Source: an optimization exercise on an open RTL-to-GDS flow (aim: small area). Production flows keep margins and buffers that such runs may drop.
RTL that was checked went through simulation tests only; none was proved equivalent to the original.
Not every run is shown, and edits may drop behaviour that the tests do not exercise.
Only the layout flow was run in runs 2 to 4; the RTL was not checked for function there.

**design/flow/config.mk**
```make
export PLATFORM = sky130hd
export DESIGN_NAME = udp_plus_fix
export DESIGN_NICKNAME = udp_plus_fix
export VERILOG_FILES = /design/flow/design.v
export SDC_FILE = /design/flow/constraint.sdc
export NUM_CORES = 4
export LEC_CHECK = 0
export CAP_MARGIN = 20
export CORE_MARGIN = 2
export CORE_UTILIZATION = 40
export SLEW_MARGIN = 20
```
**design/flow/constraint.sdc**
```tcl
create_clock -name core_clock -period 10.0 [get_ports {clk}]
set_input_delay 2.0000 -clock core_clock [delete_from_list [all_inputs] [get_ports {clk}]]
set_output_delay 2.0000 -clock core_clock [all_outputs]
set_load 0.01 [all_outputs]
```
**design/flow/run.sh**
```bash
#!/bin/bash
# synth_recipe.tcl (not shown) runs the flow's synth.tcl, then flattens the netlist and writes it again
# the make line also repeats each setting of config.mk as NAME=value (left out here)
make -C /OpenROAD-flow-scripts/flow DESIGN_CONFIG=/design/flow/config.mk WORK_HOME=/design/flow/orfs CLKGATE_MAP_FILE= SYNTH_SCRIPT=/design/flow/synth_recipe.tcl finish
```
**design/flow/design.v**
```verilog
`timescale 1ns / 1ps
module udp_parser (
    input            clk,
    input            rst,
    input      [7:0] data_in,
    input            valid_in,
    output reg [7:0] payload_data,
    output           packet_done
);
    localparam IDLE    = 2'd0;
    localparam HEADER  = 2'd1;
    localparam PAYLOAD = 2'd2;
    reg [15:0] byte_count;
    reg [15:0] udp_length;
    reg [1:0]  c_state;
    wire [15:0] byte_count_inc = byte_count + 16'd1;
    always @(posedge clk or posedge rst) begin
        if (rst) byte_count <= 16'd0;
        else if (valid_in) byte_count <= byte_count_inc;
        else byte_count <= 16'd0;
    end
    always @(posedge clk or posedge rst) begin
        if (rst) udp_length <= 16'd0;
        else if (c_state == IDLE) udp_length <= 16'd0;
        else if (byte_count == 16'd4) udp_length[15:8] <= data_in;
        else if (byte_count == 16'd5) udp_length[7:0] <= data_in;
    end
    assign packet_done = (byte_count == udp_length) & (c_state == IDLE);
    always @(posedge clk or posedge rst) begin
        if (rst) payload_data <= 8'd0;
        else if ((c_state == PAYLOAD) & valid_in) payload_data <= data_in;
        else payload_data <= 8'd0;
    end
    always @(posedge clk or posedge rst) begin
        if (rst) c_state <= IDLE;
        else case (c_state)
            IDLE:    if (valid_in) c_state <= HEADER;
            HEADER:  if (byte_count == 16'd7) c_state <= PAYLOAD;
            PAYLOAD: if (byte_count_inc == udp_length) c_state <= IDLE;
            default: ;
        endcase
    end
endmodule
`timescale 1ns / 1ps
module fix_parser (
    input        clk,
    input        rst,
    input  [7:0] data_in,
    output       msg_complete,
    output       tag_valid,
    output       tag_first,
    output       value_valid,
    output       value_first
);
localparam IDLE    = 3'b000;
localparam TAG     = 3'b100;
localparam EQUAL   = 3'b101;
localparam VALUE   = 3'b111;
localparam CONTROL = 3'b110;
localparam DONE    = 3'b010;
localparam RESET       = 3'b000;
localparam BEGINSTRING = 3'b001;
localparam BODY_LENGTH = 3'b011;
localparam BODY        = 3'b010;
localparam CHECKSUM    = 3'b110;
reg [2:0] c_state, n_state;
reg [2:0] c_s, n_s;
reg [7:0] LENGTH [0:4];
reg body_length_done;
wire body_length_value_en = (c_s == BODY_LENGTH) & (n_state == VALUE);
wire [16:0] L0 = {9'd0, LENGTH[0]}, L1 = {9'd0, LENGTH[1]}, L2 = {9'd0, LENGTH[2]};
wire [16:0] L3 = {9'd0, LENGTH[3]}, L4 = {9'd0, LENGTH[4]};
wire [16:0] len_hi = L3 + (L4 << 3) + (L4 << 1);
wire [16:0] body_length_value = L0 + (L1 << 1) + (L1 << 3) + (L2 << 2) + (L2 << 5) + (L2 << 6)
                              + (len_hi << 10) - (len_hi << 4) - (len_hi << 3);
assign tag_valid    = (n_state == TAG);
assign tag_first    = tag_valid & (c_state != TAG);
assign value_valid  = (n_state == VALUE);
assign value_first  = (c_state == EQUAL);
assign msg_complete = (c_state == DONE);
integer i;
always @(posedge clk or posedge rst) begin
    if (rst) begin
        for (i = 0; i < 5; i = i + 1) LENGTH[i] <= 8'd0;
    end else if (body_length_value_en) begin
        LENGTH[0] <= data_in - 8'h30;
        for (i = 1; i < 5; i = i + 1) LENGTH[i] <= LENGTH[i-1];
    end else if (!(c_s == BODY_LENGTH || c_s == BODY)) begin
        for (i = 0; i < 5; i = i + 1) LENGTH[i] <= 8'd0;
    end
end
reg [16:0] count_m1;
always @(posedge clk or posedge rst) begin
    if (rst) begin
        count_m1 <= 17'h1ffff;
        body_length_done <= 1'b0;
    end else if (count_m1 == body_length_value) begin
        count_m1 <= 17'h1ffff;
        body_length_done <= 1'b1;
    end else begin
        count_m1 <= (c_s == BODY) ? count_m1 + 17'd1 : 17'h1ffff;
        body_length_done <= 1'b0;
    end
end
always @(posedge clk or posedge rst) begin
    if (rst) c_state <= IDLE;
    else c_state <= n_state;
end
always @(*) begin
    n_state = c_state;
    case (c_state)
    IDLE:    if ((n_s == BEGINSTRING) | (n_s == BODY) | (n_s == BODY_LENGTH)) n_state = TAG;
    TAG:     if (data_in == 8'h3d) n_state = EQUAL;
    EQUAL:   n_state = VALUE;
    VALUE:   if (data_in == 8'h01) n_state = (c_s == CHECKSUM) ? DONE : CONTROL;
    CONTROL: n_state = TAG;
    DONE:    n_state = IDLE;
    default: ;
    endcase
end
always @(posedge clk or posedge rst) begin
    if (rst) c_s <= RESET;
    else c_s <= n_s;
end
always @(*) begin
    n_s = c_s;
    case (c_s)
    RESET:       if (data_in == 8'h38) n_s = BEGINSTRING;
    BEGINSTRING: if (data_in == 8'h01) n_s = BODY_LENGTH;
    BODY_LENGTH: if (data_in == 8'h01) n_s = BODY;
    BODY:        if (body_length_done) n_s = CHECKSUM;
    CHECKSUM:    if (data_in == 8'h01) n_s = RESET;
    default: ;
    endcase
end
endmodule
`timescale 1ns / 1ps
module fix_to_order_book (
    input             clk,
    input             rst,
    input      [7:0]  data,
    input             msg_complete,
    input             tag_valid,
    input             tag_first,
    input             value_valid,
    input             value_first,
    output            msg_valid,
    output            msg_type,
    output     [47:0] symbol_id,
    output            side,
    output     [63:0] price,
    output     [63:0] quantity,
    output     [31:0] order_id
);
    localparam [4:0] S_zzz = 5'd0;
    localparam [4:0] S_E = 5'd1;
    localparam [4:0] S_z = 5'd2;
    localparam [4:0] S_zz = 5'd3;
    localparam [4:0] S_zz1 = 5'd4;
    localparam [4:0] S_zzz1 = 5'd5;
    localparam [4:0] S_zzz3 = 5'd6;
    localparam [4:0] S_zzz5 = 5'd7;
    localparam [4:0] S_zz15 = 5'd8;
    localparam [4:0] S_zzz35 = 5'd17;
    localparam [4:0] S_zzz11 = 5'd18;
    localparam [4:0] S_zz150 = 5'd19;
    localparam [4:0] S_zzz39 = 5'd20;
    localparam [4:0] S_zzz54 = 5'd21;
    localparam [4:0] S_zz151 = 5'd22;
    localparam [4:0] S_zzz55 = 5'd23;
    localparam [4:0] S_zzz31 = 5'd24;
    function [4:0] dfa_next(input [4:0] s, input [7:0] b);
      begin
        case (s)
          S_zzz: begin
            if (b == 8'h00) dfa_next = S_zzz;
            else if (b == 8'h31) dfa_next = S_zzz1;
            else if (b == 8'h33) dfa_next = S_zzz3;
            else if (b == 8'h35) dfa_next = S_zzz5;
            else dfa_next = S_E;
          end
          S_E: begin
            if (b == 8'h00) dfa_next = S_z;
            else dfa_next = S_E;
          end
          S_z: begin
            if (b == 8'h00) dfa_next = S_zz;
            else dfa_next = S_E;
          end
          S_zz: begin
            if (b == 8'h00) dfa_next = S_zzz;
            else if (b == 8'h31) dfa_next = S_zz1;
            else dfa_next = S_E;
          end
          S_zz1: begin
            if (b == 8'h00) dfa_next = S_z;
            else if (b == 8'h35) dfa_next = S_zz15;
            else dfa_next = S_E;
          end
          S_zzz1: begin
            if (b == 8'h00) dfa_next = S_z;
            else if (b == 8'h31) dfa_next = S_zzz11;
            else if (b == 8'h35) dfa_next = S_zz15;
            else dfa_next = S_E;
          end
          S_zzz3: begin
            if (b == 8'h00) dfa_next = S_z;
            else if (b == 8'h31) dfa_next = S_zzz31;
            else if (b == 8'h35) dfa_next = S_zzz35;
            else if (b == 8'h39) dfa_next = S_zzz39;
            else dfa_next = S_E;
          end
          S_zzz5: begin
            if (b == 8'h00) dfa_next = S_z;
            else if (b == 8'h34) dfa_next = S_zzz54;
            else if (b == 8'h35) dfa_next = S_zzz55;
            else dfa_next = S_E;
          end
          S_zz15: begin
            if (b == 8'h00) dfa_next = S_z;
            else if (b == 8'h30) dfa_next = S_zz150;
            else if (b == 8'h31) dfa_next = S_zz151;
            else dfa_next = S_E;
          end
          S_zzz35: begin
            if (b == 8'h00) dfa_next = S_z;
            else dfa_next = S_E;
          end
          S_zzz11: begin
            if (b == 8'h00) dfa_next = S_z;
            else dfa_next = S_E;
          end
          S_zz150: begin
            if (b == 8'h00) dfa_next = S_z;
            else dfa_next = S_E;
          end
          S_zzz39: begin
            if (b == 8'h00) dfa_next = S_z;
            else dfa_next = S_E;
          end
          S_zzz54: begin
            if (b == 8'h00) dfa_next = S_z;
            else dfa_next = S_E;
          end
          S_zz151: begin
            if (b == 8'h00) dfa_next = S_z;
            else dfa_next = S_E;
          end
          S_zzz55: begin
            if (b == 8'h00) dfa_next = S_z;
            else dfa_next = S_E;
          end
          S_zzz31: begin
            if (b == 8'h00) dfa_next = S_z;
            else dfa_next = S_E;
          end
          default: dfa_next = S_E;
        endcase
      end
    endfunction
    localparam [3:0] C_NONE      = 4'd0;
    localparam [3:0] C_MSGTYPE   = 4'd1;
    localparam [3:0] C_CLORDID   = 4'd2;
    localparam [3:0] C_EXECTYPE  = 4'd3;
    localparam [3:0] C_ORDSTATUS = 4'd4;
    localparam [3:0] C_SIDE      = 4'd5;
    localparam [3:0] C_LEAVESQTY = 4'd6;
    localparam [3:0] C_SYMBOL    = 4'd7;
    localparam [3:0] C_LASTPX    = 4'd8;
    localparam [2:0] E_NONE = 3'd0, E_0 = 3'd1, E_F = 3'd2, E_4 = 3'd3, E_5 = 3'd4;
    localparam [1:0] O_NONE = 2'd0, O_0 = 2'd1, O_12 = 2'd2, O_4 = 2'd3;
    reg [4:0]  tag_dfa;
    reg [3:0]  tag_class;
    reg [63:0] value_stack;
    reg        MsgType8;
    reg [2:0]  ExecType;
    reg [1:0]  OrdStatus;
    reg [31:0] ClOrdID_n;
    reg [47:0] Symbol_n;
    reg        Side;
    reg [63:0] LeavesQty_n, LastPx_n;
    reg        mc1, mc2, mc3, mc4;
    reg        is_exec;
    wire tag_end = value_first;
    always @(posedge clk) begin
        if (tag_first) tag_dfa <= dfa_next(S_zzz, data);
        else if (tag_valid) tag_dfa <= dfa_next(tag_dfa, data);
    end
    always @(posedge clk or posedge rst) begin
        if (rst) tag_class <= C_NONE;
        else if (tag_end) tag_class <= tag_dfa[4] ? tag_dfa[3:0] : C_NONE;
    end
    reg [63:0] value_stack_n;
    always @(posedge clk) begin
        if (value_first) value_stack_n <= {56'hffffffffffffff, ~data};
        else if (value_valid) value_stack_n <= {value_stack_n[55:0], ~data};
    end
    always @(*) value_stack = ~value_stack_n;
    wire [7:0] v0 = value_stack[7:0];
    wire clear = mc4 & ~tag_end;
    wire wr_clordid   = tag_end & (tag_class == C_CLORDID);
    wire wr_symbol    = tag_end & (tag_class == C_SYMBOL);
    wire wr_leavesqty = tag_end & (tag_class == C_LEAVESQTY);
    wire wr_lastpx    = tag_end & (tag_class == C_LASTPX);
    reg has_clordid, has_symbol, has_leavesqty, has_lastpx;
    always @(posedge clk) begin
        if (wr_clordid)   ClOrdID_n   <= value_stack_n[31:0];
        if (wr_symbol)    Symbol_n    <= value_stack_n[47:0];
        if (wr_leavesqty) LeavesQty_n <= value_stack_n;
        if (wr_lastpx)    LastPx_n    <= value_stack_n;
    end
    always @(posedge clk or posedge rst) begin
        if (rst) begin
            has_clordid <= 1'b0; has_symbol <= 1'b0; has_leavesqty <= 1'b0; has_lastpx <= 1'b0;
        end else if (tag_end) begin
            if (wr_clordid)   has_clordid <= 1'b1;
            if (wr_symbol)    has_symbol <= 1'b1;
            if (wr_leavesqty) has_leavesqty <= 1'b1;
            if (wr_lastpx)    has_lastpx <= 1'b1;
        end else if (clear) begin
            has_clordid <= 1'b0; has_symbol <= 1'b0; has_leavesqty <= 1'b0; has_lastpx <= 1'b0;
        end
    end
    always @(posedge clk or posedge rst) begin
        if (rst) begin
            MsgType8  <= 1'b0;
            ExecType  <= E_NONE;
            OrdStatus <= O_NONE;
            Side      <= 1'b0;
        end else if (tag_end) begin
            case (tag_class)
            C_MSGTYPE:   MsgType8 <= (v0 == 8'h38);
            C_EXECTYPE:  ExecType <= (v0 == 8'h30) ? E_0 : (v0 == 8'h46) ? E_F :
                                     (v0 == 8'h34) ? E_4 : (v0 == 8'h35) ? E_5 : E_NONE;
            C_ORDSTATUS: OrdStatus <= (v0 == 8'h30) ? O_0 :
                                      (v0 == 8'h31 || v0 == 8'h32) ? O_12 :
                                      (v0 == 8'h34) ? O_4 : O_NONE;
            C_SIDE:      Side <= v0[0];
            default: ;
            endcase
        end else if (clear) begin
            MsgType8  <= 1'b0;
            ExecType  <= E_NONE;
            OrdStatus <= O_NONE;
            Side      <= 1'b0;
        end
    end
    always @(posedge clk or posedge rst) begin
        if (rst) begin
            mc1 <= 1'b0; mc2 <= 1'b0; mc3 <= 1'b0; mc4 <= 1'b0;
            is_exec <= 1'b0;
        end else begin
            mc1 <= msg_complete; mc2 <= mc1; mc3 <= mc2; mc4 <= mc3;
            if (msg_complete) is_exec <= MsgType8;
        end
    end
    wire accepted = ((ExecType == E_0) & (OrdStatus == O_0)) |
                    ((ExecType == E_F) & (OrdStatus == O_12)) |
                    ((ExecType == E_4) & (OrdStatus == O_4)) |
                    (ExecType == E_5);
    wire shown = (mc2 | mc3) & is_exec;
    wire sel = shown & accepted;
    assign msg_valid = shown;
    assign msg_type  = ~(sel & ~((ExecType == E_0) & (OrdStatus == O_0)));
    assign symbol_id = ~(Symbol_n    | {48{~(sel & has_symbol)}});
    assign side      = sel & Side;
    assign price     = ~(LastPx_n    | {64{~(sel & has_lastpx)}});
    assign quantity  = ~(LeavesQty_n | {64{~(sel & has_leavesqty)}});
    assign order_id  = ~(ClOrdID_n   | {32{~(sel & has_clordid)}});
endmodule
`timescale 1ns / 1ps
module udp_plus_fix(
    input         clk,
    input         rst,
    input  [7:0]  data_in,
    input         valid_in,
    output        fix_packet_done_in,
    output        msg_valid,
    output        msg_type,
    output [47:0] symbol_id,
    output        side,
    output [63:0] price,
    output [63:0] quantity,
    output [31:0] order_id
    );
    wire [7:0] fix_data;
    wire msg_complete, tag_valid, tag_first, value_valid, value_first;
    udp_parser udp(
        .clk(clk), .rst(rst), .data_in(data_in), .valid_in(valid_in),
        .payload_data(fix_data), .packet_done(fix_packet_done_in));
    fix_parser fp(
        .clk(clk), .rst(rst), .data_in(fix_data),
        .msg_complete(msg_complete), .tag_valid(tag_valid), .tag_first(tag_first),
        .value_valid(value_valid), .value_first(value_first));
    fix_to_order_book fto(
        .clk(clk), .rst(rst), .data(fix_data), .msg_complete(msg_complete),
        .tag_valid(tag_valid), .tag_first(tag_first),
        .value_valid(value_valid), .value_first(value_first),
        .msg_valid(msg_valid), .msg_type(msg_type), .symbol_id(symbol_id),
        .side(side), .price(price), .quantity(quantity), .order_id(order_id));
endmodule
```
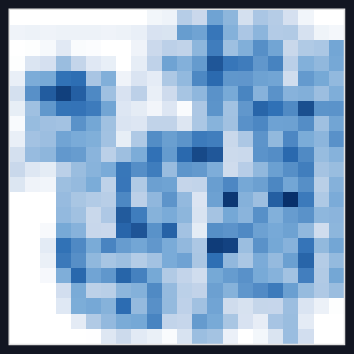
*Wire density map, run 1*
Scale: 1.5 px per um. 22 x 22 tiles, from white (low) to dark blue (high), scaled to the fullest tile. Values are wire area over tile area, all layers added.
tiles over half the peak = 33%
fullest tile = 0.40
nearly empty tiles = 11%
mean over tiles = 0.15
emptiest ninth of the die = bottom left

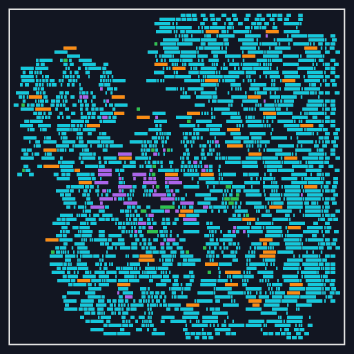
*Cells by drive strength, run 1*
Scale: 1.5 px per um.
drive 2 -> purple  # cells 61, share 3.1%
drive 6 and up -> orange  # cells 53, share 2.7%
drive 1 or less -> cyan  # cells 1,808, share 93%
drive 3 to 4 -> green  # cells 24, share 1.2%
design area: 23,300 sq um
Final WS setup: 2.35 ns
Non-clk bufs: 234
synthesis-to-finish area growth: 22.1%

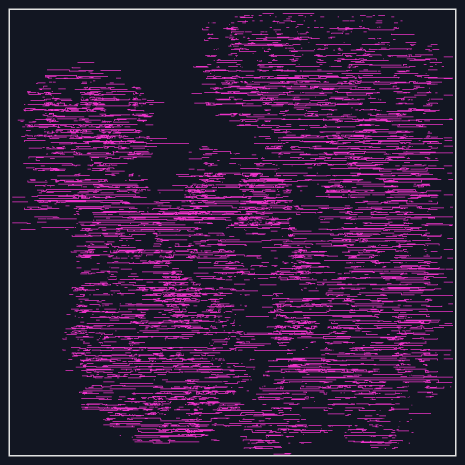
*Metal 1, run 1*
Scale: 2 px per um.
wire length on this layer = 21.5 mm
nets with wire on the layer = 1,866

==> flow_summary.json, run 1 <==
{
  "arrival_ns": 8.15,
  "stdcell_count": 2561,
  "ant_nets": 0,
  "final_common_cell": "nor2_1",
  "relSlewSlack_pct": 30.3,
  "hp-class": "reg -> reg",
  "cpMaxStageDelayCell": "or4_4",
  "postSynthCellCount": 1712,
  "io_pins": 223,
  "ys_seq_area_share_pct": 57.2,
  "wire_per_inst_um": 18.3,
  "final_cell_mix": "272 x nor2_1, 222 x clkdlybuf4s50_1, 221 x edfxtp_1",
  "die_w_um": 223,
  "period_share_pct": 76.5,
  "dp_hpwl_um": 31800,
  "run_status": "complete, no violations",
  "cts_resized": 0,
  "worst_pin_slew_ns": 1.04,
  "fmax_mhz": 131,
  "holdWs_ns": 0.340,
  "cpPeakStageDelay_ns": 0.55,
  "synth_cell_types": 84,
  "viasPerCell": 5.22,
  "required_ns": 10.50,
  "grt_pass1_vias": 13400,
  "htreeDepth": 2,
  "diodes": 0,
  "nets": 2031,
  "hold_viol": 0,
  "grt_pass1_wl_um": 75900,
  "port-buffer-count": 222,
  "antenna_found_initial": 0,
  "async_flop_share_pct": 31.3,
  "initial_core_util_pct": 40.3,
  "regArea_sq_um": 10900,
  "numCtsBuffers": 42,
  "drive_above_1_share_pct": 7.09,
  "drv_slew": 0,
  "path_class": "reg -> reg",
  "hold_buffers": 0,
  "setup_tns_ns": 0,
  "fp.dieH_um": 223,
  "ys_ff_latch": 403,
  "syn_nets": 1831,
  "multiInputGateArea_sq_um": 7550,
  "setup_viol": 0,
  "firstDrtPassIters": 5,
  "cts.clk_slew.worst_paths_ns": 0.06,
  "ys_warn_count": 4,
  "grtUsageTotal_pct": 19.1,
  "root_buffer": "clkbuf_16",
  "dieArea_sq_um": 49500,
  "cts_sinks": 403,
  "rsz0062_at_grt": "false",
  "drc": 0,
  "crit_fanout": 17,
  "place_inst": 2483,
  "cp-start-kind": "register",
  "pre_cts_slack_ns": 2.39,
  "finalWirelength_um": 46900,
  "syn_area_per_cell_sq_um": 11.2,
  "fillers": 4280,
  "cts_max_path_buffers": 3,
  "fin_crit_ns": 7.65,
  "gr-total-overflow": 0,
  "gp_congestion": 0.856,
  "drv_cap": 0,
  "post_cts_buffers": 0,
  "grt_max_degree": 80,
  "vias": 13400,
  "synth_edf_count": 221,
  "clock_latency_ns": 0.58,
  "end_kind": "register",
  "fin_skew_ns": 0.0316,
  "ys.flop_type": "edfxtp_1",
  "cts_tree": "yes",
  "first_iter_violations": 940,
  "placed_area_sq_um": 21900,
  "syn_area_sq_um": 19100,
  "num_rows": 80,
  "fp.coreArea_sq_um": 47400
}
[run 1: worst paths after layout]
path / slack (ns) / cells after the start / start / to
max: 2.35 / 26 / fp.LENGTH[4][0]$_DFFE_PP0P_ / fp.count_m1[8]$_DFF_PP1_
max reg2reg: 2.35 / 26 / fp.LENGTH[4][0]$_DFFE_PP0P_ / fp.count_m1[8]$_DFF_PP1_
max in group asynchronous: 6.98 / 3 / rst / fto.OrdStatus[1]$_DFFE_PP0P_
min reg2reg: 0.34 / 0 / fto.mc1$_DFF_PP0_ / fto.mc2$_DFF_PP0_
min: 0.34 / 0 / fto.mc1$_DFF_PP0_ / fto.mc2$_DFF_PP0_
min in group asynchronous: 1.86 / 2 / rst / fp.c_state[0]$_DFF_PP0_
[run 1: state kept, by name, summed over array words and instances, names as in the netlist, 2 cells and up]
signal             cells
fp.LENGTH             40
fp.c_s                 3
fp.c_state             3
fp.count_m1           17
fto.ClOrdID_n         32
fto.ExecType           3
fto.LastPx_n          64
fto.LeavesQty_n       64
fto.OrdStatus          2
fto.Symbol_n          48
fto.tag_class          4
fto.tag_dfa            5
fto.value_stack_n     64
udp.byte_count        16
udp.c_state            2
udp.payload_data       8
udp.udp_length        16
[run 1: metrics by stage]
step	util (%)
after CTS	49.1
after floorplan	-
after global routing	49.2
final	49.2
after detailed placement	46.2
after global placement	46.2
[run 1: metal layers]
metal / global-route usage, % / wire, um / vias up
met5: 0 / 0 / -
met4: 5.00 / 1060 / 0
met3: 3.86 / 2690 / 70
met2: 31.2 / 21700 / 402
met1: 26.2 / 21500 / 6556
li1: - / - / 6337
[run 1: kinds of logic (layout without fill, tap and decap cells)]
kind of cell,count (synthesis),after routing,share of synthesized area [%]
flip-flops,403,403,57.2
AND/OR/NAND/NOR,697,697,16.7
adder cells (fa/ha/maj),108,108,8.88
XOR/XNOR,91,91,4.25
multiplexers,23,23,1.22
buffers and inverters,172,406,3.52
other,1,1,0.0196
AO/OA/AOI/OAI,217,217,8.16
[run 1: critical path, delay by kind of cell (launching register included)]
kind	cells	cell delay [ns]
and+or+nand+nor	6	1.51
xor gates and xnor gates	2	0.43
adders and majority gates	8	3.16
AOI/OAI and AO/OA	6	1.92
DFF	1	0.37
buffers and inverters	4	0.20
[run 1: cells in the mapped netlist (5+ instances only)]
library cell	count	area share [%]
or3_1	7	0.23
o21bai_1	6	0.24
nand2_1	166	3.3
dfrtp_1	109	14
o21ai_0	44	1.2
or4_1	5	0.20
a21o_1	12	0.47
inv_1	94	1.8
edfxtp_1	221	35
xor2_1	36	1.7
ha_1	62	4.1
o21a_1	12	0.47
dfstp_2	17	2.3
a21oi_1	35	0.92
nor3_1	14	0.37
mux2i_1	20	1.0
fa_1	46	4.8
nand2b_1	13	0.43
a22o_1	42	1.9
nor2_1	275	5.4
nand2_2	10	0.33
nor2b_1	9	0.29
a31oi_1	6	0.20
nor4_1	10	0.33
dfxtp_1	56	5.9
a211oi_1	8	0.31
nand3_1	99	2.6
nand4_1	15	0.49
xnor2_1	53	2.4
and3_1	15	0.49
clkbuf_1	64	1.3
buf_2	7	0.18
and2_1	24	0.79
or2_2	7	0.23
[run 1: area by class of cell]
class                   count  share of cell area [%]
clock buffers              52                    4.75
clock inverters            26                    1.29
inverters                  94                    1.52
multi-input cells        1137                    32.4
flip-flops and latches    403                    46.9
well taps                 615                    3.30
repair buffers            234                    9.93
### Logic cells by family, run 1

Scale: 2 px per um.
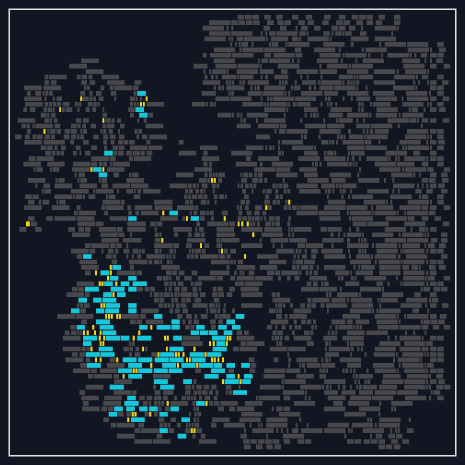

--- run 2 (diff from run 1) ---
--- a/design/flow/design.v
+++ b/design/flow/design.v
@@ -79,10 +79,8 @@
 assign value_first  = (c_state == EQUAL);
 assign msg_complete = (c_state == DONE);
 integer i;
-always @(posedge clk or posedge rst) begin
-    if (rst) begin
-        for (i = 0; i < 5; i = i + 1) LENGTH[i] <= 8'd0;
-    end else if (body_length_value_en) begin
+always @(posedge clk) begin
+    if (body_length_value_en) begin
         LENGTH[0] <= data_in - 8'h30;
         for (i = 1; i < 5; i = i + 1) LENGTH[i] <= LENGTH[i-1];
     end else if (!(c_s == BODY_LENGTH || c_s == BODY)) begin
@@ -90,11 +88,8 @@
     end
 end
 reg [16:0] count_m1;
-always @(posedge clk or posedge rst) begin
-    if (rst) begin
-        count_m1 <= 17'h1ffff;
-        body_length_done <= 1'b0;
-    end else if (count_m1 == body_length_value) begin
+always @(posedge clk) begin
+    if (count_m1 == body_length_value) begin
         count_m1 <= 17'h1ffff;
         body_length_done <= 1'b1;
     end else begin
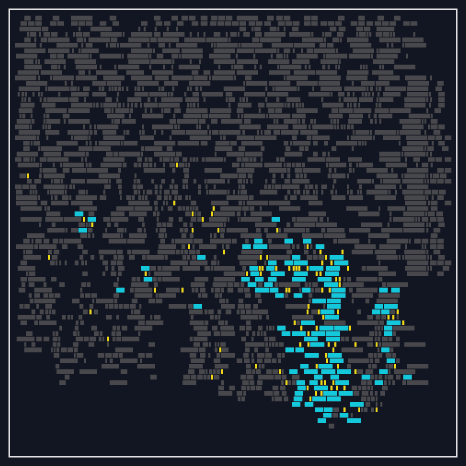
*Logic cells by family, run 2*
Scale: 2 px per um.
inverters -> yellow  # cells 94
adder and majority cells -> cyan  # cells 108

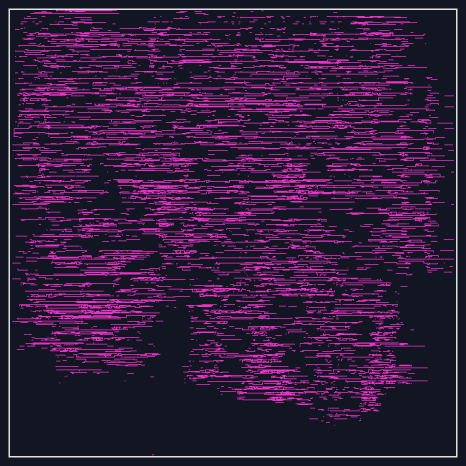
*Metal 1, run 2*
Scale: 2 px per um.
share of all routed wire = 45%
nets with wire on the layer = 1,896
main direction = horizontal
wire length on this layer = 21.4 mm
vias: 13,200
met1 usage: 26.4%
final wirelength: 47,300 um

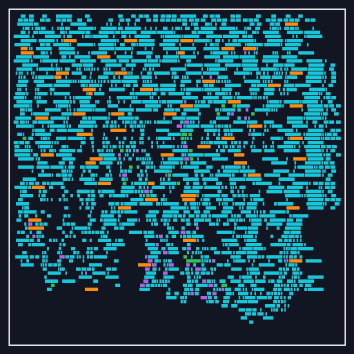
*Cells by drive strength, run 2*
Scale: 1.5 px per um.
drive 1 or less -> cyan  # cells 1,839, share 94%
drive 2 -> purple  # cells 46, share 2.3%
drive 3 to 4 -> green  # cells 20, share 1.0%
drive 6 and up -> orange  # cells 54, share 2.8%

==> flow_summary.json, run 2 <==
{
  "run_status": "complete, no violations",
  "fillers": 4205,
  "fp.dieH_um": 223,
  "cpMaxStageDelayCell": "or4b_1",
  "fin_crit_ns": 7.64,
  "yosys.cell_count.top_type": "nor2_1",
  "port-buffer-count": 222,
  "diodes": 0,
  "fmax_mhz": 131,
  "dieArea_sq_um": 49700,
  "root_buffer": "clkbuf_16",
  "hold_buffers": 0,
  "setup_ws_ns": 2.36,
  "synth_edf_count": 261,
  "ys_warn_count": 4,
  "fin_skew_ns": 0.0136,
  "die_w_um": 223,
  "numCtsBuffers": 43,
  "drv_slew": 0,
  "gp_congestion": 0.828,
  "cp_num_buf_inv": 4,
  "area_growth_pct": 21.8,
  "cts.clk_slew.worst_paths_ns": 0.06,
  "end_kind": "register",
  "setup_tns_ns": 0,
  "ys.flop_type": "edfxtp_1",
  "path_class": "reg -> reg",
  "drv_cap": 0,
  "synth.area.top_cells": "edfxtp_1 41%, dfrtp_1 8.9%, dfxtp_1 7.7%, nor2_1 5.4%, fa_1 4.8%",
  "htreeDepth": 2,
  "hold_viol": 0,
  "grt_pass1_vias": 13400,
  "io_pins": 223,
  "clock_latency_ns": 0.55,
  "cts_max_path_buffers": 3,
  "hp-class": "reg -> reg",
  "stdcell_count": 2574,
  "syn_area_sq_um": 19200,
  "synth_common_cells": "277 x nor2_1, 261 x edfxtp_1, 178 x nand2_1",
  "place_inst": 2494,
  "wire_per_inst_um": 18.4,
  "drc": 0,
  "pre_cts_slack_ns": 2.40,
  "holdWs_ns": 0.347,
  "setup_viol": 0,
  "post-synth-top-area-cell": "edfxtp_1",
  "arrival_ns": 8.10,
  "finalInstanceArea_sq_um": 23400,
  "required_ns": 10.47,
  "grt_pass1_wl_um": 75200,
  "ys_ff_latch": 403,
  "dp_hpwl_um": 32300,
  "post-route-util_pct": 49.2,
  "period_share_pct": 76.4,
  "post_cts_buffers": 0,
  "fp.coreArea_sq_um": 47500,
  "yosysTopAreaCellShare_pct": 40.9,
  "antenna_found_initial": 0,
  "grt_max_degree": 69,
  "async_flop_share_pct": 16.9,
  "gr-total-overflow": 0,
  "reg_top3": "fto.LastPx_n: 64 flops, fto.LeavesQty_n: 64 flops, fto.value_stack_n: 64 flops",
  "cts_tree": "yes",
  "drive_above_1_share_pct": 6.13,
  "relSlewSlack_pct": 30.0,
  "placed_area_sq_um": 22000,
  "ys_seq_area_share_pct": 57.4,
  "final_common_cell": "nor2_1",
  "cpPeakStageDelay_ns": 0.87,
  "num_rows": 80,
  "crit_fanout": 18,
  "viasPerCell": 5.14,
  "crit_family": "adder cells",
  "rsz0062_at_grt": "false",
  "synth_cell_types": 87,
  "cts_sinks": 403,
  "first_iter_violations": 777,
  "firstDrtPassIters": 4,
  "ant_nets": 0,
  "cts_resized": 0,
  "final_cell_mix": "276 x nor2_1, 261 x edfxtp_1, 222 x clkdlybuf4s50_1",
  "syn_nets": 1841,
  "syn_area_per_cell_sq_um": 11.1,
  "postSynthCellCount": 1722,
  "initial_core_util_pct": 40.4,
  "grtUsageTotal_pct": 19.1,
  "worst_pin_slew_ns": 1.05,
  "nets": 2043,
  "cp-start-kind": "register"
}
[run 2: changes by cell type after synthesis, sizes merged, moves of 11 or more]
cell,previous run,this run
dfrtp,109,68
a22o,42,0
edfxtp,221,261
and2,25,48
dfstp,17,0
nand3,99,110
dfxtp,56,74
[run 2: worst register-to-register path, cell delays in order (launching register included)]
cell and delay (ns):
edfxtp_1 0.36, ha_1 0.18, inv_1 0.06, fa_1 0.52, inv_1 0.04, ha_1 0.30
o21ai_0 0.14, o21ai_0 0.17, a21o_1 0.20, a21o_1 0.20, a21o_1 0.17, a21oi_1 0.21
xor2_1 0.22, fa_1 0.47, fa_1 0.52, inv_1 0.06, fa_1 0.53, inv_1 0.05
ha_1 0.19, ha_1 0.33, xnor2_1 0.28, o31ai_1 0.10, a2111oi_1 0.39, o221ai_1 0.20
or4_1 0.54, or4b_1 0.87, nand3b_1 0.22
[run 2: final timing paths]
kind                                          startpoint                        endpoint  slack, ns  depth (start not counted)
max                        fp.LENGTH[4][0]$_SDFFCE_PN0P_       fp.count_m1[1]$_SDFF_PP1_       2.36                         26
min in group asynchronous                            rst    udp.byte_count[14]$_DFF_PP0_       2.02                          3
max in group asynchronous                            rst  udp.udp_length[15]$_DFFE_PP0P_       7.38                          3
max reg2reg                fp.LENGTH[4][0]$_SDFFCE_PN0P_       fp.count_m1[1]$_SDFF_PP1_       2.36                         26
min reg2reg                            fto.mc1$_DFF_PP0_               fto.mc2$_DFF_PP0_       0.35                          0
min                                    fto.mc1$_DFF_PP0_               fto.mc2$_DFF_PP0_       0.35                          0
[run 2: layout make-up]
cell class | instances | area (sq um) | area share [%]
timing repair buffer | 237 | 2330 | 9.99
tap | 615 | 769 | 3.29
multi-input combinational | 1145 | 7480 | 32.0
sequential | 403 | 11000 | 47.2
clock inverter | 22 | 241 | 1.03
inverter | 94 | 353 | 1.51
clock buffer | 58 | 1170 | 5.02
[run 2: routing by layer]
| layer | share of wire (%) | global-route usage [%] | up-vias |
|---|---|---|---|
| met5 | 0 | 0 | - |
| met4 | 1.6 | 4.01 | 0 |
| met3 | 4.7 | 2.94 | 57 |
| met2 | 49 | 31.9 | 280 |
| met1 | 45 | 26.4 | 6548 |
| li1 | - | - | 6347 |
[run 2: kinds of logic after synthesis]
group | Yosys count | synth area share (%)
and+or+nand+nor | 743 | 18.0
DFF | 403 | 57.4
AOI/OAI and AO/OA | 174 | 6.17
buffers and inverters | 174 | 3.77
adders and majority gates | 108 | 8.84
xor gates and xnor gates | 91 | 4.30
muxes | 28 | 1.48
other | 1 | 0.0195
### Wire density map, run 2

Scale: 1.5 px per um. 22 x 22 tiles, from white (low) to dark blue (high), scaled to the fullest tile. Values are wire area over tile area, all layers added.
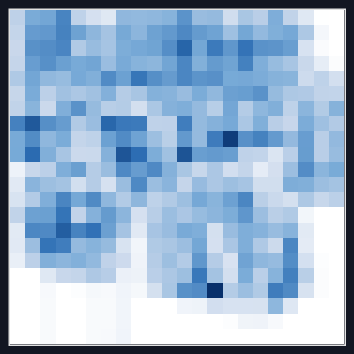

--- run 3 (diff from run 2) ---
--- a/design/flow/config.mk
+++ b/design/flow/config.mk
@@ -8,4 +8,6 @@
 export CAP_MARGIN = 20
 export CORE_MARGIN = 2
 export CORE_UTILIZATION = 40
+export CTS_BUF_LIST = sky130_fd_sc_hd__clkbuf_4
+export CTS_CLUSTER_SIZE = 30
 export SLEW_MARGIN = 20
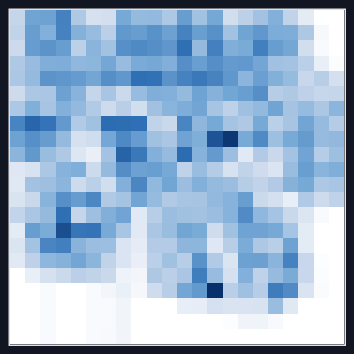
*Wire density map, run 3*
Scale: 1.5 px per um. 22 x 22 tiles, from white (low) to dark blue (high), scaled to the fullest tile. Values are wire area over tile area, all layers added.
fullest tile = 0.45
nearly empty tiles = 13%
mean over tiles = 0.15
WL/cell: 17.9 um
total track usage: 19.6%
vias: 13,700

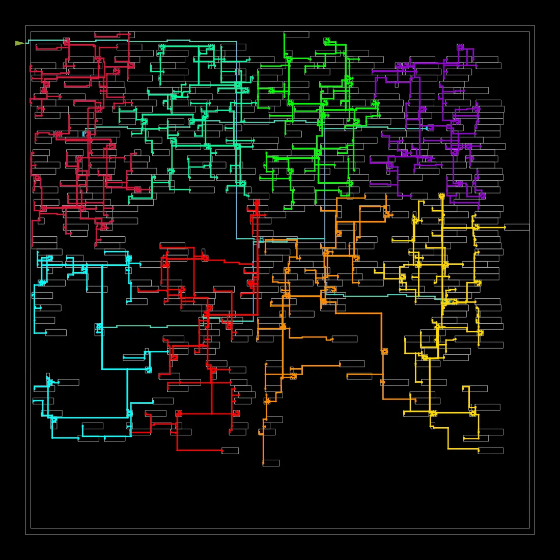
*CTS result over the die, run 3*
sequential cells: 403
TritonCTS buffer count: 106
Root Buffer: clkbuf_4
CTS H-tree lvls: 3

==> flow_summary.json, run 3 <==
{
  "fin_crit_ns": 7.61,
  "synth_edf_count": 261,
  "hold_buffers": 0,
  "fin_skew_ns": 0.0394,
  "syn_area_per_cell_sq_um": 11.1,
  "num_rows": 80,
  "ys_ff_latch": 403,
  "yosysTopAreaCellShare_pct": 40.9,
  "relSlewSlack_pct": 30.2,
  "cts_max_path_buffers": 3,
  "end_kind": "register",
  "hp-class": "reg -> reg",
  "drc": 0,
  "reg_top3": "fto.LastPx_n: 64 flops, fto.LeavesQty_n: 64 flops, fto.value_stack_n: 64 flops",
  "final_cell_mix": "276 x nor2_1, 261 x edfxtp_1, 222 x clkdlybuf4s50_1",
  "crit_family": "adder cells",
  "port-buffer-count": 222,
  "multiInputGateArea_sq_um": 7480,
  "ys.flop_type": "edfxtp_1",
  "dp_hpwl_um": 32300,
  "gr-total-overflow": 0,
  "cts.clk_slew.worst_paths_ns": 0.07,
  "drv_cap": 0,
  "gp_congestion": 0.828,
  "ys_warn_count": 4,
  "synth.area.top_cells": "edfxtp_1 41%, dfrtp_1 8.9%, dfxtp_1 7.7%, nor2_1 5.4%, fa_1 4.8%",
  "hold_viol": 0,
  "fmax_mhz": 131,
  "grt_max_degree": 69,
  "post_cts_buffers": 0,
  "rsz0062_at_grt": "false",
  "arrival_ns": 8.37,
  "synth_cell_types": 87,
  "initial_core_util_pct": 40.4,
  "path_class": "reg -> reg",
  "run_status": "complete, no violations",
  "clock_latency_ns": 0.85,
  "setup_viol": 0,
  "nets": 2106,
  "synth_common_cells": "277 x nor2_1, 261 x edfxtp_1, 178 x nand2_1",
  "cts_sinks": 403,
  "grt_pass1_vias": 14100,
  "fp.dieH_um": 223,
  "syn_nets": 1841,
  "cts_tree": "yes",
  "viasPerCell": 5.08,
  "placed_area_sq_um": 22000,
  "setup_tns_ns": 0,
  "cts_resized": 0,
  "fp.coreArea_sq_um": 47500,
  "required_ns": 10.76,
  "ys_seq_area_share_pct": 57.4,
  "async_flop_share_pct": 16.9,
  "dieArea_sq_um": 49700,
  "worst_pin_slew_ns": 1.04,
  "finalInstanceArea_sq_um": 23400,
  "firstDrtPassIters": 5,
  "place_inst": 2494,
  "period_share_pct": 76.1,
  "grt_pass1_wl_um": 76900,
  "cp_num_buf_inv": 4,
  "cpMaxStageDelayCell": "or4b_1",
  "cp-start-kind": "register",
  "first_iter_violations": 780,
  "cpPeakStageDelay_ns": 0.87,
  "post-synth-top-area-cell": "edfxtp_1",
  "ant_nets": 0,
  "die_w_um": 223,
  "syn_area_sq_um": 19200,
  "drive_above_1_share_pct": 10.9,
  "finalWirelength_um": 48400,
  "yosys.cell_count.top_type": "nor2_1",
  "area_growth_pct": 22.1,
  "crit_fanout": 18,
  "antenna_found_initial": 2,
  "fillers": 4283,
  "io_pins": 223,
  "drv_slew": 0,
  "postSynthCellCount": 1722,
  "regArea_sq_um": 11000
}
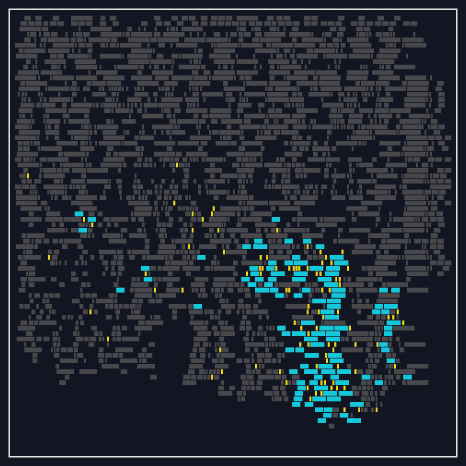
*Logic cells by family, run 3*
Scale: 2 px per um.
inverters -> yellow  # cells 94
adder and majority cells -> cyan  # cells 108
final std cells w/o fill: 2,700
commonest non-fill, non-tap cell in the layout: nor2_1
multi-input logic portion of the cell area: 31.9%

-- run 3: cell type report --
| cell class | instances | area share, % |
|---|---|---|
| Timing Repair Buffer | 237 | 9.97 |
| Clock buffer | 160 | 5.13 |
| Sequential cell | 403 | 47.0 |
| Multi-Input combinational cell | 1145 | 31.9 |
| Clock inverter | 42 | 1.11 |
| Antenna cell | 4 | 0.0427 |
| Inverter | 94 | 1.51 |
| Tap cell | 615 | 3.28 |
-- run 3: per-stage QoR --
stage	setup WS (ns)	utilization (%)	hold slack (ns)
floorplan	3.13	-	0.331
global placement	2.52	46.2	0.333
detailed placement	2.40	46.2	0.336
CTS	2.36	49.3	0.350
global route	1.88	49.3	0.354
finish	2.39	49.3	0.347
-- run 3: kinds of logic (layout without fill, tap and decap cells) --
logic type               after synthesis  count (layout)  synth area share [%]
buffers and inverters                174             533                  3.77
AO/OA/AOI/OAI                        174             174                  6.17
multiplexers                          28              28                  1.48
flip-flops                           403             403                  57.4
XOR/XNOR                              91              91                  4.30
other                                  1               5                0.0195
AND/OR/NAND/NOR                      743             743                  18.0
adder cells (fa/ha/maj)              108             108                  8.84
-- run 3: worst paths after layout --
kind / startpoint / endpoint / slack, ns / cells after the start
min in group asynchronous: rst / udp.udp_length[12]$_DFFE_PP0P_ / 1.75 / 3
worst max register to register: fp.LENGTH[4][0]$_SDFFCE_PN0P_ / fp.count_m1[1]$_SDFF_PP1_ / 2.39 / 26
max in group asynchronous: rst / fto.has_leavesqty$_DFFE_PP0P_ / 7.64 / 3
worst min-delay path: fto.mc1$_DFF_PP0_ / fto.mc2$_DFF_PP0_ / 0.35 / 0
worst min register to register: fto.mc1$_DFF_PP0_ / fto.mc2$_DFF_PP0_ / 0.35 / 0
worst max-delay path: fp.LENGTH[4][0]$_SDFFCE_PN0P_ / fp.count_m1[1]$_SDFF_PP1_ / 2.39 / 26
-- run 3: per-layer routing --
layer | GRT usage [%] | up-vias | share of wire [%]
met5 | 0 | - | 0
met4 | 5.63 | 0 | 1.7
met3 | 4.40 | 53 | 5.2
met2 | 32.1 | 360 | 49
met1 | 26.2 | 6761 | 45
li1 | - | 6546 | -
### Cells by drive strength, run 3

Scale: 1.5 px per um.
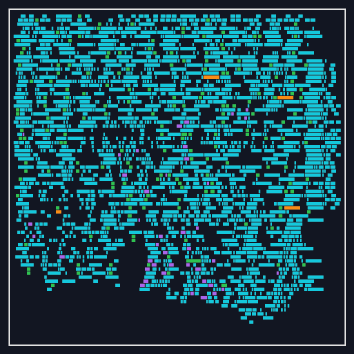

--- run 4 (diff from run 3) ---
==> design/flow/flow/run.sh (new file) <==
#!/bin/bash
# The standard layout, with every port buffered by the smallest buffer
# (sky130_fd_sc_hd__buf_1) instead of the one buffer_ports picks by default.
set -euo pipefail
bash standard.sh "BUFFER_PORTS_ARGS=-buffer_cell sky130_fd_sc_hd__buf_1" finish > standard_flow.log 2>&1
==> design/flow/standard.sh (new file) <==
#!/bin/bash
# synth_recipe.tcl (not shown) runs the flow's synth.tcl, then flattens the netlist and writes it again
# the make line also repeats each setting of config.mk as NAME=value (left out here)
make -C /OpenROAD-flow-scripts/flow DESIGN_CONFIG=/design/flow/config.mk WORK_HOME=/design/flow/orfs CLKGATE_MAP_FILE= SYNTH_SCRIPT=/design/flow/synth_recipe.tcl "${@:-finish}"
--- a/design/flow/config.mk
+++ b/design/flow/config.mk
@@ -8,6 +8,4 @@
 export CAP_MARGIN = 20
 export CORE_MARGIN = 2
 export CORE_UTILIZATION = 40
-export CTS_BUF_LIST = sky130_fd_sc_hd__clkbuf_4
-export CTS_CLUSTER_SIZE = 30
 export SLEW_MARGIN = 20
removed: design/flow/run.sh
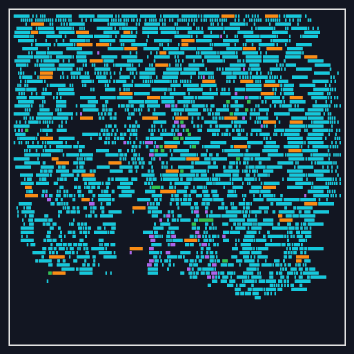
*Cells by drive strength, run 4*
Scale: 1.5 px per um.
drive 1 or less -> cyan  # cells 1,827, share 94%
drive 6 and up -> orange  # cells 57, share 2.9%
drive 2 -> purple  # cells 48, share 2.5%
drive 3 to 4 -> green  # cells 21, share 1.1%
design area: 22,000 sq um
synthesis-to-finish area growth: 14.8%

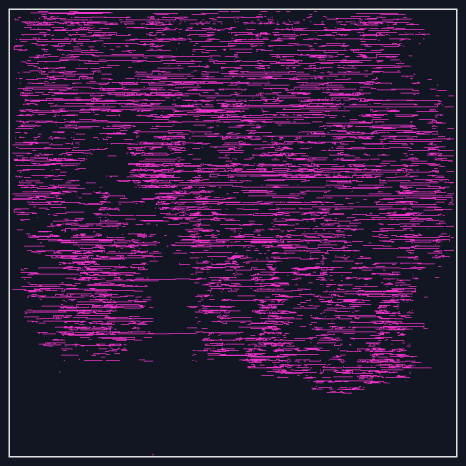
*Metal 1, run 4*
Scale: 2 px per um.
wire length on this layer = 20.7 mm
nets with wire on the layer = 1,901

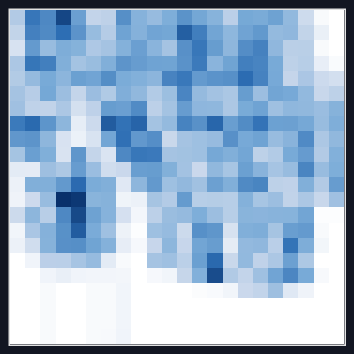
*Wire density map, run 4*
Scale: 1.5 px per um. 22 x 22 tiles, from white (low) to dark blue (high), scaled to the fullest tile. Values are wire area over tile area, all layers added.
nearly empty tiles = 17%
fullest tile = 0.43
densest ninth of the die = top middle
mean over tiles = 0.15

==> flow_summary.json, run 4 <==
{
  "yosysTopAreaCellShare_pct": 40.9,
  "syn_area_per_cell_sq_um": 11.1,
  "final_cell_mix": "276 x nor2_1, 261 x edfxtp_1, 222 x buf_1",
  "gr-total-overflow": 0,
  "ant_nets": 0,
  "holdWs_ns": 0.351,
  "cpMaxStageDelayCell": "or4b_1",
  "drive_above_1_share_pct": 6.45,
  "min_path_cells": 0,
  "arrival_ns": 8.13,
  "fmax_mhz": 131,
  "wire_per_inst_um": 17.9,
  "worst_pin_slew_ns": 1.03,
  "yosys.cell_count.top_type": "nor2_1",
  "die_w_um": 223,
  "setup_viol": 0,
  "ys_seq_area_share_pct": 57.4,
  "fp.coreArea_sq_um": 47500,
  "fillers": 4442,
  "period_share_pct": 76.6,
  "drc": 0,
  "crit_fanout": 18,
  "ys_ff_latch": 403,
  "grt_pass1_vias": 13300,
  "io_pins": 223,
  "cts_tree": "yes",
  "root_buffer": "clkbuf_16",
  "hold_buffers": 0,
  "ff2ff_path_depth": 26,
  "viasPerCell": 5.20,
  "final_common_cell": "nor2_1",
  "ys_warn_count": 4,
  "grt_max_degree": 69,
  "dieArea_sq_um": 49700,
  "reg_top3": "fto.LastPx_n: 64 flops, fto.LeavesQty_n: 64 flops, fto.value_stack_n: 64 flops",
  "cts.clk_slew.worst_paths_ns": 0.06,
  "path_class": "reg -> reg",
  "rsz0062_at_grt": "false",
  "grt_pass1_wl_um": 73700,
  "postSynthCellCount": 1722,
  "post_cts_buffers": 0,
  "drv_cap": 0,
  "cts_max_path_buffers": 3,
  "clock_latency_ns": 0.56,
  "nets": 2040,
  "pre_cts_slack_ns": 2.45,
  "cpPeakStageDelay_ns": 0.86,
  "num_rows": 80,
  "port-buffer-count": 222,
  "dp_hpwl_um": 31000,
  "end_kind": "register",
  "firstDrtPassIters": 7,
  "gp_congestion": 0.846,
  "placed_area_sq_um": 20600,
  "syn_area_sq_um": 19200,
  "grtUsageTotal_pct": 18.5,
  "fp.dieH_um": 223,
  "fin_skew_ns": 0.0177,
  "diodes": 0,
  "vias": 13400,
  "first_iter_violations": 965,
  "async_flop_share_pct": 16.9,
  "relSlewSlack_pct": 31.2,
  "hold_viol": 0,
  "cts_sinks": 403,
  "cts_resized": 0,
  "run_status": "complete, no violations",
  "synth_edf_count": 261,
  "hp-class": "reg -> reg",
  "post-synth-top-area-cell": "edfxtp_1",
  "ys.flop_type": "edfxtp_1",
  "synth_cell_types": 87,
  "drv_slew": 0,
  "fin_crit_ns": 7.66,
  "regArea_sq_um": 11000,
  "synth.area.top_cells": "edfxtp_1 41%, dfrtp_1 8.9%, dfxtp_1 7.7%, nor2_1 5.4%, fa_1 4.8%",
  "antenna_found_initial": 0,
  "setup_tns_ns": 0,
  "initial_core_util_pct": 40.4,
  "setup_ws_ns": 2.34,
  "numCtsBuffers": 42,
  "syn_nets": 1841,
  "synth_common_cells": "277 x nor2_1, 261 x edfxtp_1, 178 x nand2_1",
  "cp-start-kind": "register",
  "finalWirelength_um": 45900,
  "htreeDepth": 2,
  "multiInputGateArea_sq_um": 7490,
  "required_ns": 10.47
}
run 4: cell count changes in the layout (fill, tap and decap cells not counted), moves of 7 or more:
cell / change
clkbuf_4: -160
buf_1: +222
clkdlybuf4s50_1: -222
clkbuf_16: +42
clkinv_1: -31
clkinv_2: +7
run 4: kinds of logic after synthesis:
logic type	synth area share, %
XOR/XNOR	4.30
AO/OA/AOI/OAI	6.17
buffers and inverters	3.77
multiplexers	1.48
adder cells (fa/ha/maj)	8.84
other	0.0195
AND/OR/NAND/NOR	18.0
flip-flops	57.4
run 4: layout make-up:
class / instances / area share [%]
Inverter: 94 / 1.60
Tap cell: 615 / 3.50
Clock inverter: 24 / 1.38
Sequential cell: 403 / 50.1
Multi-Input combinational cell: 1145 / 34.0
Clock buffer: 52 / 5.22
Timing Repair Buffer: 235 / 4.23
run 4: through the flow:
step                      utilization, %  instances
after floorplan                        -       1722
after global placement              43.2       2492
after detailed placement            43.2       2492
after CTS                           46.3       2568
after global routing                46.3       2568
final                               46.3       2568
run 4: worst max-delay path: cells and delay by family, from the launching register on:
kind | cells | cell delay, ns
AND/OR/NAND/NOR | 3 | 1.60
XOR/XNOR | 2 | 0.51
AO/OA/AOI/OAI | 9 | 1.77
adder cells (fa/ha/maj) | 8 | 3.09
flip-flops | 1 | 0.37
buffers and inverters | 4 | 0.21
run 4: layer usage:
metal | share of wire [%] | up-vias | track usage [%]
met5 | 0 | - | 0
met4 | 2.2 | 0 | 5.15
met3 | 4.7 | 73 | 2.99
met2 | 48 | 325 | 30.1
met1 | 45 | 6639 | 25.6
li1 | - | 6324 | -
run 4: final timing paths:
path | start | end | slack, ns
min reg2reg | fto.mc1$_DFF_PP0_ | fto.mc2$_DFF_PP0_ | 0.35
max in group asynchronous | rst | fto.mc2$_DFF_PP0_ | 7.73
min | fto.mc1$_DFF_PP0_ | fto.mc2$_DFF_PP0_ | 0.35
max reg2reg | fp.LENGTH[4][0]$_SDFFCE_PN0P_ | fp.count_m1[0]$_SDFF_PP1_ | 2.34
min in group asynchronous | rst | udp.udp_length[10]$_DFFE_PP0P_ | 1.70
max | fp.LENGTH[4][0]$_SDFFCE_PN0P_ | fp.count_m1[0]$_SDFF_PP1_ | 2.34
### Logic cells by family, run 4

Scale: 2 px per um.
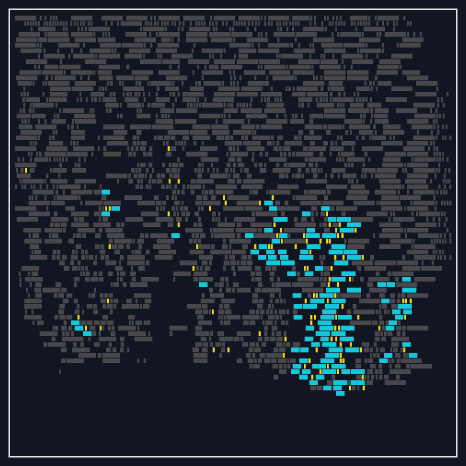

--- run 5 (diff from run 4) ---
--- a/design/flow/design.v
+++ b/design/flow/design.v
@@ -71,21 +71,25 @@
 wire [16:0] L0 = {9'd0, LENGTH[0]}, L1 = {9'd0, LENGTH[1]}, L2 = {9'd0, LENGTH[2]};
 wire [16:0] L3 = {9'd0, LENGTH[3]}, L4 = {9'd0, LENGTH[4]};
 wire [16:0] len_hi = L3 + (L4 << 3) + (L4 << 1);
+wire [16:0] len_hi_n = ~len_hi;
 wire [16:0] body_length_value = L0 + (L1 << 1) + (L1 << 3) + (L2 << 2) + (L2 << 5) + (L2 << 6)
-                              + (len_hi << 10) - (len_hi << 4) - (len_hi << 3);
+                              + (len_hi << 10) + (len_hi_n << 4) + (len_hi_n << 3) + 17'd24;
 assign tag_valid    = (n_state == TAG);
 assign tag_first    = tag_valid & (c_state != TAG);
 assign value_valid  = (n_state == VALUE);
 assign value_first  = (c_state == EQUAL);
 assign msg_complete = (c_state == DONE);
-integer i;
+wire length_keep = (c_s == BODY_LENGTH) | (c_s == BODY);
+wire length_hold = length_keep & ~body_length_value_en;
+wire [39:0] length_q = {LENGTH[4], LENGTH[3], LENGTH[2], LENGTH[1], LENGTH[0]};
+wire [39:0] length_shift = {LENGTH[3], LENGTH[2], LENGTH[1], LENGTH[0], data_in - 8'h30};
+wire [39:0] length_d = (length_shift & {40{body_length_value_en}}) | (length_q & {40{length_hold}});
 always @(posedge clk) begin
-    if (body_length_value_en) begin
-        LENGTH[0] <= data_in - 8'h30;
-        for (i = 1; i < 5; i = i + 1) LENGTH[i] <= LENGTH[i-1];
-    end else if (!(c_s == BODY_LENGTH || c_s == BODY)) begin
-        for (i = 0; i < 5; i = i + 1) LENGTH[i] <= 8'd0;
-    end
+    LENGTH[0] <= length_d[7:0];
+    LENGTH[1] <= length_d[15:8];
+    LENGTH[2] <= length_d[23:16];
+    LENGTH[3] <= length_d[31:24];
+    LENGTH[4] <= length_d[39:32];
 end
 reg [16:0] count_m1;
 always @(posedge clk) begin
--- a/design/flow/config.mk
+++ b/design/flow/config.mk
@@ -8,4 +8,5 @@
 export CAP_MARGIN = 20
 export CORE_MARGIN = 2
 export CORE_UTILIZATION = 40
+export CTS_CLUSTER_SIZE = 25
 export SLEW_MARGIN = 20
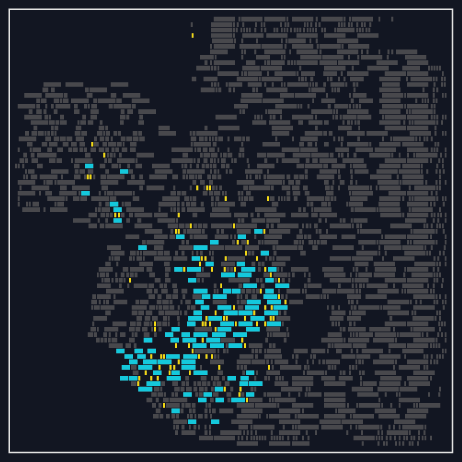
*Logic cells by family, run 5*
Scale: 2 px per um.
adder and majority cells -> cyan  # cells 103
inverters -> yellow  # cells 88

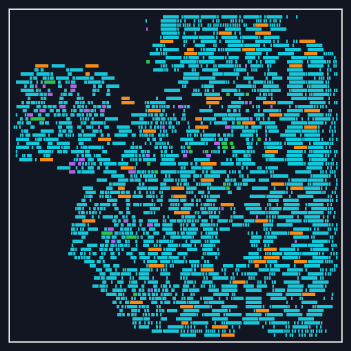
*Cells by drive strength, run 5*
Scale: 1.5 px per um.
drive 6 and up -> orange  # cells 60, share 3.0%
drive 1 or less -> cyan  # cells 1,861, share 94%
drive 3 to 4 -> green  # cells 21, share 1.1%
drive 2 -> purple  # cells 41, share 2.1%

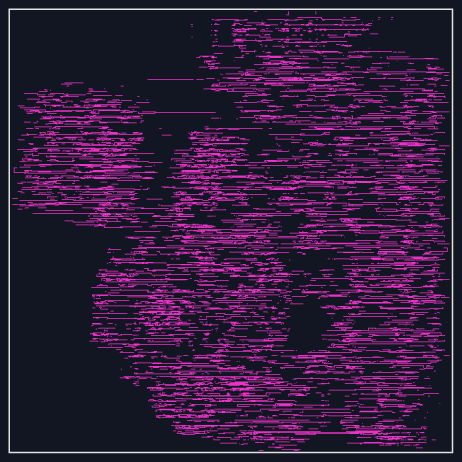
*Metal 1, run 5*
Scale: 2 px per um.
share of all routed wire = 47%
wire length on this layer = 20.6 mm
nets with wire on the layer = 1,882
longest straight run = 51.5 um
main direction = horizontal
met1 usage: 26.3%
final wirelength: 44,300 um

==> flow_summary.json, run 5 <==
{
  "run_status": "complete, no violations",
  "placed_area_sq_um": 20100,
  "crit_family": "adder cells",
  "cts.clk_slew.worst_paths_ns": 0.06,
  "final_cell_mix": "267 x nor2_1, 231 x nand2_1, 222 x buf_1",
  "fin_crit_ns": 6.55,
  "dp_hpwl_um": 29900,
  "cp_cell_sequence": "ha_1, inv_1, fa_1, inv_1, ha_1, a21oi_1, nor2b_1, o21ai_0, nor2b_1, xor2_1, fa_1, inv_1, fa_1, inv_1, fa_1, ha_1, ha_1, a211oi_4, o311ai_1, a31o_2, a21oi_1, xnor2_1, a31oi_4, o21ai_0",
  "cts_max_path_buffers": 3,
  "ys_ff_latch": 403,
  "cp_num_buf_inv": 4,
  "rsz0062_at_grt": "false",
  "place_inst": 2510,
  "ys_warn_count": 4,
  "yosys.cell_count.top_type": "nor2_1",
  "cpPeakStageDelay_ns": 0.55,
  "dieArea_sq_um": 48800,
  "syn_nets": 1868,
  "finalInstanceArea_sq_um": 21700,
  "gr-total-overflow": 0,
  "diodes": 0,
  "drc": 0,
  "cts_tree": "yes",
  "ys.flop_type": "edfxtp_1",
  "r2r_start": "fp.LENGTH[3][3]$_DFF_P_",
  "root_buffer": "clkbuf_16",
  "first_iter_violations": 1026,
  "wire_per_inst_um": 17.1,
  "num_rows": 79,
  "grtUsageTotal_pct": 18.4,
  "setup_tns_ns": 0,
  "cts_resized": 0,
  "fin_skew_ns": 0.0218,
  "gp_congestion": 0.848,
  "syn_area_sq_um": 18800,
  "post_cts_buffers": 0,
  "crit_fanout": 17,
  "synth_cell_types": 82,
  "hp-class": "reg -> reg",
  "drv_cap": 0,
  "final_common_cell": "nor2_1",
  "period_share_pct": 65.5,
  "cp-start-kind": "register",
  "port-buffer-count": 222,
  "clock_latency_ns": 0.58,
  "fp.dieH_um": 221,
  "worst_pin_slew_ns": 1.05,
  "setup.worst_path.start": "fp.LENGTH[3][3]$_DFF_P_",
  "grt_pass1_wl_um": 73200,
  "fp.coreArea_sq_um": 46500,
  "path_class": "reg -> reg",
  "ant_nets": 0,
  "htreeDepth": 2,
  "initial_core_util_pct": 40.5,
  "postSynthCellCount": 1754,
  "stdcell_count": 2590,
  "fmax_mhz": 153,
  "required_ns": 10.42,
  "yosysTopAreaCellShare_pct": 35.3,
  "viasPerCell": 5.13,
  "io_pins": 223,
  "vias": 13300,
  "end_kind": "register",
  "syn_area_per_cell_sq_um": 10.7,
  "holdWs_ns": 0.345,
  "hold_path_startpoint": "fto.mc1$_DFF_PP0_",
  "async_flop_share_pct": 16.9,
  "numCtsBuffers": 43,
  "post-synth-top-area-cell": "edfxtp_1",
  "area_growth_pct": 15.3,
  "hold_buffers": 0,
  "relSlewSlack_pct": 29.9,
  "drive_above_1_share_pct": 6.15,
  "grt_max_degree": 71,
  "die_w_um": 221,
  "firstDrtPassIters": 7,
  "grt_pass1_vias": 13000,
  "synth_edf_count": 221,
  "ys_seq_area_share_pct": 56.5,
  "arrival_ns": 6.96,
  "reg_top3": "fto.LastPx_n: 64 flops, fto.LeavesQty_n: 64 flops, fto.value_stack_n: 64 flops",
  "antenna_found_initial": 0,
  "cpMaxStageDelayCell": "fa_1",
  "synth_common_cells": "269 x nor2_1, 234 x nand2_1, 221 x edfxtp_1",
  "nets": 2062,
  "hold_viol": 0,
  "setup_viol": 0,
  "cts_sinks": 403,
  "synth.area.top_cells": "edfxtp_1 35%, dfxtp_1 12%, dfrtp_1 9.0%, nor2_1 5.4%, fa_1 5.0%",
  "drv_slew": 0
}
==> run 5: cell count changes in the layout (fill, tap and decap cells not counted), sizes merged, moves of 10 or more <==
| cell | change |
|---|---|
| o21ai | +26 |
| a21o | -10 |
| dfxtp | +40 |
| and2 | -23 |
| nand3 | +15 |
| edfxtp | -40 |
| nand2 | +55 |
==> run 5: area by class of cell <==
cell class,count,area [sq um]
clock buffers,52,1170
inverters,88,330
flip-flops and latches,403,10600
well taps,607,759
multi-input cells,1177,7490
repair buffers,235,931
clock inverters,28,384
fillers,4384,24800
==> run 5: path summary, 6_finish.rpt <==
| kind | cells after the start | end | slack (ns) |
|---|---|---|---|
| setup / recovery | 24 | fp.count_m1[15]$_SDFF_PP1_ | 3.45 |
| hold / removal | 0 | fto.mc2$_DFF_PP0_ | 0.35 |
| setup reg to reg | 24 | fp.count_m1[15]$_SDFF_PP1_ | 3.45 |
| hold reg to reg | 0 | fto.mc2$_DFF_PP0_ | 0.35 |
| max in group asynchronous | 3 | fto.ExecType[1]$_DFFE_PP0P_ | 7.73 |
| min in group asynchronous | 3 | udp.byte_count[3]$_DFF_PP0_ | 1.68 |
==> run 5: cell families (layout without fill, tap and decap cells) <==
group / count (synthesis) / after routing / share of synthesized area [%]
AND/OR/NAND/NOR: 784 / 784 / 19.2
flip-flops: 403 / 403 / 56.5
multiplexers: 25 / 25 / 1.34
other: 1 / 1 / 0.0199
AO/OA/AOI/OAI: 168 / 168 / 5.87
buffers and inverters: 174 / 403 / 3.92
XOR/XNOR: 96 / 96 / 4.47
adder cells (fa/ha/maj): 103 / 103 / 8.73
==> run 5: metal layers <==
metal | routed length, um | vias to the layer above | global-route usage, %
li1 | - | 6380 | -
met1 | 20600 | 6469 | 26.3
met2 | 20600 | 385 | 29.2
met3 | 2270 | 63 | 3.16
met4 | 865 | 0 | 4.52
met5 | 0 | - | 0
==> run 5: stage by stage <==
step | worst slack [ns] | util, %
2_1_floorplan | 4.02 | -
3_3_place_gp | 3.60 | 43.3
3_5_place_dp | 3.48 | 43.3
4_1_cts | 3.45 | 46.7
5_1_grt | 2.91 | 46.7
6_report | 3.45 | 46.7
--- run 6 (diff from run 5) ---
--- a/design/flow/config.mk
+++ b/design/flow/config.mk
@@ -8,5 +8,5 @@
 export CAP_MARGIN = 20
 export CORE_MARGIN = 2
 export CORE_UTILIZATION = 40
-export CTS_CLUSTER_SIZE = 25
+export CTS_CLUSTER_SIZE = 35
 export SLEW_MARGIN = 20
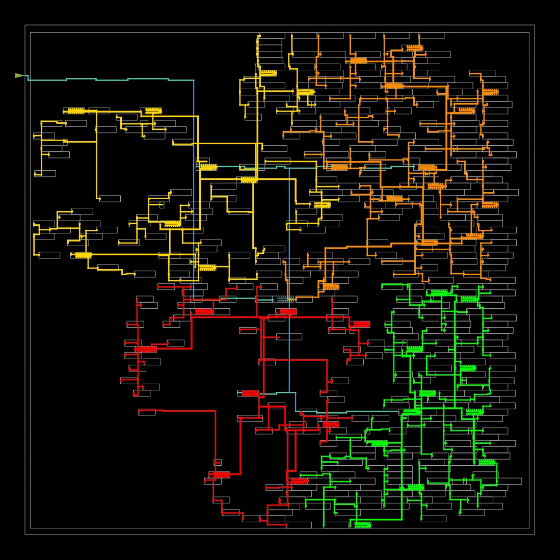
*CTS result over the die, run 6*
TritonCTS buffer count: 43
Root Buffer: clkbuf_16
CTS H-tree lvls: 2
clock sinks: 403

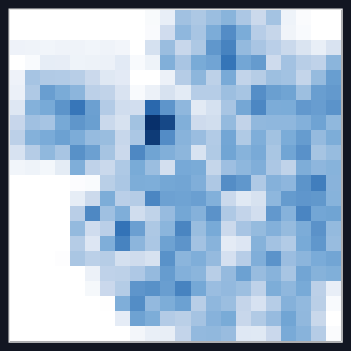
*Wire density map, run 6*
Scale: 1.5 px per um. 22 x 22 tiles, from white (low) to dark blue (high), scaled to the fullest tile. Values are wire area over tile area, all layers added.
mean over tiles = 0.14
fullest tile = 0.47
nearly empty tiles = 17%

==> flow_summary.json, run 6 <==
{
  "min_path_cells": 0,
  "dieArea_sq_um": 48800,
  "cts.clk_slew.worst_paths_ns": 0.06,
  "dp_hpwl_um": 29900,
  "io_pins": 223,
  "ff2ff_path_depth": 24,
  "final_common_cell": "nor2_1",
  "gr-total-overflow": 0,
  "grt_pass1_wl_um": 73200,
  "fin_skew_ns": 0.0218,
  "cts_resized": 0,
  "post-synth-top-area-cell": "edfxtp_1",
  "initial_core_util_pct": 40.5,
  "synth_common_cells": "269 x nor2_1, 234 x nand2_1, 221 x edfxtp_1",
  "fin_crit_ns": 6.55,
  "hp-class": "reg -> reg",
  "rsz0062_at_grt": "false",
  "reg2reg_to": "fp.count_m1[15]$_SDFF_PP1_",
  "first_iter_violations": 1026,
  "crit_fanout": 17,
  "drv_cap": 0,
  "ys_warn_count": 4,
  "ys_ff_latch": 403,
  "cts_max_path_buffers": 3,
  "wire_per_inst_um": 17.1,
  "setup_tns_ns": 0,
  "grt_max_degree": 71,
  "yosys.cell_count.top_type": "nor2_1",
  "ys_seq_area_share_pct": 56.5,
  "cpPeakStageDelay_ns": 0.55,
  "cts_tree": "yes",
  "async_flop_share_pct": 16.9,
  "final_cell_mix": "267 x nor2_1, 231 x nand2_1, 222 x buf_1",
  "die_w_um": 221,
  "cp_cell_sequence": "ha_1, inv_1, fa_1, inv_1, ha_1, a21oi_1, nor2b_1, o21ai_0, nor2b_1, xor2_1, fa_1, inv_1, fa_1, inv_1, fa_1, ha_1, ha_1, a211oi_4, o311ai_1, a31o_2, a21oi_1, xnor2_1, a31oi_4, o21ai_0",
  "firstDrtPassIters": 7,
  "syn_area_sq_um": 18800,
  "fp.coreArea_sq_um": 46500,
  "antenna_found_initial": 0,
  "syn_area_per_cell_sq_um": 10.7,
  "end_kind": "register",
  "synth.area.top_cells": "edfxtp_1 35%, dfxtp_1 12%, dfrtp_1 9.0%, nor2_1 5.4%, fa_1 5.0%",
  "finalWirelength_um": 44300,
  "multiInputGateArea_sq_um": 7490,
  "num_rows": 79,
  "ant_nets": 0,
  "arrival_ns": 6.96,
  "worst_hold_path.endpoint": "fto.mc2$_DFF_PP0_",
  "relSlewSlack_pct": 29.9,
  "regArea_sq_um": 10600,
  "period_share_pct": 65.5,
  "reg2reg_setup_slack_ns": 3.45,
  "post_cts_buffers": 0,
  "port-buffer-count": 222,
  "drc": 0,
  "viasPerCell": 5.13,
  "hold_buffers": 0,
  "clock_latency_ns": 0.58,
  "run_status": "complete, no violations",
  "path_class": "reg -> reg",
  "cpMaxStageDelayCell": "fa_1",
  "hold_path_startpoint": "fto.mc1$_DFF_PP0_",
  "reg_top3": "fto.LastPx_n: 64 flops, fto.LeavesQty_n: 64 flops, fto.value_stack_n: 64 flops",
  "fmax_mhz": 153,
  "hold_viol": 0,
  "postSynthCellCount": 1754,
  "fp.dieH_um": 221,
  "yosysTopAreaCellShare_pct": 35.3,
  "cp-start-kind": "register",
  "required_ns": 10.42,
  "diodes": 0,
  "r2r_start": "fp.LENGTH[3][3]$_DFF_P_",
  "nets": 2062,
  "area_growth_pct": 15.3,
  "worst_pin_slew_ns": 1.05,
  "syn_nets": 1868,
  "gp_congestion": 0.848,
  "ys.flop_type": "edfxtp_1",
  "setup_viol": 0,
  "drive_above_1_share_pct": 6.15,
  "synth_edf_count": 221,
  "grtUsageTotal_pct": 18.4,
  "drv_slew": 0,
  "synth_cell_types": 82,
  "fillers": 4384,
  "vias": 13300,
  "grt_pass1_vias": 13000
}
## run 6: cell counts in the layout (fill, tap and decap cells not counted)
No cell type changed its count.
## run 6: worst max path at each step
| stage | end | startpoint | cells after the start | slack (ns) |
|---|---|---|---|---|
| after CTS | fp.count_m1[15]$_SDFF_PP1_ | fp.LENGTH[3][3]$_DFF_P_ | 24 | 3.45 |
| after detailed placement | fp.count_m1[15]$_SDFF_PP1_ | fp.LENGTH[3][3]$_DFF_P_ | 27 | 3.48 |
| after global routing | fp.count_m1[15]$_SDFF_PP1_ | fp.LENGTH[3][3]$_DFF_P_ | 26 | 2.91 |
| after floorplan | fp.count_m1[10]$_SDFF_PP1_ | fp.LENGTH[4][0]$_DFF_P_ | 27 | 4.02 |
| after global placement | fp.count_m1[5]$_SDFF_PP1_ | fp.LENGTH[4][0]$_DFF_P_ | 27 | 3.60 |
| final | fp.count_m1[15]$_SDFF_PP1_ | fp.LENGTH[3][3]$_DFF_P_ | 24 | 3.45 |
## run 6: layout make-up
class / instances / share of cell area (%)
sequential: 403 / 49.0
multi-input combinational: 1177 / 34.5
clock buffer: 52 / 5.40
timing repair buffer: 235 / 4.29
tap: 607 / 3.50
clock inverter: 28 / 1.77
inverter: 88 / 1.52
## run 6: per-stage QoR
step	util [%]	area (sq um)	hold slack [ns]	setup slack [ns]	cells
floorplan	-	18800	0.331	4.02	1754
finish	46.7	21700	0.345	3.45	2590
detailed placement	43.3	20100	0.336	3.48	2510
global placement	43.3	20100	0.335	3.60	2510
CTS	46.7	21700	0.349	3.45	2590
global route	46.7	21700	0.358	2.91	2590
## run 6: logic make-up after synthesis
family / count (synthesis) / synth area share, %
AND/OR/NAND/NOR: 784 / 19.2
flip-flops: 403 / 56.5
buffers and inverters: 174 / 3.92
AO/OA/AOI/OAI: 168 / 5.87
adder cells (fa/ha/maj): 103 / 8.73
XOR/XNOR: 96 / 4.47
multiplexers: 25 / 1.34
other: 1 / 0.0199
## run 6: critical path: cells and delay by family (launching register included)
family | cells | cell delay, ns
compound gates | 8 | 1.96
xor+xnor | 2 | 0.46
fa+ha+maj | 8 | 3.08
buf+inv | 4 | 0.27
flops | 1 | 0.36
simple gates | 2 | 0.26
## run 6: routing by layer
layer / part of all wire (%) / wire (um) / GRT usage [%]
met1: 47 / 20600 / 26.3
met4: 2.0 / 865 / 4.52
met2: 46 / 20600 / 29.2
met3: 5.1 / 2270 / 3.16
met5: 0 / 0 / 0
--- run 7 (diff from run 6) ---
--- a/design/flow/config.mk
+++ b/design/flow/config.mk
@@ -8,5 +8,6 @@
 export CAP_MARGIN = 20
 export CORE_MARGIN = 2
 export CORE_UTILIZATION = 40
-export CTS_CLUSTER_SIZE = 35
+export CTS_CLUSTER_DIAMETER = 90
+export CTS_CLUSTER_SIZE = 32
 export SLEW_MARGIN = 20
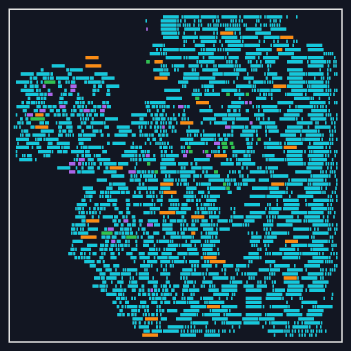
*Cells by drive strength, run 7*
Scale: 1.5 px per um.
drive 3 to 4 -> green  # cells 21, share 1.1%
drive 6 and up -> orange  # cells 30, share 1.5%
drive 1 or less -> cyan  # cells 1,857, share 96%
drive 2 -> purple  # cells 33, share 1.7%
Final WS setup: 3.46 ns
design area: 20,900 sq um
Non-clk bufs: 235

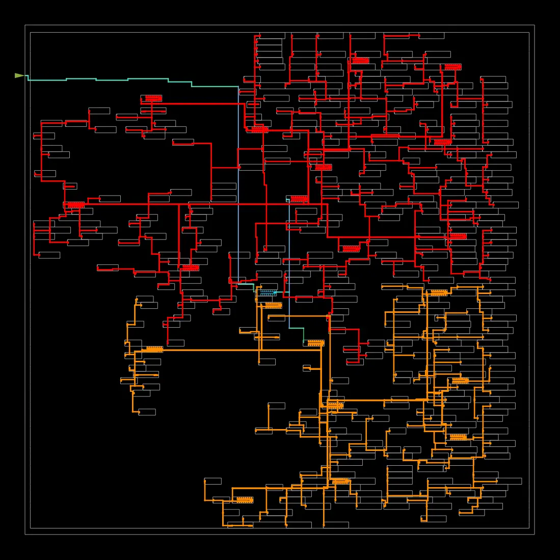
*CTS result over the die, run 7*
TritonCTS buffer count: 21
CTS H-tree lvls: 1

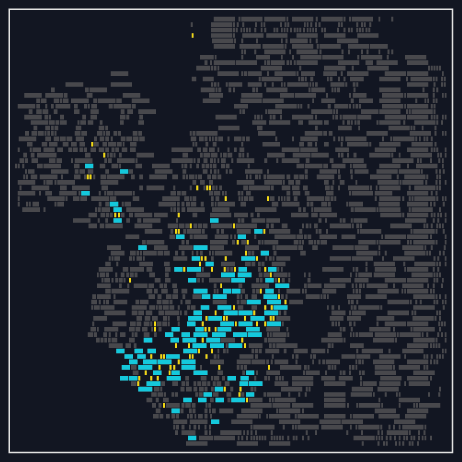
*Logic cells by family, run 7*
Scale: 2 px per um.
inverters -> yellow  # cells 88
adder and majority cells -> cyan  # cells 103

==> flow_summary.json, run 7 <==
{
  "nets": 2040,
  "finalWirelength_um": 43700,
  "ys_warn_count": 4,
  "cpMaxStageDelayCell": "fa_1",
  "gp_congestion": 0.848,
  "io_pins": 223,
  "worst_pin_slew_ns": 1.02,
  "final_cell_mix": "267 x nor2_1, 231 x nand2_1, 222 x buf_1",
  "post-synth-top-area-cell": "edfxtp_1",
  "r2r_start": "fp.LENGTH[4][0]$_DFF_P_",
  "crit_fanout": 17,
  "cts.clk_slew.worst_paths_ns": 0.11,
  "synth_edf_count": 221,
  "synth_common_cells": "269 x nor2_1, 234 x nand2_1, 221 x edfxtp_1",
  "cts_sinks": 403,
  "drive_above_1_share_pct": 4.33,
  "viasPerCell": 5.11,
  "ys.flop_type": "edfxtp_1",
  "yosysTopAreaCellShare_pct": 35.3,
  "end_kind": "register",
  "fp.coreArea_sq_um": 46500,
  "initial_core_util_pct": 40.5,
  "stdcell_count": 2548,
  "postSynthCellCount": 1754,
  "diodes": 0,
  "fin_crit_ns": 6.54,
  "relSlewSlack_pct": 31.6,
  "vias": 13000,
  "path_class": "reg -> reg",
  "async_flop_share_pct": 16.9,
  "ant_nets": 0,
  "setup_viol": 0,
  "rsz0062_at_grt": "false",
  "ys_ff_latch": 403,
  "syn_area_per_cell_sq_um": 10.7,
  "synth.area.top_cells": "edfxtp_1 35%, dfxtp_1 12%, dfrtp_1 9.0%, nor2_1 5.4%, fa_1 5.0%",
  "reg2reg_setup_slack_ns": 3.46,
  "synth_cell_types": 82,
  "placed_area_sq_um": 20100,
  "fmax_mhz": 153,
  "dp_hpwl_um": 29900,
  "cp_cell_sequence": "ha_1, inv_1, fa_1, inv_1, ha_1, a21oi_1, nor2b_1, o21ai_0, nor2b_1, xor2_1, fa_1, inv_1, fa_1, inv_1, fa_1, ha_1, ha_1, a211oi_4, o311ai_1, a31o_2, a21oi_1, xnor2_1, a31oi_4, o21ai_0",
  "hold_viol": 0,
  "fillers": 4475,
  "place_inst": 2510,
  "setup_tns_ns": 0,
  "hp-class": "reg -> reg",
  "cpPeakStageDelay_ns": 0.55,
  "hold_buffers": 0,
  "die_w_um": 221,
  "syn_nets": 1868,
  "required_ns": 10.40,
  "grtUsageTotal_pct": 17.8,
  "firstDrtPassIters": 5,
  "root_buffer": "clkbuf_16",
  "cp_num_buf_inv": 4,
  "cts_max_path_buffers": 3,
  "drc": 0,
  "final_common_cell": "nor2_1",
  "syn_area_sq_um": 18800,
  "run_status": "complete, no violations",
  "period_share_pct": 65.4,
  "num_rows": 79,
  "crit_family": "adder cells",
  "worst_hold_path.endpoint": "fto.mc2$_DFF_PP0_"
}
## run 7: cell counts after synthesis
Identical to the previous run, type by type.
## run 7: how the worst max path moves through the flow
stage               slack (ns)                     from  cells after the start                          to
floorplan                 4.02  fp.LENGTH[4][0]$_DFF_P_                     27  fp.count_m1[10]$_SDFF_PP1_
global placement          3.60  fp.LENGTH[4][0]$_DFF_P_                     27   fp.count_m1[5]$_SDFF_PP1_
detailed placement        3.48  fp.LENGTH[3][3]$_DFF_P_                     27  fp.count_m1[15]$_SDFF_PP1_
CTS                       3.43  fp.LENGTH[4][0]$_DFF_P_                     27  fp.count_m1[15]$_SDFF_PP1_
global route              2.88  fp.LENGTH[4][0]$_DFF_P_                     26  fp.count_m1[15]$_SDFF_PP1_
finish                    3.46  fp.LENGTH[4][0]$_DFF_P_                     24  fp.count_m1[15]$_SDFF_PP1_
## run 7: area by class of cell
cell class                      count  area [sq um]  share of cell area (%)
Multi-Input combinational cell   1177          7490                    35.8
Inverter                           88           330                    1.58
Tap cell                          607           759                    3.63
Clock inverter                     11           220                    1.05
Clock buffer                       27           548                    2.62
Timing Repair Buffer              235           931                    4.46
Sequential cell                   403         10600                    50.8
## run 7: cells by family after synthesis
group,Yosys count,synth area share (%)
xor+xnor,96,4.47
other cells,1,0.0199
buf+inv,174,3.92
compound gates,168,5.87
fa+ha+maj,103,8.73
mux,25,1.34
simple gates,784,19.2
flops,403,56.5
## run 7: metal layers
metal,wire (um),vias to the layer above,track usage [%]
met2,20400,333,29.0
met1,20600,6333,26.0
met4,648,0,3.27
met5,0,-,0
met3,2040,46,1.97
li1,-,6305,-
## run 7: stage by stage
| step | util (%) | hold slack, ns | setup slack (ns) |
|---|---|---|---|
| final | 45.0 | 0.358 | 3.46 |
| after global routing | 45.0 | 0.371 | 2.88 |
| after CTS | 45.0 | 0.362 | 3.43 |
| after detailed placement | 43.3 | 0.336 | 3.48 |
| after global placement | 43.3 | 0.335 | 3.60 |
| after floorplan | - | 0.331 | 4.02 |
### Wire density map, run 7

Scale: 1.5 px per um. 22 x 22 tiles, from white (low) to dark blue (high), scaled to the fullest tile. Values are wire area over tile area, all layers added.
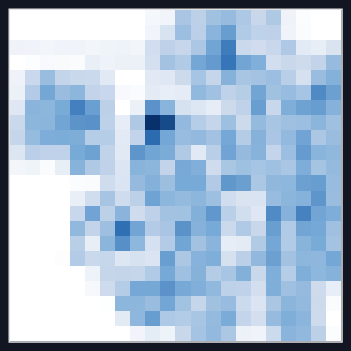

--- run 8 (diff from run 7) ---
==> design/flow/config.mk (replaced) <==
export PLATFORM = sky130hd
export DESIGN_NAME = udp_plus_fix
export DESIGN_NICKNAME = udp_plus_fix
export VERILOG_FILES = /design/flow/design.v
export SDC_FILE = /design/flow/constraint.sdc
export NUM_CORES = 4
export LEC_CHECK = 0
export ABC_AREA = 1
export CAP_MARGIN = 20
export CORE_MARGIN = 2
export CORE_UTILIZATION = 40
export CTS_CLUSTER_DIAMETER = 100
export CTS_CLUSTER_SIZE = 25
export SLEW_MARGIN = 20
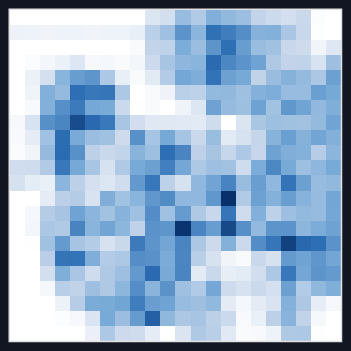
*Wire density map, run 8*
Scale: 1.5 px per um. 22 x 22 tiles, from white (low) to dark blue (high), scaled to the fullest tile. Values are wire area over tile area, all layers added.
mean over tiles = 0.14
nearly empty tiles = 12%
fullest tile = 0.43
tiles over half the peak = 25%
vias: 13,400
WL/cell: 16.4 um
final wirelength: 44,700 um
total track usage: 18.1%

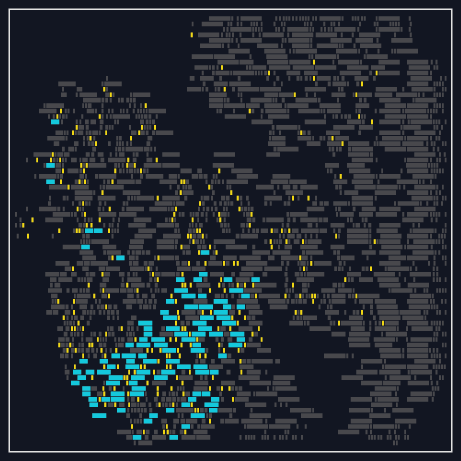
*Logic cells by family, run 8*
Scale: 2 px per um.
inverters -> yellow  # cells 263
adder and majority cells -> cyan  # cells 103

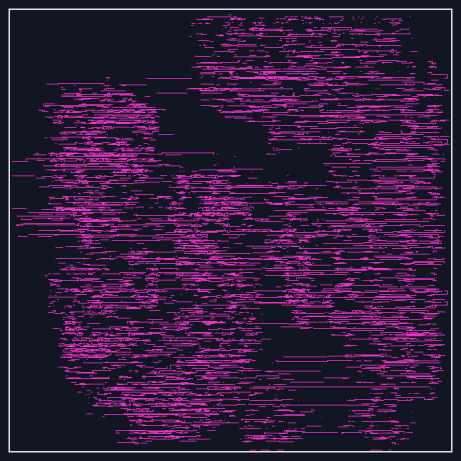
*Metal 1, run 8*
Scale: 2 px per um.
wire length on this layer = 20.6 mm
main direction = horizontal
nets with wire on the layer = 2,036
longest straight run = 88.3 um
met1 usage: 25.0%

==> flow_summary.json, run 8 <==
{
  "run_status": "complete, no violations",
  "ys_warn_count": 4,
  "drv_slew": 0,
  "diodes": 0,
  "first_iter_violations": 1133,
  "syn_area_per_cell_sq_um": 9.88,
  "pre_cts_slack_ns": 3.80,
  "synth_common_cells": "310 x nor2_1, 280 x nand2_1, 254 x inv_1",
  "post-synth-top-area-cell": "edfxtp_1",
  "cts.clk_slew.worst_paths_ns": 0.10,
  "htreeDepth": 1,
  "fin_skew_ns": 0.0173,
  "fmax_mhz": 160,
  "synth.area.top_cells": "edfxtp_1 35%, dfxtp_1 12%, dfrtp_1 9.1%, nor2_1 6.2%, nand2_1 5.6%",
  "end_kind": "register",
  "ys.flop_type": "edfxtp_1",
  "firstDrtPassIters": 7,
  "setup_tns_ns": 0,
  "syn_area_sq_um": 18800,
  "initial_core_util_pct": 40.4,
  "synth_cell_types": 58,
  "numCtsBuffers": 20,
  "final_cell_mix": "308 x nor2_1, 276 x nand2_1, 253 x inv_1",
  "io_pins": 223,
  "antenna_found_initial": 0,
  "hold_buffers": 0,
  "port-buffer-count": 222,
  "grt_max_degree": 110,
  "final_common_cell": "nor2_1",
  "cts_max_path_buffers": 3,
  "fp.coreArea_sq_um": 46500,
  "place_inst": 2685,
  "reg_top3": "fto.LastPx_n: 64 flops, fto.LeavesQty_n: 64 flops, fto.value_stack_n: 64 flops",
  "root_buffer": "clkbuf_16",
  "rsz0062_at_grt": "false",
  "viasPerCell": 4.94,
  "die_w_um": 221,
  "num_rows": 79,
  "finalInstanceArea_sq_um": 20900,
  "hold_viol": 0,
  "dieArea_sq_um": 48600,
  "hp-class": "reg -> reg",
  "grt_pass1_vias": 12800,
  "cpMaxStageDelayCell": "fa_1",
  "post_cts_buffers": 0,
  "dp_hpwl_um": 31400,
  "placed_area_sq_um": 20200,
  "nets": 2215,
  "path_class": "reg -> reg",
  "grt_pass1_wl_um": 69600,
  "async_flop_share_pct": 16.9,
  "crit_path_frequent_cell": "nand2_1",
  "ant_nets": 0,
  "cts_sinks": 403,
  "yosysTopAreaCellShare_pct": 35.4,
  "area_growth_pct": 11.2,
  "yosys.cell_count.top_type": "nor2_1",
  "setup_ws_ns": 3.76,
  "relSlewSlack_pct": 37.0,
  "cpPeakStageDelay_ns": 0.55,
  "cts_tree": "yes",
  "cp-start-kind": "register",
  "arrival_ns": 6.66,
  "gp_congestion": 0.836,
  "crit_fanout": 17,
  "clock_latency_ns": 0.55,
  "stdcell_count": 2722,
  "ys_seq_area_share_pct": 56.6,
  "period_share_pct": 62.4,
  "drc": 0,
  "required_ns": 10.42,
  "setup_viol": 0,
  "drive_above_1_share_pct": 5.01,
  "drv_cap": 0,
  "syn_nets": 2011,
  "synth_edf_count": 221,
  "crit_family": "adder cells",
  "cts_resized": 0,
  "cp_num_buf_inv": 6,
  "fin_crit_ns": 6.24,
  "fp.dieH_um": 221,
  "gr-total-overflow": 0,
  "worst_pin_slew_ns": 0.945,
  "ys_ff_latch": 403,
  "postSynthCellCount": 1897
}
[run 8: cell count changes after synthesis, moves of 14 or more]
cell,delta
clkbuf_1,-35
nand3_1,-29
nor2_1,+41
nand2_1,+46
and2_1,-22
o21ai_1,+14
o22ai_1,+35
a21oi_1,+17
mux2i_1,-23
inv_1,+167
and3_1,-17
xnor2_1,-38
nand3_2,+15
o21ai_0,+33
[run 8: kinds of logic after synthesis]
| group | Yosys count | share of synthesized area [%] |
|---|---|---|
| AND/OR/NAND/NOR | 786 | 18.1 |
| flip-flops | 403 | 56.6 |
| buffers and inverters | 316 | 6.59 |
| AO/OA/AOI/OAI | 228 | 7.03 |
| adder cells (fa/ha/maj) | 103 | 8.75 |
| XOR/XNOR | 59 | 2.76 |
| other | 1 | 0.0200 |
| multiplexers | 1 | 0.0600 |
[run 8: layout make-up]
| cell class | instances | area, sq um |
|---|---|---|
| clock buffers | 33 | 571 |
| clock inverters | 3 | 30.0 |
| fillers | 4483 | 25600 |
| inverters | 263 | 987 |
| multi-input cells | 1178 | 6950 |
| flip-flops and latches | 403 | 10600 |
| well taps | 607 | 759 |
| repair buffers | 235 | 943 |
[run 8: routing by layer]
layer	part of all wire, %	track usage [%]	vias up
met4	1.9	4.11	0
met1	46	25.0	6441
li1	-	-	6625
met3	4.9	2.12	47
met2	47	30.6	336
met5	0	0	-
[run 8: path summary, 6_finish.rpt]
check                                         from                            to  slack (ns)  depth (start not counted)
setup / recovery           fp.LENGTH[4][0]$_DFF_P_    fp.count_m1[16]$_SDFF_PP1_        3.76                         32
setup reg to reg           fp.LENGTH[4][0]$_DFF_P_    fp.count_m1[16]$_SDFF_PP1_        3.76                         32
max in group asynchronous                      rst    udp.c_state[1]$_DFFE_PP0P_        7.69                          3
min in group asynchronous                      rst  udp.byte_count[12]$_DFF_PP0_        1.69                          3
hold reg to reg                  fto.mc1$_DFF_PP0_             fto.mc2$_DFF_PP0_        0.35                          0
hold / removal                   fto.mc1$_DFF_PP0_             fto.mc2$_DFF_PP0_        0.35                          0
[run 8: metrics by stage]
stage	util [%]	hold slack [ns]
after floorplan	-	0.331
after global placement	43.5	0.332
after CTS	44.8	0.351
final	44.9	0.351
after global routing	44.9	0.374
after detailed placement	43.5	0.336
### CTS result over the die, run 8

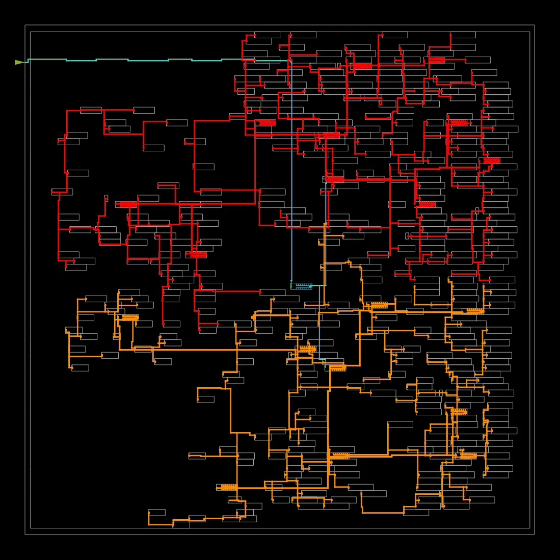

--- run 9 (diff from run 8) ---
--- a/design/flow/config.mk
+++ b/design/flow/config.mk
@@ -5,7 +5,6 @@
 export SDC_FILE = /design/flow/constraint.sdc
 export NUM_CORES = 4
 export LEC_CHECK = 0
-export ABC_AREA = 1
 export CAP_MARGIN = 20
 export CORE_MARGIN = 2
 export CORE_UTILIZATION = 40
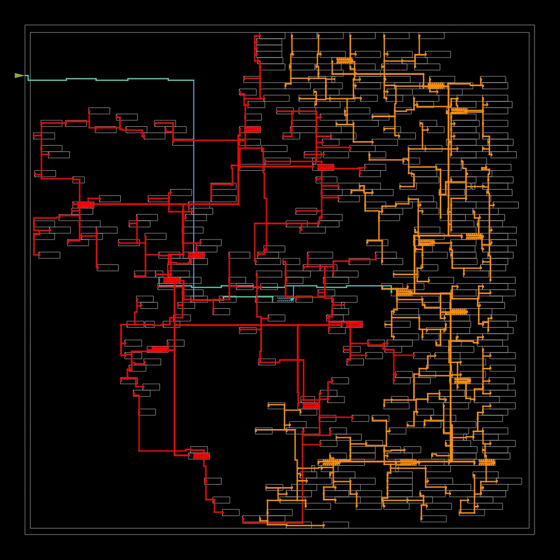
*CTS result over the die, run 9*

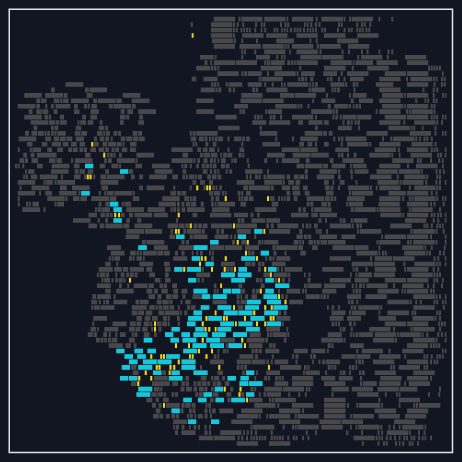
*Logic cells by family, run 9*
Scale: 2 px per um.
inverters -> yellow  # cells 88
adder and majority cells -> cyan  # cells 103
multi-input logic portion of the cell area: 36.0%
final std cells w/o fill: 2,548

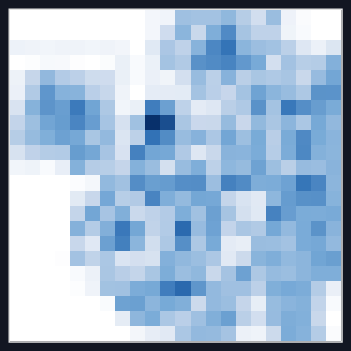
*Wire density map, run 9*
Scale: 1.5 px per um. 22 x 22 tiles, from white (low) to dark blue (high), scaled to the fullest tile. Values are wire area over tile area, all layers added.
emptiest ninth of the die = bottom left
fullest tile = 0.46
tiles over half the peak = 18%
mean over tiles = 0.14
nearly empty tiles = 17%

==> flow_summary.json, run 9 <==
{
  "path_class": "reg -> reg",
  "cpPeakStageDelay_ns": 0.54,
  "yosysTopAreaCellShare_pct": 35.3,
  "synth_edf_count": 221,
  "fp.coreArea_sq_um": 46500,
  "initial_core_util_pct": 40.5,
  "fin_crit_ns": 6.54,
  "cts_max_path_buffers": 3,
  "setup_ws_ns": 3.46,
  "hold_viol": 0,
  "yosys.cell_count.top_type": "nor2_1",
  "fin_skew_ns": 0.0219,
  "grt_pass1_vias": 12600,
  "hold_buffers": 0,
  "arrival_ns": 6.94,
  "relSlewSlack_pct": 31.3,
  "drv_cap": 0,
  "cts_sinks": 403,
  "syn_area_per_cell_sq_um": 10.7,
  "gr-total-overflow": 0,
  "dieArea_sq_um": 48800,
  "final_common_cell": "nor2_1",
  "cts_tree": "yes",
  "diodes": 0,
  "run_status": "complete, no violations",
  "synth_common_cells": "269 x nor2_1, 234 x nand2_1, 221 x edfxtp_1",
  "ant_nets": 0,
  "placed_area_sq_um": 20100,
  "synth_cell_types": 82,
  "setup.worst_path.end": "fp.count_m1[15]$_SDFF_PP1_",
  "synth.area.top_cells": "edfxtp_1 35%, dfxtp_1 12%, dfrtp_1 9.0%, nor2_1 5.4%, fa_1 5.0%",
  "viasPerCell": 5.13,
  "die_w_um": 221,
  "grt_max_degree": 71,
  "port-buffer-count": 222,
  "io_pins": 223,
  "place_inst": 2510,
  "worst_pin_slew_ns": 1.03,
  "setup_viol": 0,
  "reg2reg_setup_slack_ns": 3.46,
  "async_flop_share_pct": 16.9,
  "drc": 0,
  "finalWirelength_um": 43500,
  "cts.clk_slew.worst_paths_ns": 0.10,
  "area_growth_pct": 10.5,
  "drive_above_1_share_pct": 4.07,
  "wire_per_inst_um": 17.1,
  "reg_top3": "fto.LastPx_n: 64 flops, fto.LeavesQty_n: 64 flops, fto.value_stack_n: 64 flops",
  "clock_latency_ns": 0.55,
  "fp.dieH_um": 221,
  "firstDrtPassIters": 7,
  "grt_pass1_wl_um": 71600,
  "num_rows": 79,
  "final_cell_mix": "267 x nor2_1, 231 x nand2_1, 222 x buf_1",
  "postSynthCellCount": 1754,
  "fmax_mhz": 153,
  "r2r_start": "fp.LENGTH[4][0]$_DFF_P_",
  "setup.worst_path.start": "fp.LENGTH[4][0]$_DFF_P_",
  "crit_path_frequent_cell": "ha_1",
  "root_buffer": "clkbuf_16",
  "syn_nets": 1868,
  "dp_hpwl_um": 29900,
  "cp-start-kind": "register",
  "drv_slew": 0,
  "pre_cts_slack_ns": 3.48,
  "antenna_found_initial": 0,
  "end_kind": "register",
  "cpMaxStageDelayCell": "fa_1",
  "hp-class": "reg -> reg",
  "gp_congestion": 0.848,
  "crit_family": "adder cells",
  "nets": 2040,
  "htreeDepth": 1,
  "ys_warn_count": 4,
  "vias": 13100,
  "syn_area_sq_um": 18800,
  "grtUsageTotal_pct": 17.9,
  "period_share_pct": 65.4,
  "ys_seq_area_share_pct": 56.5,
  "cp_num_cells": 27,
  "ys.flop_type": "edfxtp_1",
  "post-synth-top-area-cell": "edfxtp_1",
  "required_ns": 10.40,
  "fillers": 4480,
  "holdWs_ns": 0.356,
  "numCtsBuffers": 21,
  "setup_tns_ns": 0,
  "ys_ff_latch": 403,
  "rsz0062_at_grt": "false",
  "cp_num_buf_inv": 4,
  "post_cts_buffers": 0,
  "finalInstanceArea_sq_um": 20800,
  "first_iter_violations": 1047,
  "crit_fanout": 17,
  "ff2ff_path_depth": 27,
  "cts_resized": 0,
  "reg2reg_to": "fp.count_m1[15]$_SDFF_PP1_",
  "post-route-util_pct": 44.7
}
run 9: final cells by class:
type / count / area, sq um / area share (%)
Sequential cell: 403 / 10600 / 51.1
Clock buffer: 34 / 606 / 2.91
Multi-Input combinational cell: 1177 / 7490 / 36.0
Tap cell: 607 / 759 / 3.65
Timing Repair Buffer: 235 / 931 / 4.48
Clock inverter: 4 / 56.3 / 0.271
Inverter: 88 / 330 / 1.59
run 9: how the worst min path moves through the flow:
stage          slack, ns  cells past startpoint                end              start
2_1_floorplan       0.33                      0  fto.mc2$_DFF_PP0_  fto.mc1$_DFF_PP0_
6_report            0.36                      0  fto.mc2$_DFF_PP0_  fto.mc1$_DFF_PP0_
4_1_cts             0.36                      0  fto.mc2$_DFF_PP0_  fto.mc1$_DFF_PP0_
3_5_place_dp        0.34                      0  fto.mc2$_DFF_PP0_  fto.mc1$_DFF_PP0_
3_3_place_gp        0.33                      0  fto.mc2$_DFF_PP0_  fto.mc1$_DFF_PP0_
5_1_grt             0.37                      0  fto.mc2$_DFF_PP0_  fto.mc1$_DFF_PP0_
run 9: metal layers:
layer / up-vias / share of wire [%] / routed length, um / global-route usage [%]
met5: - / 0 / 0 / 0
met4: 0 / 1.4 / 618 / 2.84
met3: 32 / 4.9 / 2120 / 2.27
met2: 336 / 47 / 20300 / 28.9
met1: 6377 / 47 / 20500 / 26.2
li1: 6321 / - / - / -
run 9: worst reg2reg max path: stages, from the launching register on:
cell	delay, ns
dfxtp_1	0.38
ha_1	0.18
inv_1	0.06
fa_1	0.46
nor2b_1	0.12
o21ai_0	0.10
nor2b_1	0.16
xnor2_1	0.12
ha_1	0.33
or3_1	0.33
o21ai_0	0.13
a21oi_1	0.12
xnor2_1	0.30
inv_1	0.08
ha_1	0.28
inv_1	0.05
fa_1	0.46
fa_1	0.54
inv_1	0.04
ha_1	0.28
ha_1	0.37
o21ai_0	0.17
o2bb2ai_1	0.19
or3b_1	0.35
o311ai_1	0.09
nor4_2	0.12
a31oi_4	0.41
o21ai_0	0.16
run 9: cell families (layout without fill, tap and decap cells):
| kind of cell | Yosys count | in the layout | share of synthesized area [%] |
|---|---|---|---|
| flops | 403 | 403 | 56.5 |
| mux | 25 | 25 | 1.34 |
| simple gates | 784 | 784 | 19.2 |
| fa+ha+maj | 103 | 103 | 8.73 |
| buf+inv | 174 | 361 | 3.92 |
| xor+xnor | 96 | 96 | 4.47 |
| compound gates | 168 | 168 | 5.87 |
| other cells | 1 | 1 | 0.0199 |
### Metal 1, run 9

Scale: 2 px per um.
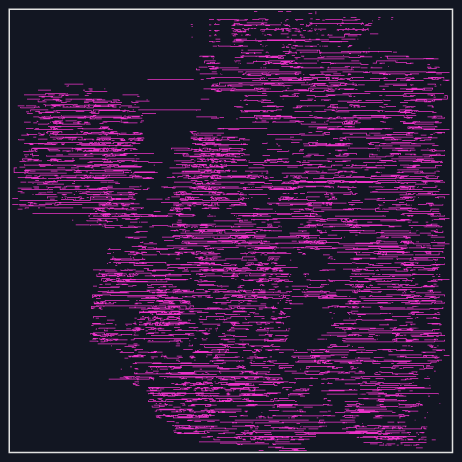

--- run 10 (diff from run 9) ---
--- a/design/flow/config.mk
+++ b/design/flow/config.mk
@@ -5,9 +5,10 @@
 export SDC_FILE = /design/flow/constraint.sdc
 export NUM_CORES = 4
 export LEC_CHECK = 0
+export ABC_AREA = 1
 export CAP_MARGIN = 20
 export CORE_MARGIN = 2
-export CORE_UTILIZATION = 40
+export CORE_UTILIZATION = 65
 export CTS_CLUSTER_DIAMETER = 100
 export CTS_CLUSTER_SIZE = 25
 export SLEW_MARGIN = 20
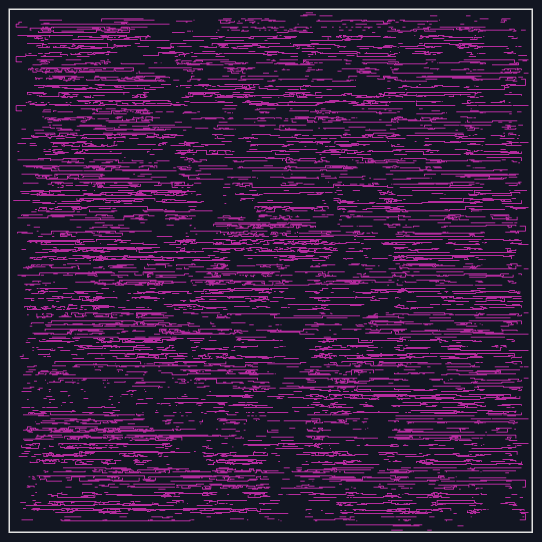
*Metal 1, run 10*
Scale: 3 px per um.
nets with wire on the layer = 2,030
share of all routed wire = 43%
main direction = horizontal
longest straight run = 42.8 um
final wirelength: 42,100 um
vias: 13,700
met1 usage: 38.2%

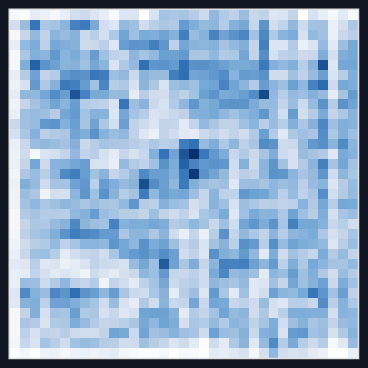
*Wire density map, run 10*
Scale: 2 px per um. 35 x 35 tiles, from white (low) to dark blue (high), scaled to the fullest tile. Values are wire area over tile area, all layers added.
emptiest ninth of the die = bottom left
fullest tile = 0.60
nearly empty tiles = 1.0%
tiles over half the peak = 21%
mean over tiles = 0.22
WL/cell: 16.8 um
total track usage: 27.4%

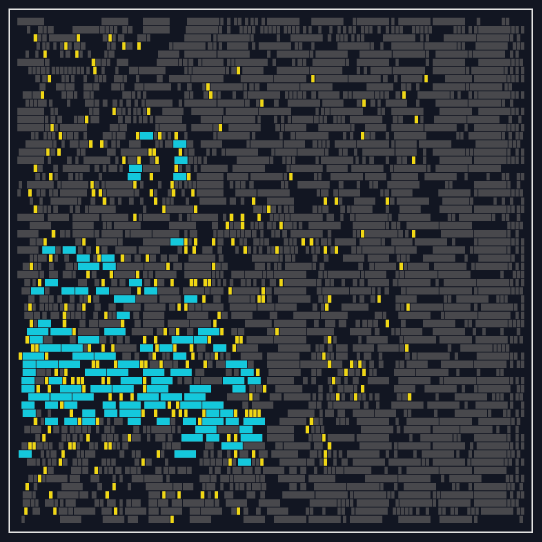
*Logic cells by family, run 10*
Scale: 3 px per um.
adder and majority cells -> cyan  # cells 103
inverters -> yellow  # cells 263
final std cells w/o fill: 2,498
multi-input logic portion of the cell area: 33.8%

==> flow_summary.json, run 10 <==
{
  "setup_ws_ns": 3.78,
  "cp_num_buf_inv": 6,
  "grt_max_degree": 119,
  "ff2ff_path_depth": 31,
  "crit_fanout": 17,
  "cts.clk_slew.worst_paths_ns": 0.09,
  "syn_area_per_cell_sq_um": 9.88,
  "reg2reg_setup_slack_ns": 3.78,
  "relSlewSlack_pct": 27.5,
  "r2r_start": "fp.LENGTH[4][0]$_DFF_P_",
  "synth_edf_count": 221,
  "ys.flop_type": "edfxtp_1",
  "setup.worst_path.start": "fp.LENGTH[4][0]$_DFF_P_",
  "rsz0062_at_grt": "false",
  "clock_latency_ns": 0.53,
  "yosys.cell_count.top_type": "nor2_1",
  "ys_ff_latch": 403,
  "async_flop_share_pct": 16.9,
  "reg_top3": "fto.LastPx_n: 64 flops, fto.LeavesQty_n: 64 flops, fto.value_stack_n: 64 flops",
  "initial_core_util_pct": 65.7,
  "cp_num_cells": 31,
  "yosysTopAreaCellShare_pct": 35.4,
  "setup_tns_ns": 0,
  "fin_skew_ns": 0.0154,
  "min_path_cells": 0,
  "syn_nets": 2011,
  "post-synth-top-area-cell": "edfxtp_1",
  "numCtsBuffers": 20,
  "hold_path_startpoint": "fto.mc1$_DFF_PP0_",
  "hold_viol": 0,
  "worst_pin_slew_ns": 1.08,
  "cp-start-kind": "register",
  "viasPerCell": 5.48,
  "cts_sinks": 403,
  "postSynthCellCount": 1897,
  "grt_pass1_wl_um": 66700,
  "path_class": "reg -> reg",
  "first_iter_violations": 1110,
  "hp-class": "reg -> reg",
  "arrival_ns": 6.68,
  "reg2reg_to": "fp.count_m1[4]$_SDFF_PP1_",
  "num_rows": 62,
  "cts_tree": "yes",
  "fp.dieH_um": 174,
  "drv_slew": 0,
  "io_pins": 223,
  "drc": 0,
  "run_status": "complete, no violations",
  "post_cts_buffers": 0,
  "crit_family": "adder cells",
  "synth_cell_types": 58,
  "final_cell_mix": "308 x nor2_1, 276 x nand2_1, 253 x inv_1",
  "grt_pass1_vias": 12800,
  "area_growth_pct": 9.61,
  "firstDrtPassIters": 5,
  "period_share_pct": 62.2,
  "setup_viol": 0,
  "die_w_um": 174,
  "port-buffer-count": 222,
  "synth.area.top_cells": "edfxtp_1 35%, dfxtp_1 12%, dfrtp_1 9.1%, nor2_1 6.2%, nand2_1 5.6%",
  "antenna_found_initial": 2,
  "required_ns": 10.45,
  "final_common_cell": "nor2_1",
  "cts_resized": 0,
  "cpPeakStageDelay_ns": 0.53,
  "syn_area_sq_um": 18800,
  "cpMaxStageDelayCell": "fa_1",
  "nets": 2212,
  "setup.worst_path.end": "fp.count_m1[4]$_SDFF_PP1_",
  "dieArea_sq_um": 30200,
  "root_buffer": "clkbuf_16",
  "ant_nets": 0,
  "fmax_mhz": 161,
  "hold_buffers": 0,
  "drive_above_1_share_pct": 4.83,
  "dp_hpwl_um": 30000,
  "crit_path_frequent_cell": "nand2_1",
  "gp_congestion": 0.891,
  "synth_common_cells": "310 x nor2_1, 280 x nand2_1, 254 x inv_1",
  "pre_cts_slack_ns": 3.82,
  "ys_seq_area_share_pct": 56.6,
  "htreeDepth": 1,
  "drv_cap": 0,
  "cts_max_path_buffers": 3,
  "fp.coreArea_sq_um": 28500,
  "ys_warn_count": 4,
  "gr-total-overflow": 0,
  "fin_crit_ns": 6.22,
  "end_kind": "register"
}
## run 10: cell types whose count changed in the layout (fill, tap and decap cells not counted), sizes merged, moves of 21 or more
cell and change:
inv +170, nand2 +56, nor2 +53, o21ai +47, xnor2 -38, o22ai +36, and2 -23, mux2i -23
a21oi +21
## run 10: cell families (layout without fill, tap and decap cells)
family,count (synthesis),in the layout,synth area share [%]
fa+ha+maj,103,103,8.75
buf+inv,316,531,6.59
simple gates,786,786,18.1
compound gates,228,228,7.03
xor+xnor,59,59,2.76
flops,403,403,56.6
other cells,1,3,0.0200
mux,1,1,0.0600
## run 10: area by class of cell
type | count | area [sq um]
antenna | 2 | 5.00
timing repair buffer | 232 | 908
tap | 384 | 480
fill | 2221 | 7990
clock buffer | 34 | 574
multi-input combinational | 1178 | 6950
inverter | 263 | 987
sequential | 403 | 10600
clock inverter | 2 | 27.5
## run 10: metal layers
layer	up-vias	global-route usage, %	part of all wire [%]
met4	0	5.99	1.9
met2	466	47.6	49
met1	6532	38.2	43
li1	6629	-	-
met3	51	2.24	5.3
met5	-	0	0
## run 10: worst min path at each step
stage | slack [ns] | end
after floorplan | 0.33 | fto.mc2$_DFF_PP0_
after global routing | 0.37 | fto.mc2$_DFF_PP0_
after global placement | 0.34 | fto.mc2$_DFF_PP0_
after detailed placement | 0.34 | fto.mc2$_DFF_PP0_
after CTS | 0.37 | fto.mc2$_DFF_PP0_
final | 0.37 | fto.mc2$_DFF_PP0_
## run 10: through the flow
stage	std cells	hold slack, ns	cell area [sq um]	util [%]
4_1_cts	2496	0.369	20500	71.9
2_1_floorplan	1897	0.331	18800	-
3_3_place_gp	2460	0.343	19900	69.8
3_5_place_dp	2460	0.338	19900	69.8
6_report	2498	0.366	20600	72.0
5_1_grt	2498	0.372	20600	72.0
### Cells by drive strength, run 10

Scale: 2 px per um.
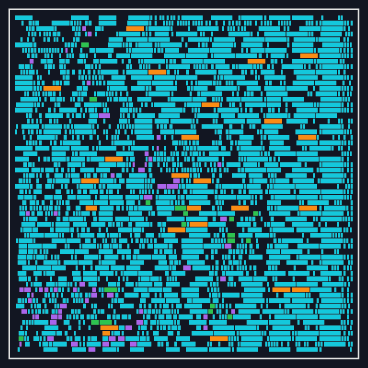

--- run 11 (diff from run 10) ---
--- a/design/flow/design.v
+++ b/design/flow/design.v
@@ -68,12 +68,13 @@
 reg [7:0] LENGTH [0:4];
 reg body_length_done;
 wire body_length_value_en = (c_s == BODY_LENGTH) & (n_state == VALUE);
-wire [16:0] L0 = {9'd0, LENGTH[0]}, L1 = {9'd0, LENGTH[1]}, L2 = {9'd0, LENGTH[2]};
-wire [16:0] L3 = {9'd0, LENGTH[3]}, L4 = {9'd0, LENGTH[4]};
-wire [16:0] len_hi = L3 + (L4 << 3) + (L4 << 1);
-wire [16:0] len_hi_n = ~len_hi;
-wire [16:0] body_length_value = L0 + (L1 << 1) + (L1 << 3) + (L2 << 2) + (L2 << 5) + (L2 << 6)
-                              + (len_hi << 10) + (len_hi_n << 4) + (len_hi_n << 3) + 17'd24;
+reg [16:0] body_length_value;
+wire [7:0]  new_digit = data_in - 8'h30;
+wire [16:0] L4w = {9'd0, LENGTH[4]};
+wire [16:0] L4n = ~L4w;
+wire [16:0] pushed_value = (body_length_value << 3) + (body_length_value << 1) + {9'd0, new_digit}
+                         + (L4n << 16) + (L4n << 15) + (L4n << 10) + (L4n << 9) + (L4n << 7) + (L4n << 5)
+                         + 17'h186a0;
 assign tag_valid    = (n_state == TAG);
 assign tag_first    = tag_valid & (c_state != TAG);
 assign value_valid  = (n_state == VALUE);
@@ -85,6 +86,7 @@
 wire [39:0] length_shift = {LENGTH[3], LENGTH[2], LENGTH[1], LENGTH[0], data_in - 8'h30};
 wire [39:0] length_d = (length_shift & {40{body_length_value_en}}) | (length_q & {40{length_hold}});
 always @(posedge clk) begin
+    body_length_value <= body_length_value_en ? pushed_value : (length_keep ? body_length_value : 17'd0);
     LENGTH[0] <= length_d[7:0];
     LENGTH[1] <= length_d[15:8];
     LENGTH[2] <= length_d[23:16];
--- a/design/flow/config.mk
+++ b/design/flow/config.mk
@@ -5,10 +5,9 @@
 export SDC_FILE = /design/flow/constraint.sdc
 export NUM_CORES = 4
 export LEC_CHECK = 0
-export ABC_AREA = 1
 export CAP_MARGIN = 20
 export CORE_MARGIN = 2
-export CORE_UTILIZATION = 65
+export CORE_UTILIZATION = 40
 export CTS_CLUSTER_DIAMETER = 100
 export CTS_CLUSTER_SIZE = 25
 export SLEW_MARGIN = 20
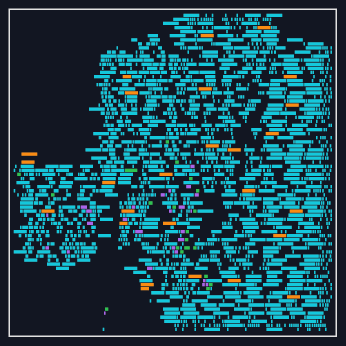
*Cells by drive strength, run 11*
Scale: 1.5 px per um.
drive 1 or less -> cyan  # cells 1,771, share 96%
drive 2 -> purple  # cells 26, share 1.4%
drive 6 and up -> orange  # cells 26, share 1.4%
drive 3 to 4 -> green  # cells 20, share 1.1%
design area: 20,300 sq um
Final WS setup: 5.06 ns

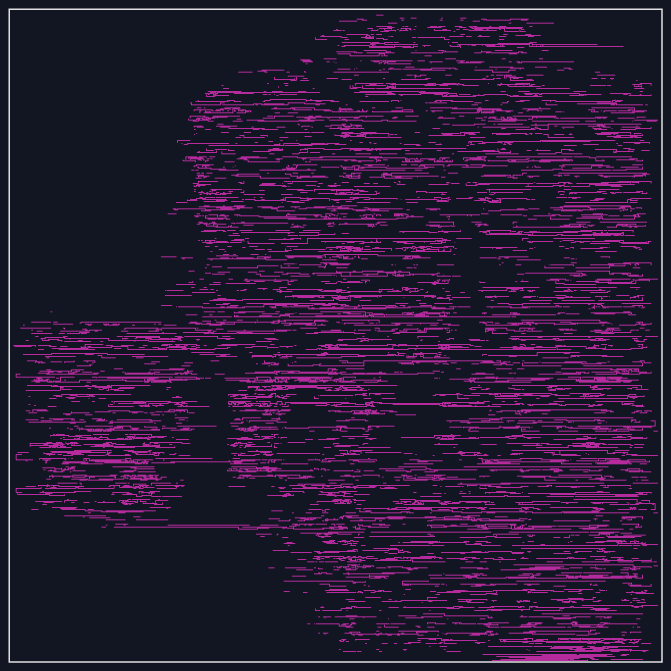
*Metal 1, run 11*
Scale: 3 px per um.
nets with wire on the layer = 1,735
share of all routed wire = 47%
main direction = horizontal
vias: 12,400
met1 usage: 26.3%
final wirelength: 42,200 um

==> flow_summary.json, run 11 <==
{
  "syn_area_sq_um": 18200,
  "fin_skew_ns": 0.0327,
  "path_class": "reg -> out",
  "relSlewSlack_pct": 28.5,
  "fin_crit_ns": 4.94,
  "hold_viol": 0,
  "reg2reg_setup_slack_ns": 5.21,
  "drc": 0,
  "required_ns": 8.00,
  "reg_top3": "fto.LastPx_n: 64 flops, fto.LeavesQty_n: 64 flops, fto.value_stack_n: 64 flops",
  "cpPeakStageDelay_ns": 0.63,
  "synth.area.top_cells": "edfxtp_1 39%, dfxtp_1 13%, dfrtp_1 9.4%, nor2_1 5.6%, nand2_1 5.0%",
  "antenna_found_initial": 0,
  "synth_edf_count": 238,
  "num_rows": 78,
  "hold_path_startpoint": "fto.mc1$_DFF_PP0_",
  "viasPerCell": 5.06,
  "rsz0062_at_grt": "false",
  "drive_above_1_share_pct": 3.91,
  "yosys.cell_count.top_type": "nor2_1",
  "root_buffer": "clkbuf_16",
  "hold_buffers": 0,
  "post_cts_buffers": 0,
  "cpMaxStageDelayCell": "nand2_2",
  "initial_core_util_pct": 40.3,
  "worst_hold_path.endpoint": "fto.mc2$_DFF_PP0_",
  "fp.coreArea_sq_um": 45100,
  "ys.flop_type": "edfxtp_1",
  "period_share_pct": 49.4,
  "dp_hpwl_um": 28500,
  "ys_warn_count": 4,
  "dieArea_sq_um": 47100,
  "first_iter_violations": 1034,
  "synth_cell_types": 70,
  "crit_fanout": 48,
  "reg2reg_to": "fp.body_length_value[16]$_SDFFCE_PN0P_",
  "synth_common_cells": "272 x nor2_1, 240 x nand2_1, 238 x edfxtp_1",
  "hp-class": "reg -> reg",
  "cts_tree": "yes",
  "cts_max_path_buffers": 3,
  "grt_pass1_wl_um": 66800,
  "run_status": "complete, no violations",
  "htreeDepth": 1,
  "wire_per_inst_um": 17.3,
  "clock_latency_ns": 0.56,
  "die_w_um": 217,
  "fmax_mhz": 203,
  "cts_resized": 0,
  "fp.dieH_um": 217,
  "syn_area_per_cell_sq_um": 11.0,
  "final_common_cell": "nor2_1",
  "worst_pin_slew_ns": 1.07,
  "min_path_cells": 0,
  "gp_congestion": 0.857,
  "cts_sinks": 420,
  "setup_viol": 0,
  "cp-start-kind": "register",
  "place_inst": 2403,
  "drv_slew": 0,
  "drv_cap": 0,
  "stdcell_count": 2443,
  "final_cell_mix": "271 x nor2_1, 238 x edfxtp_1, 236 x nand2_1"
}
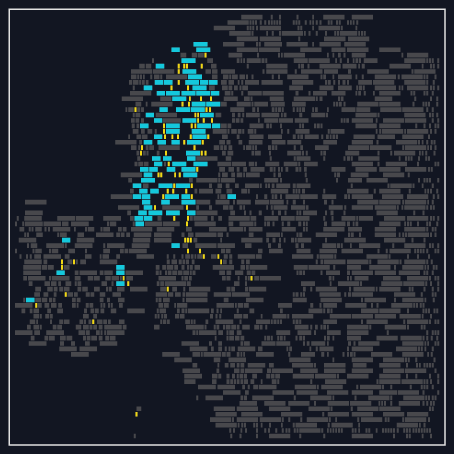
*Logic cells by family, run 11*
Scale: 2 px per um.
adder and majority cells -> cyan  # cells 83
inverters -> yellow  # cells 76

-- run 11: cell count changes in the layout (fill, tap and decap cells not counted), sizes merged, moves of 28 or more --
cell / previous run / this run
xnor2: 19 / 47
o21ai: 109 / 29
o22ai: 39 / 3
nor2: 322 / 273
a21oi: 55 / 26
inv: 261 / 77
nand2: 290 / 240
-- run 11: worst max-delay path, delay by kind of cell, from the launching register on --
kind / cells / cell delay (ns)
AOI/OAI and AO/OA: 2 / 0.24
buffers and inverters: 1 / 0.18
DFF: 1 / 0.42
and+or+nand+nor: 5 / 1.51
-- run 11: how the worst max path moves through the flow --
stage	from	to	slack [ns]	depth (start not counted)
floorplan	fp.c_state[2]$_DFF_PP0_	fto.ClOrdID_n[0]$_DFFE_PP_	5.37	5
global placement	udp.payload_data[4]$_DFF_PP0_	fp.body_length_value[16]$_SDFFCE_PN0P_	5.29	17
detailed placement	udp.payload_data[4]$_DFF_PP0_	fp.body_length_value[16]$_SDFFCE_PN0P_	5.22	17
CTS	fto.ExecType[1]$_DFFE_PP0P_	symbol_id[4]	5.03	8
global route	fto.ExecType[0]$_DFFE_PP0P_	symbol_id[39]	4.85	7
finish	fto.ExecType[1]$_DFFE_PP0P_	symbol_id[45]	5.06	8
-- run 11: logic make-up after synthesis --
kind of cell / share of synthesized area, %
mux: 1.29
compound gates: 3.73
fa+ha+maj: 7.17
buf+inv: 3.38
flops: 61.3
xor+xnor: 4.34
simple gates: 18.8
-- run 11: through the flow --
stage | cell area [sq um] | util (%) | setup slack [ns] | hold WS (ns)
floorplan | 18200 | - | 5.37 | 0.331
global placement | 19600 | 43.4 | 5.29 | 0.339
detailed placement | 19600 | 43.4 | 5.22 | 0.348
CTS | 20300 | 44.9 | 5.03 | 0.333
global route | 20300 | 44.9 | 4.85 | 0.334
finish | 20300 | 44.9 | 5.06 | 0.332
-- run 11: cell type report --
class,count,area (sq um)
clock buffer,35,599
clock inverter,5,83.8
fill,4259,24800
inverter,76,285
multi-input combinational,1068,6450
sequential,420,11100
tap,600,751
timing repair buffer,239,961
-- run 11: routing by layer --
| layer | part of all wire (%) | wire [um] | global-route usage, % |
|---|---|---|---|
| met5 | 0 | 0 | 0 |
| met4 | 1.5 | 628 | 3.36 |
| met3 | 5.2 | 2190 | 2.15 |
| met2 | 46 | 19600 | 28.2 |
| met1 | 47 | 19800 | 26.3 |

==> gallery <==
CTS result over the die.
(a)
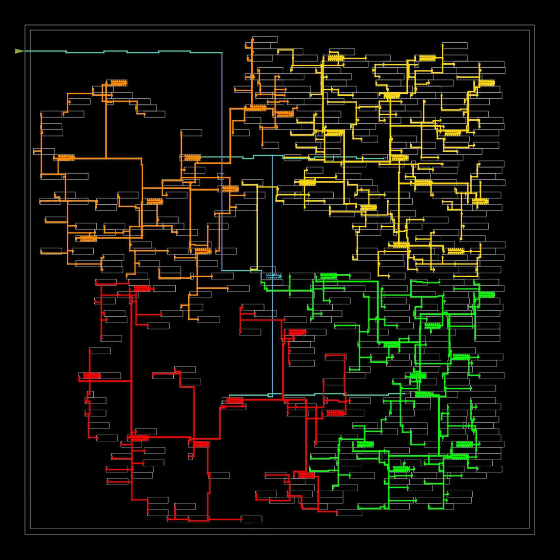
(b)
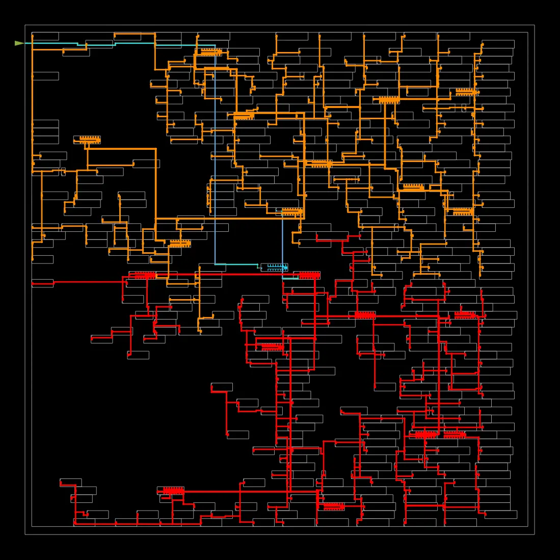
(c)
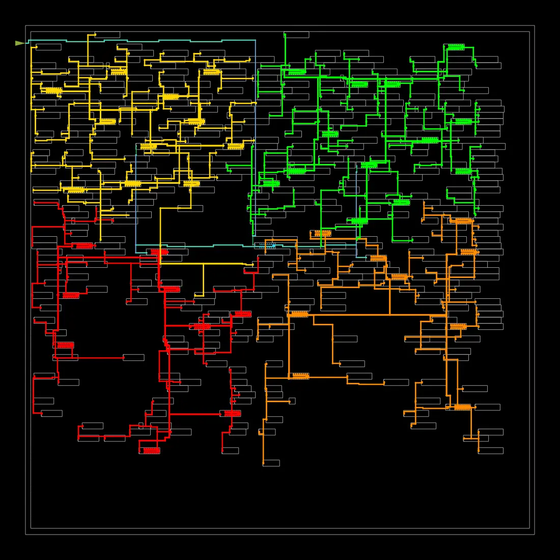
(d)
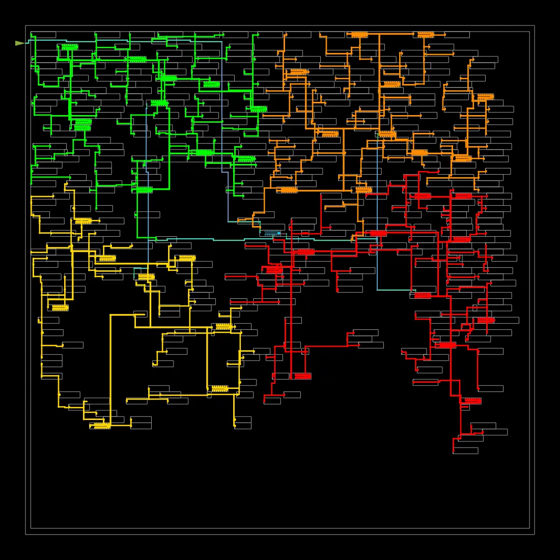
(e)
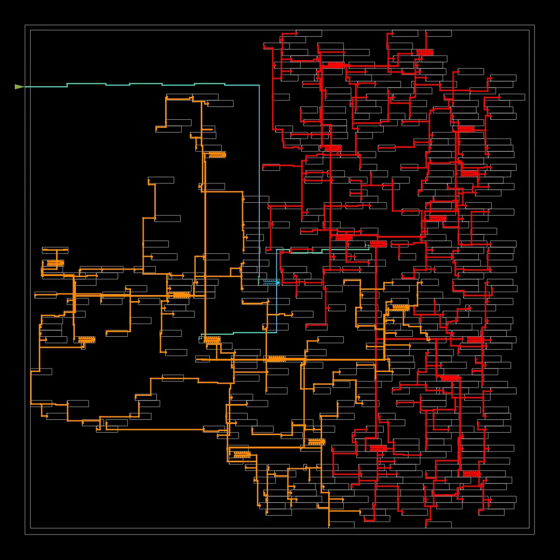
| from | picture |
|---|---|
| run 11 | (e) |
| run 1 | (a) |
| run 2 | (c) |
| run 4 | (d) |
| run 10 | (b) |

port drivers added, routing unchanged:
How much do the figures lean on ideal ports? The routed layouts below were timed once more, with nothing changed but the port constraints. Step 1, drivers: a clkbuf_16 drives clk and a buf_2 each remaining input, both assumed. Step 2 moves the port delays by t, midway between the first and last clock arrival at a register: inputs arrive t later, outputs are due t later. That takes back most of the time a late clock gives input paths. Three values: ideal, step 1, step 2; two values: the first two.
| run | t (ns) | setup slack, ns | hold WS [ns] | worst setup path at the end |
|---|---|---|---|---|
| run 1 | 0.621 | 2.350 / 2.350 / 2.350 | 0.340 / 0.340 / 0.340 | register to register |
| run 2 | 0.601 | 2.365 / 2.365 / 2.365 | 0.347 / 0.347 / 0.347 | register to register |
| run 3 | 0.879 | 2.392 / 2.392 / 2.392 | 0.347 / 0.347 / 0.347 | register to register |
| run 4 | 0.603 | 2.342 / 2.342 / 2.342 | 0.351 / 0.351 / 0.351 | register to register |
| run 5 | 0.617 | 3.455 / 3.455 / 3.455 | 0.345 / 0.345 / 0.345 | register to register |
| run 6 | 0.617 | 3.455 / 3.455 / 3.455 | 0.345 / 0.345 / 0.345 | register to register |
| run 7 | 0.599 | 3.462 / 3.462 / 3.462 | 0.358 / 0.358 / 0.358 | register to register |
| run 8 | 0.591 | 3.758 / 3.758 / 3.758 | 0.351 / 0.351 / 0.351 | register to register |
| run 9 | 0.596 | 3.459 / 3.459 / 3.459 | 0.356 / 0.356 / 0.356 | register to register |
| run 10 | 0.571 | 3.776 / 3.776 / 3.776 | 0.366 / 0.366 / 0.366 | register to register |
| run 11 | 0.603 | 5.065 / 5.012 / 5.207 | 0.332 / 0.332 / 0.332 | register to register |
After both steps setup and hold are still met in every run listed.
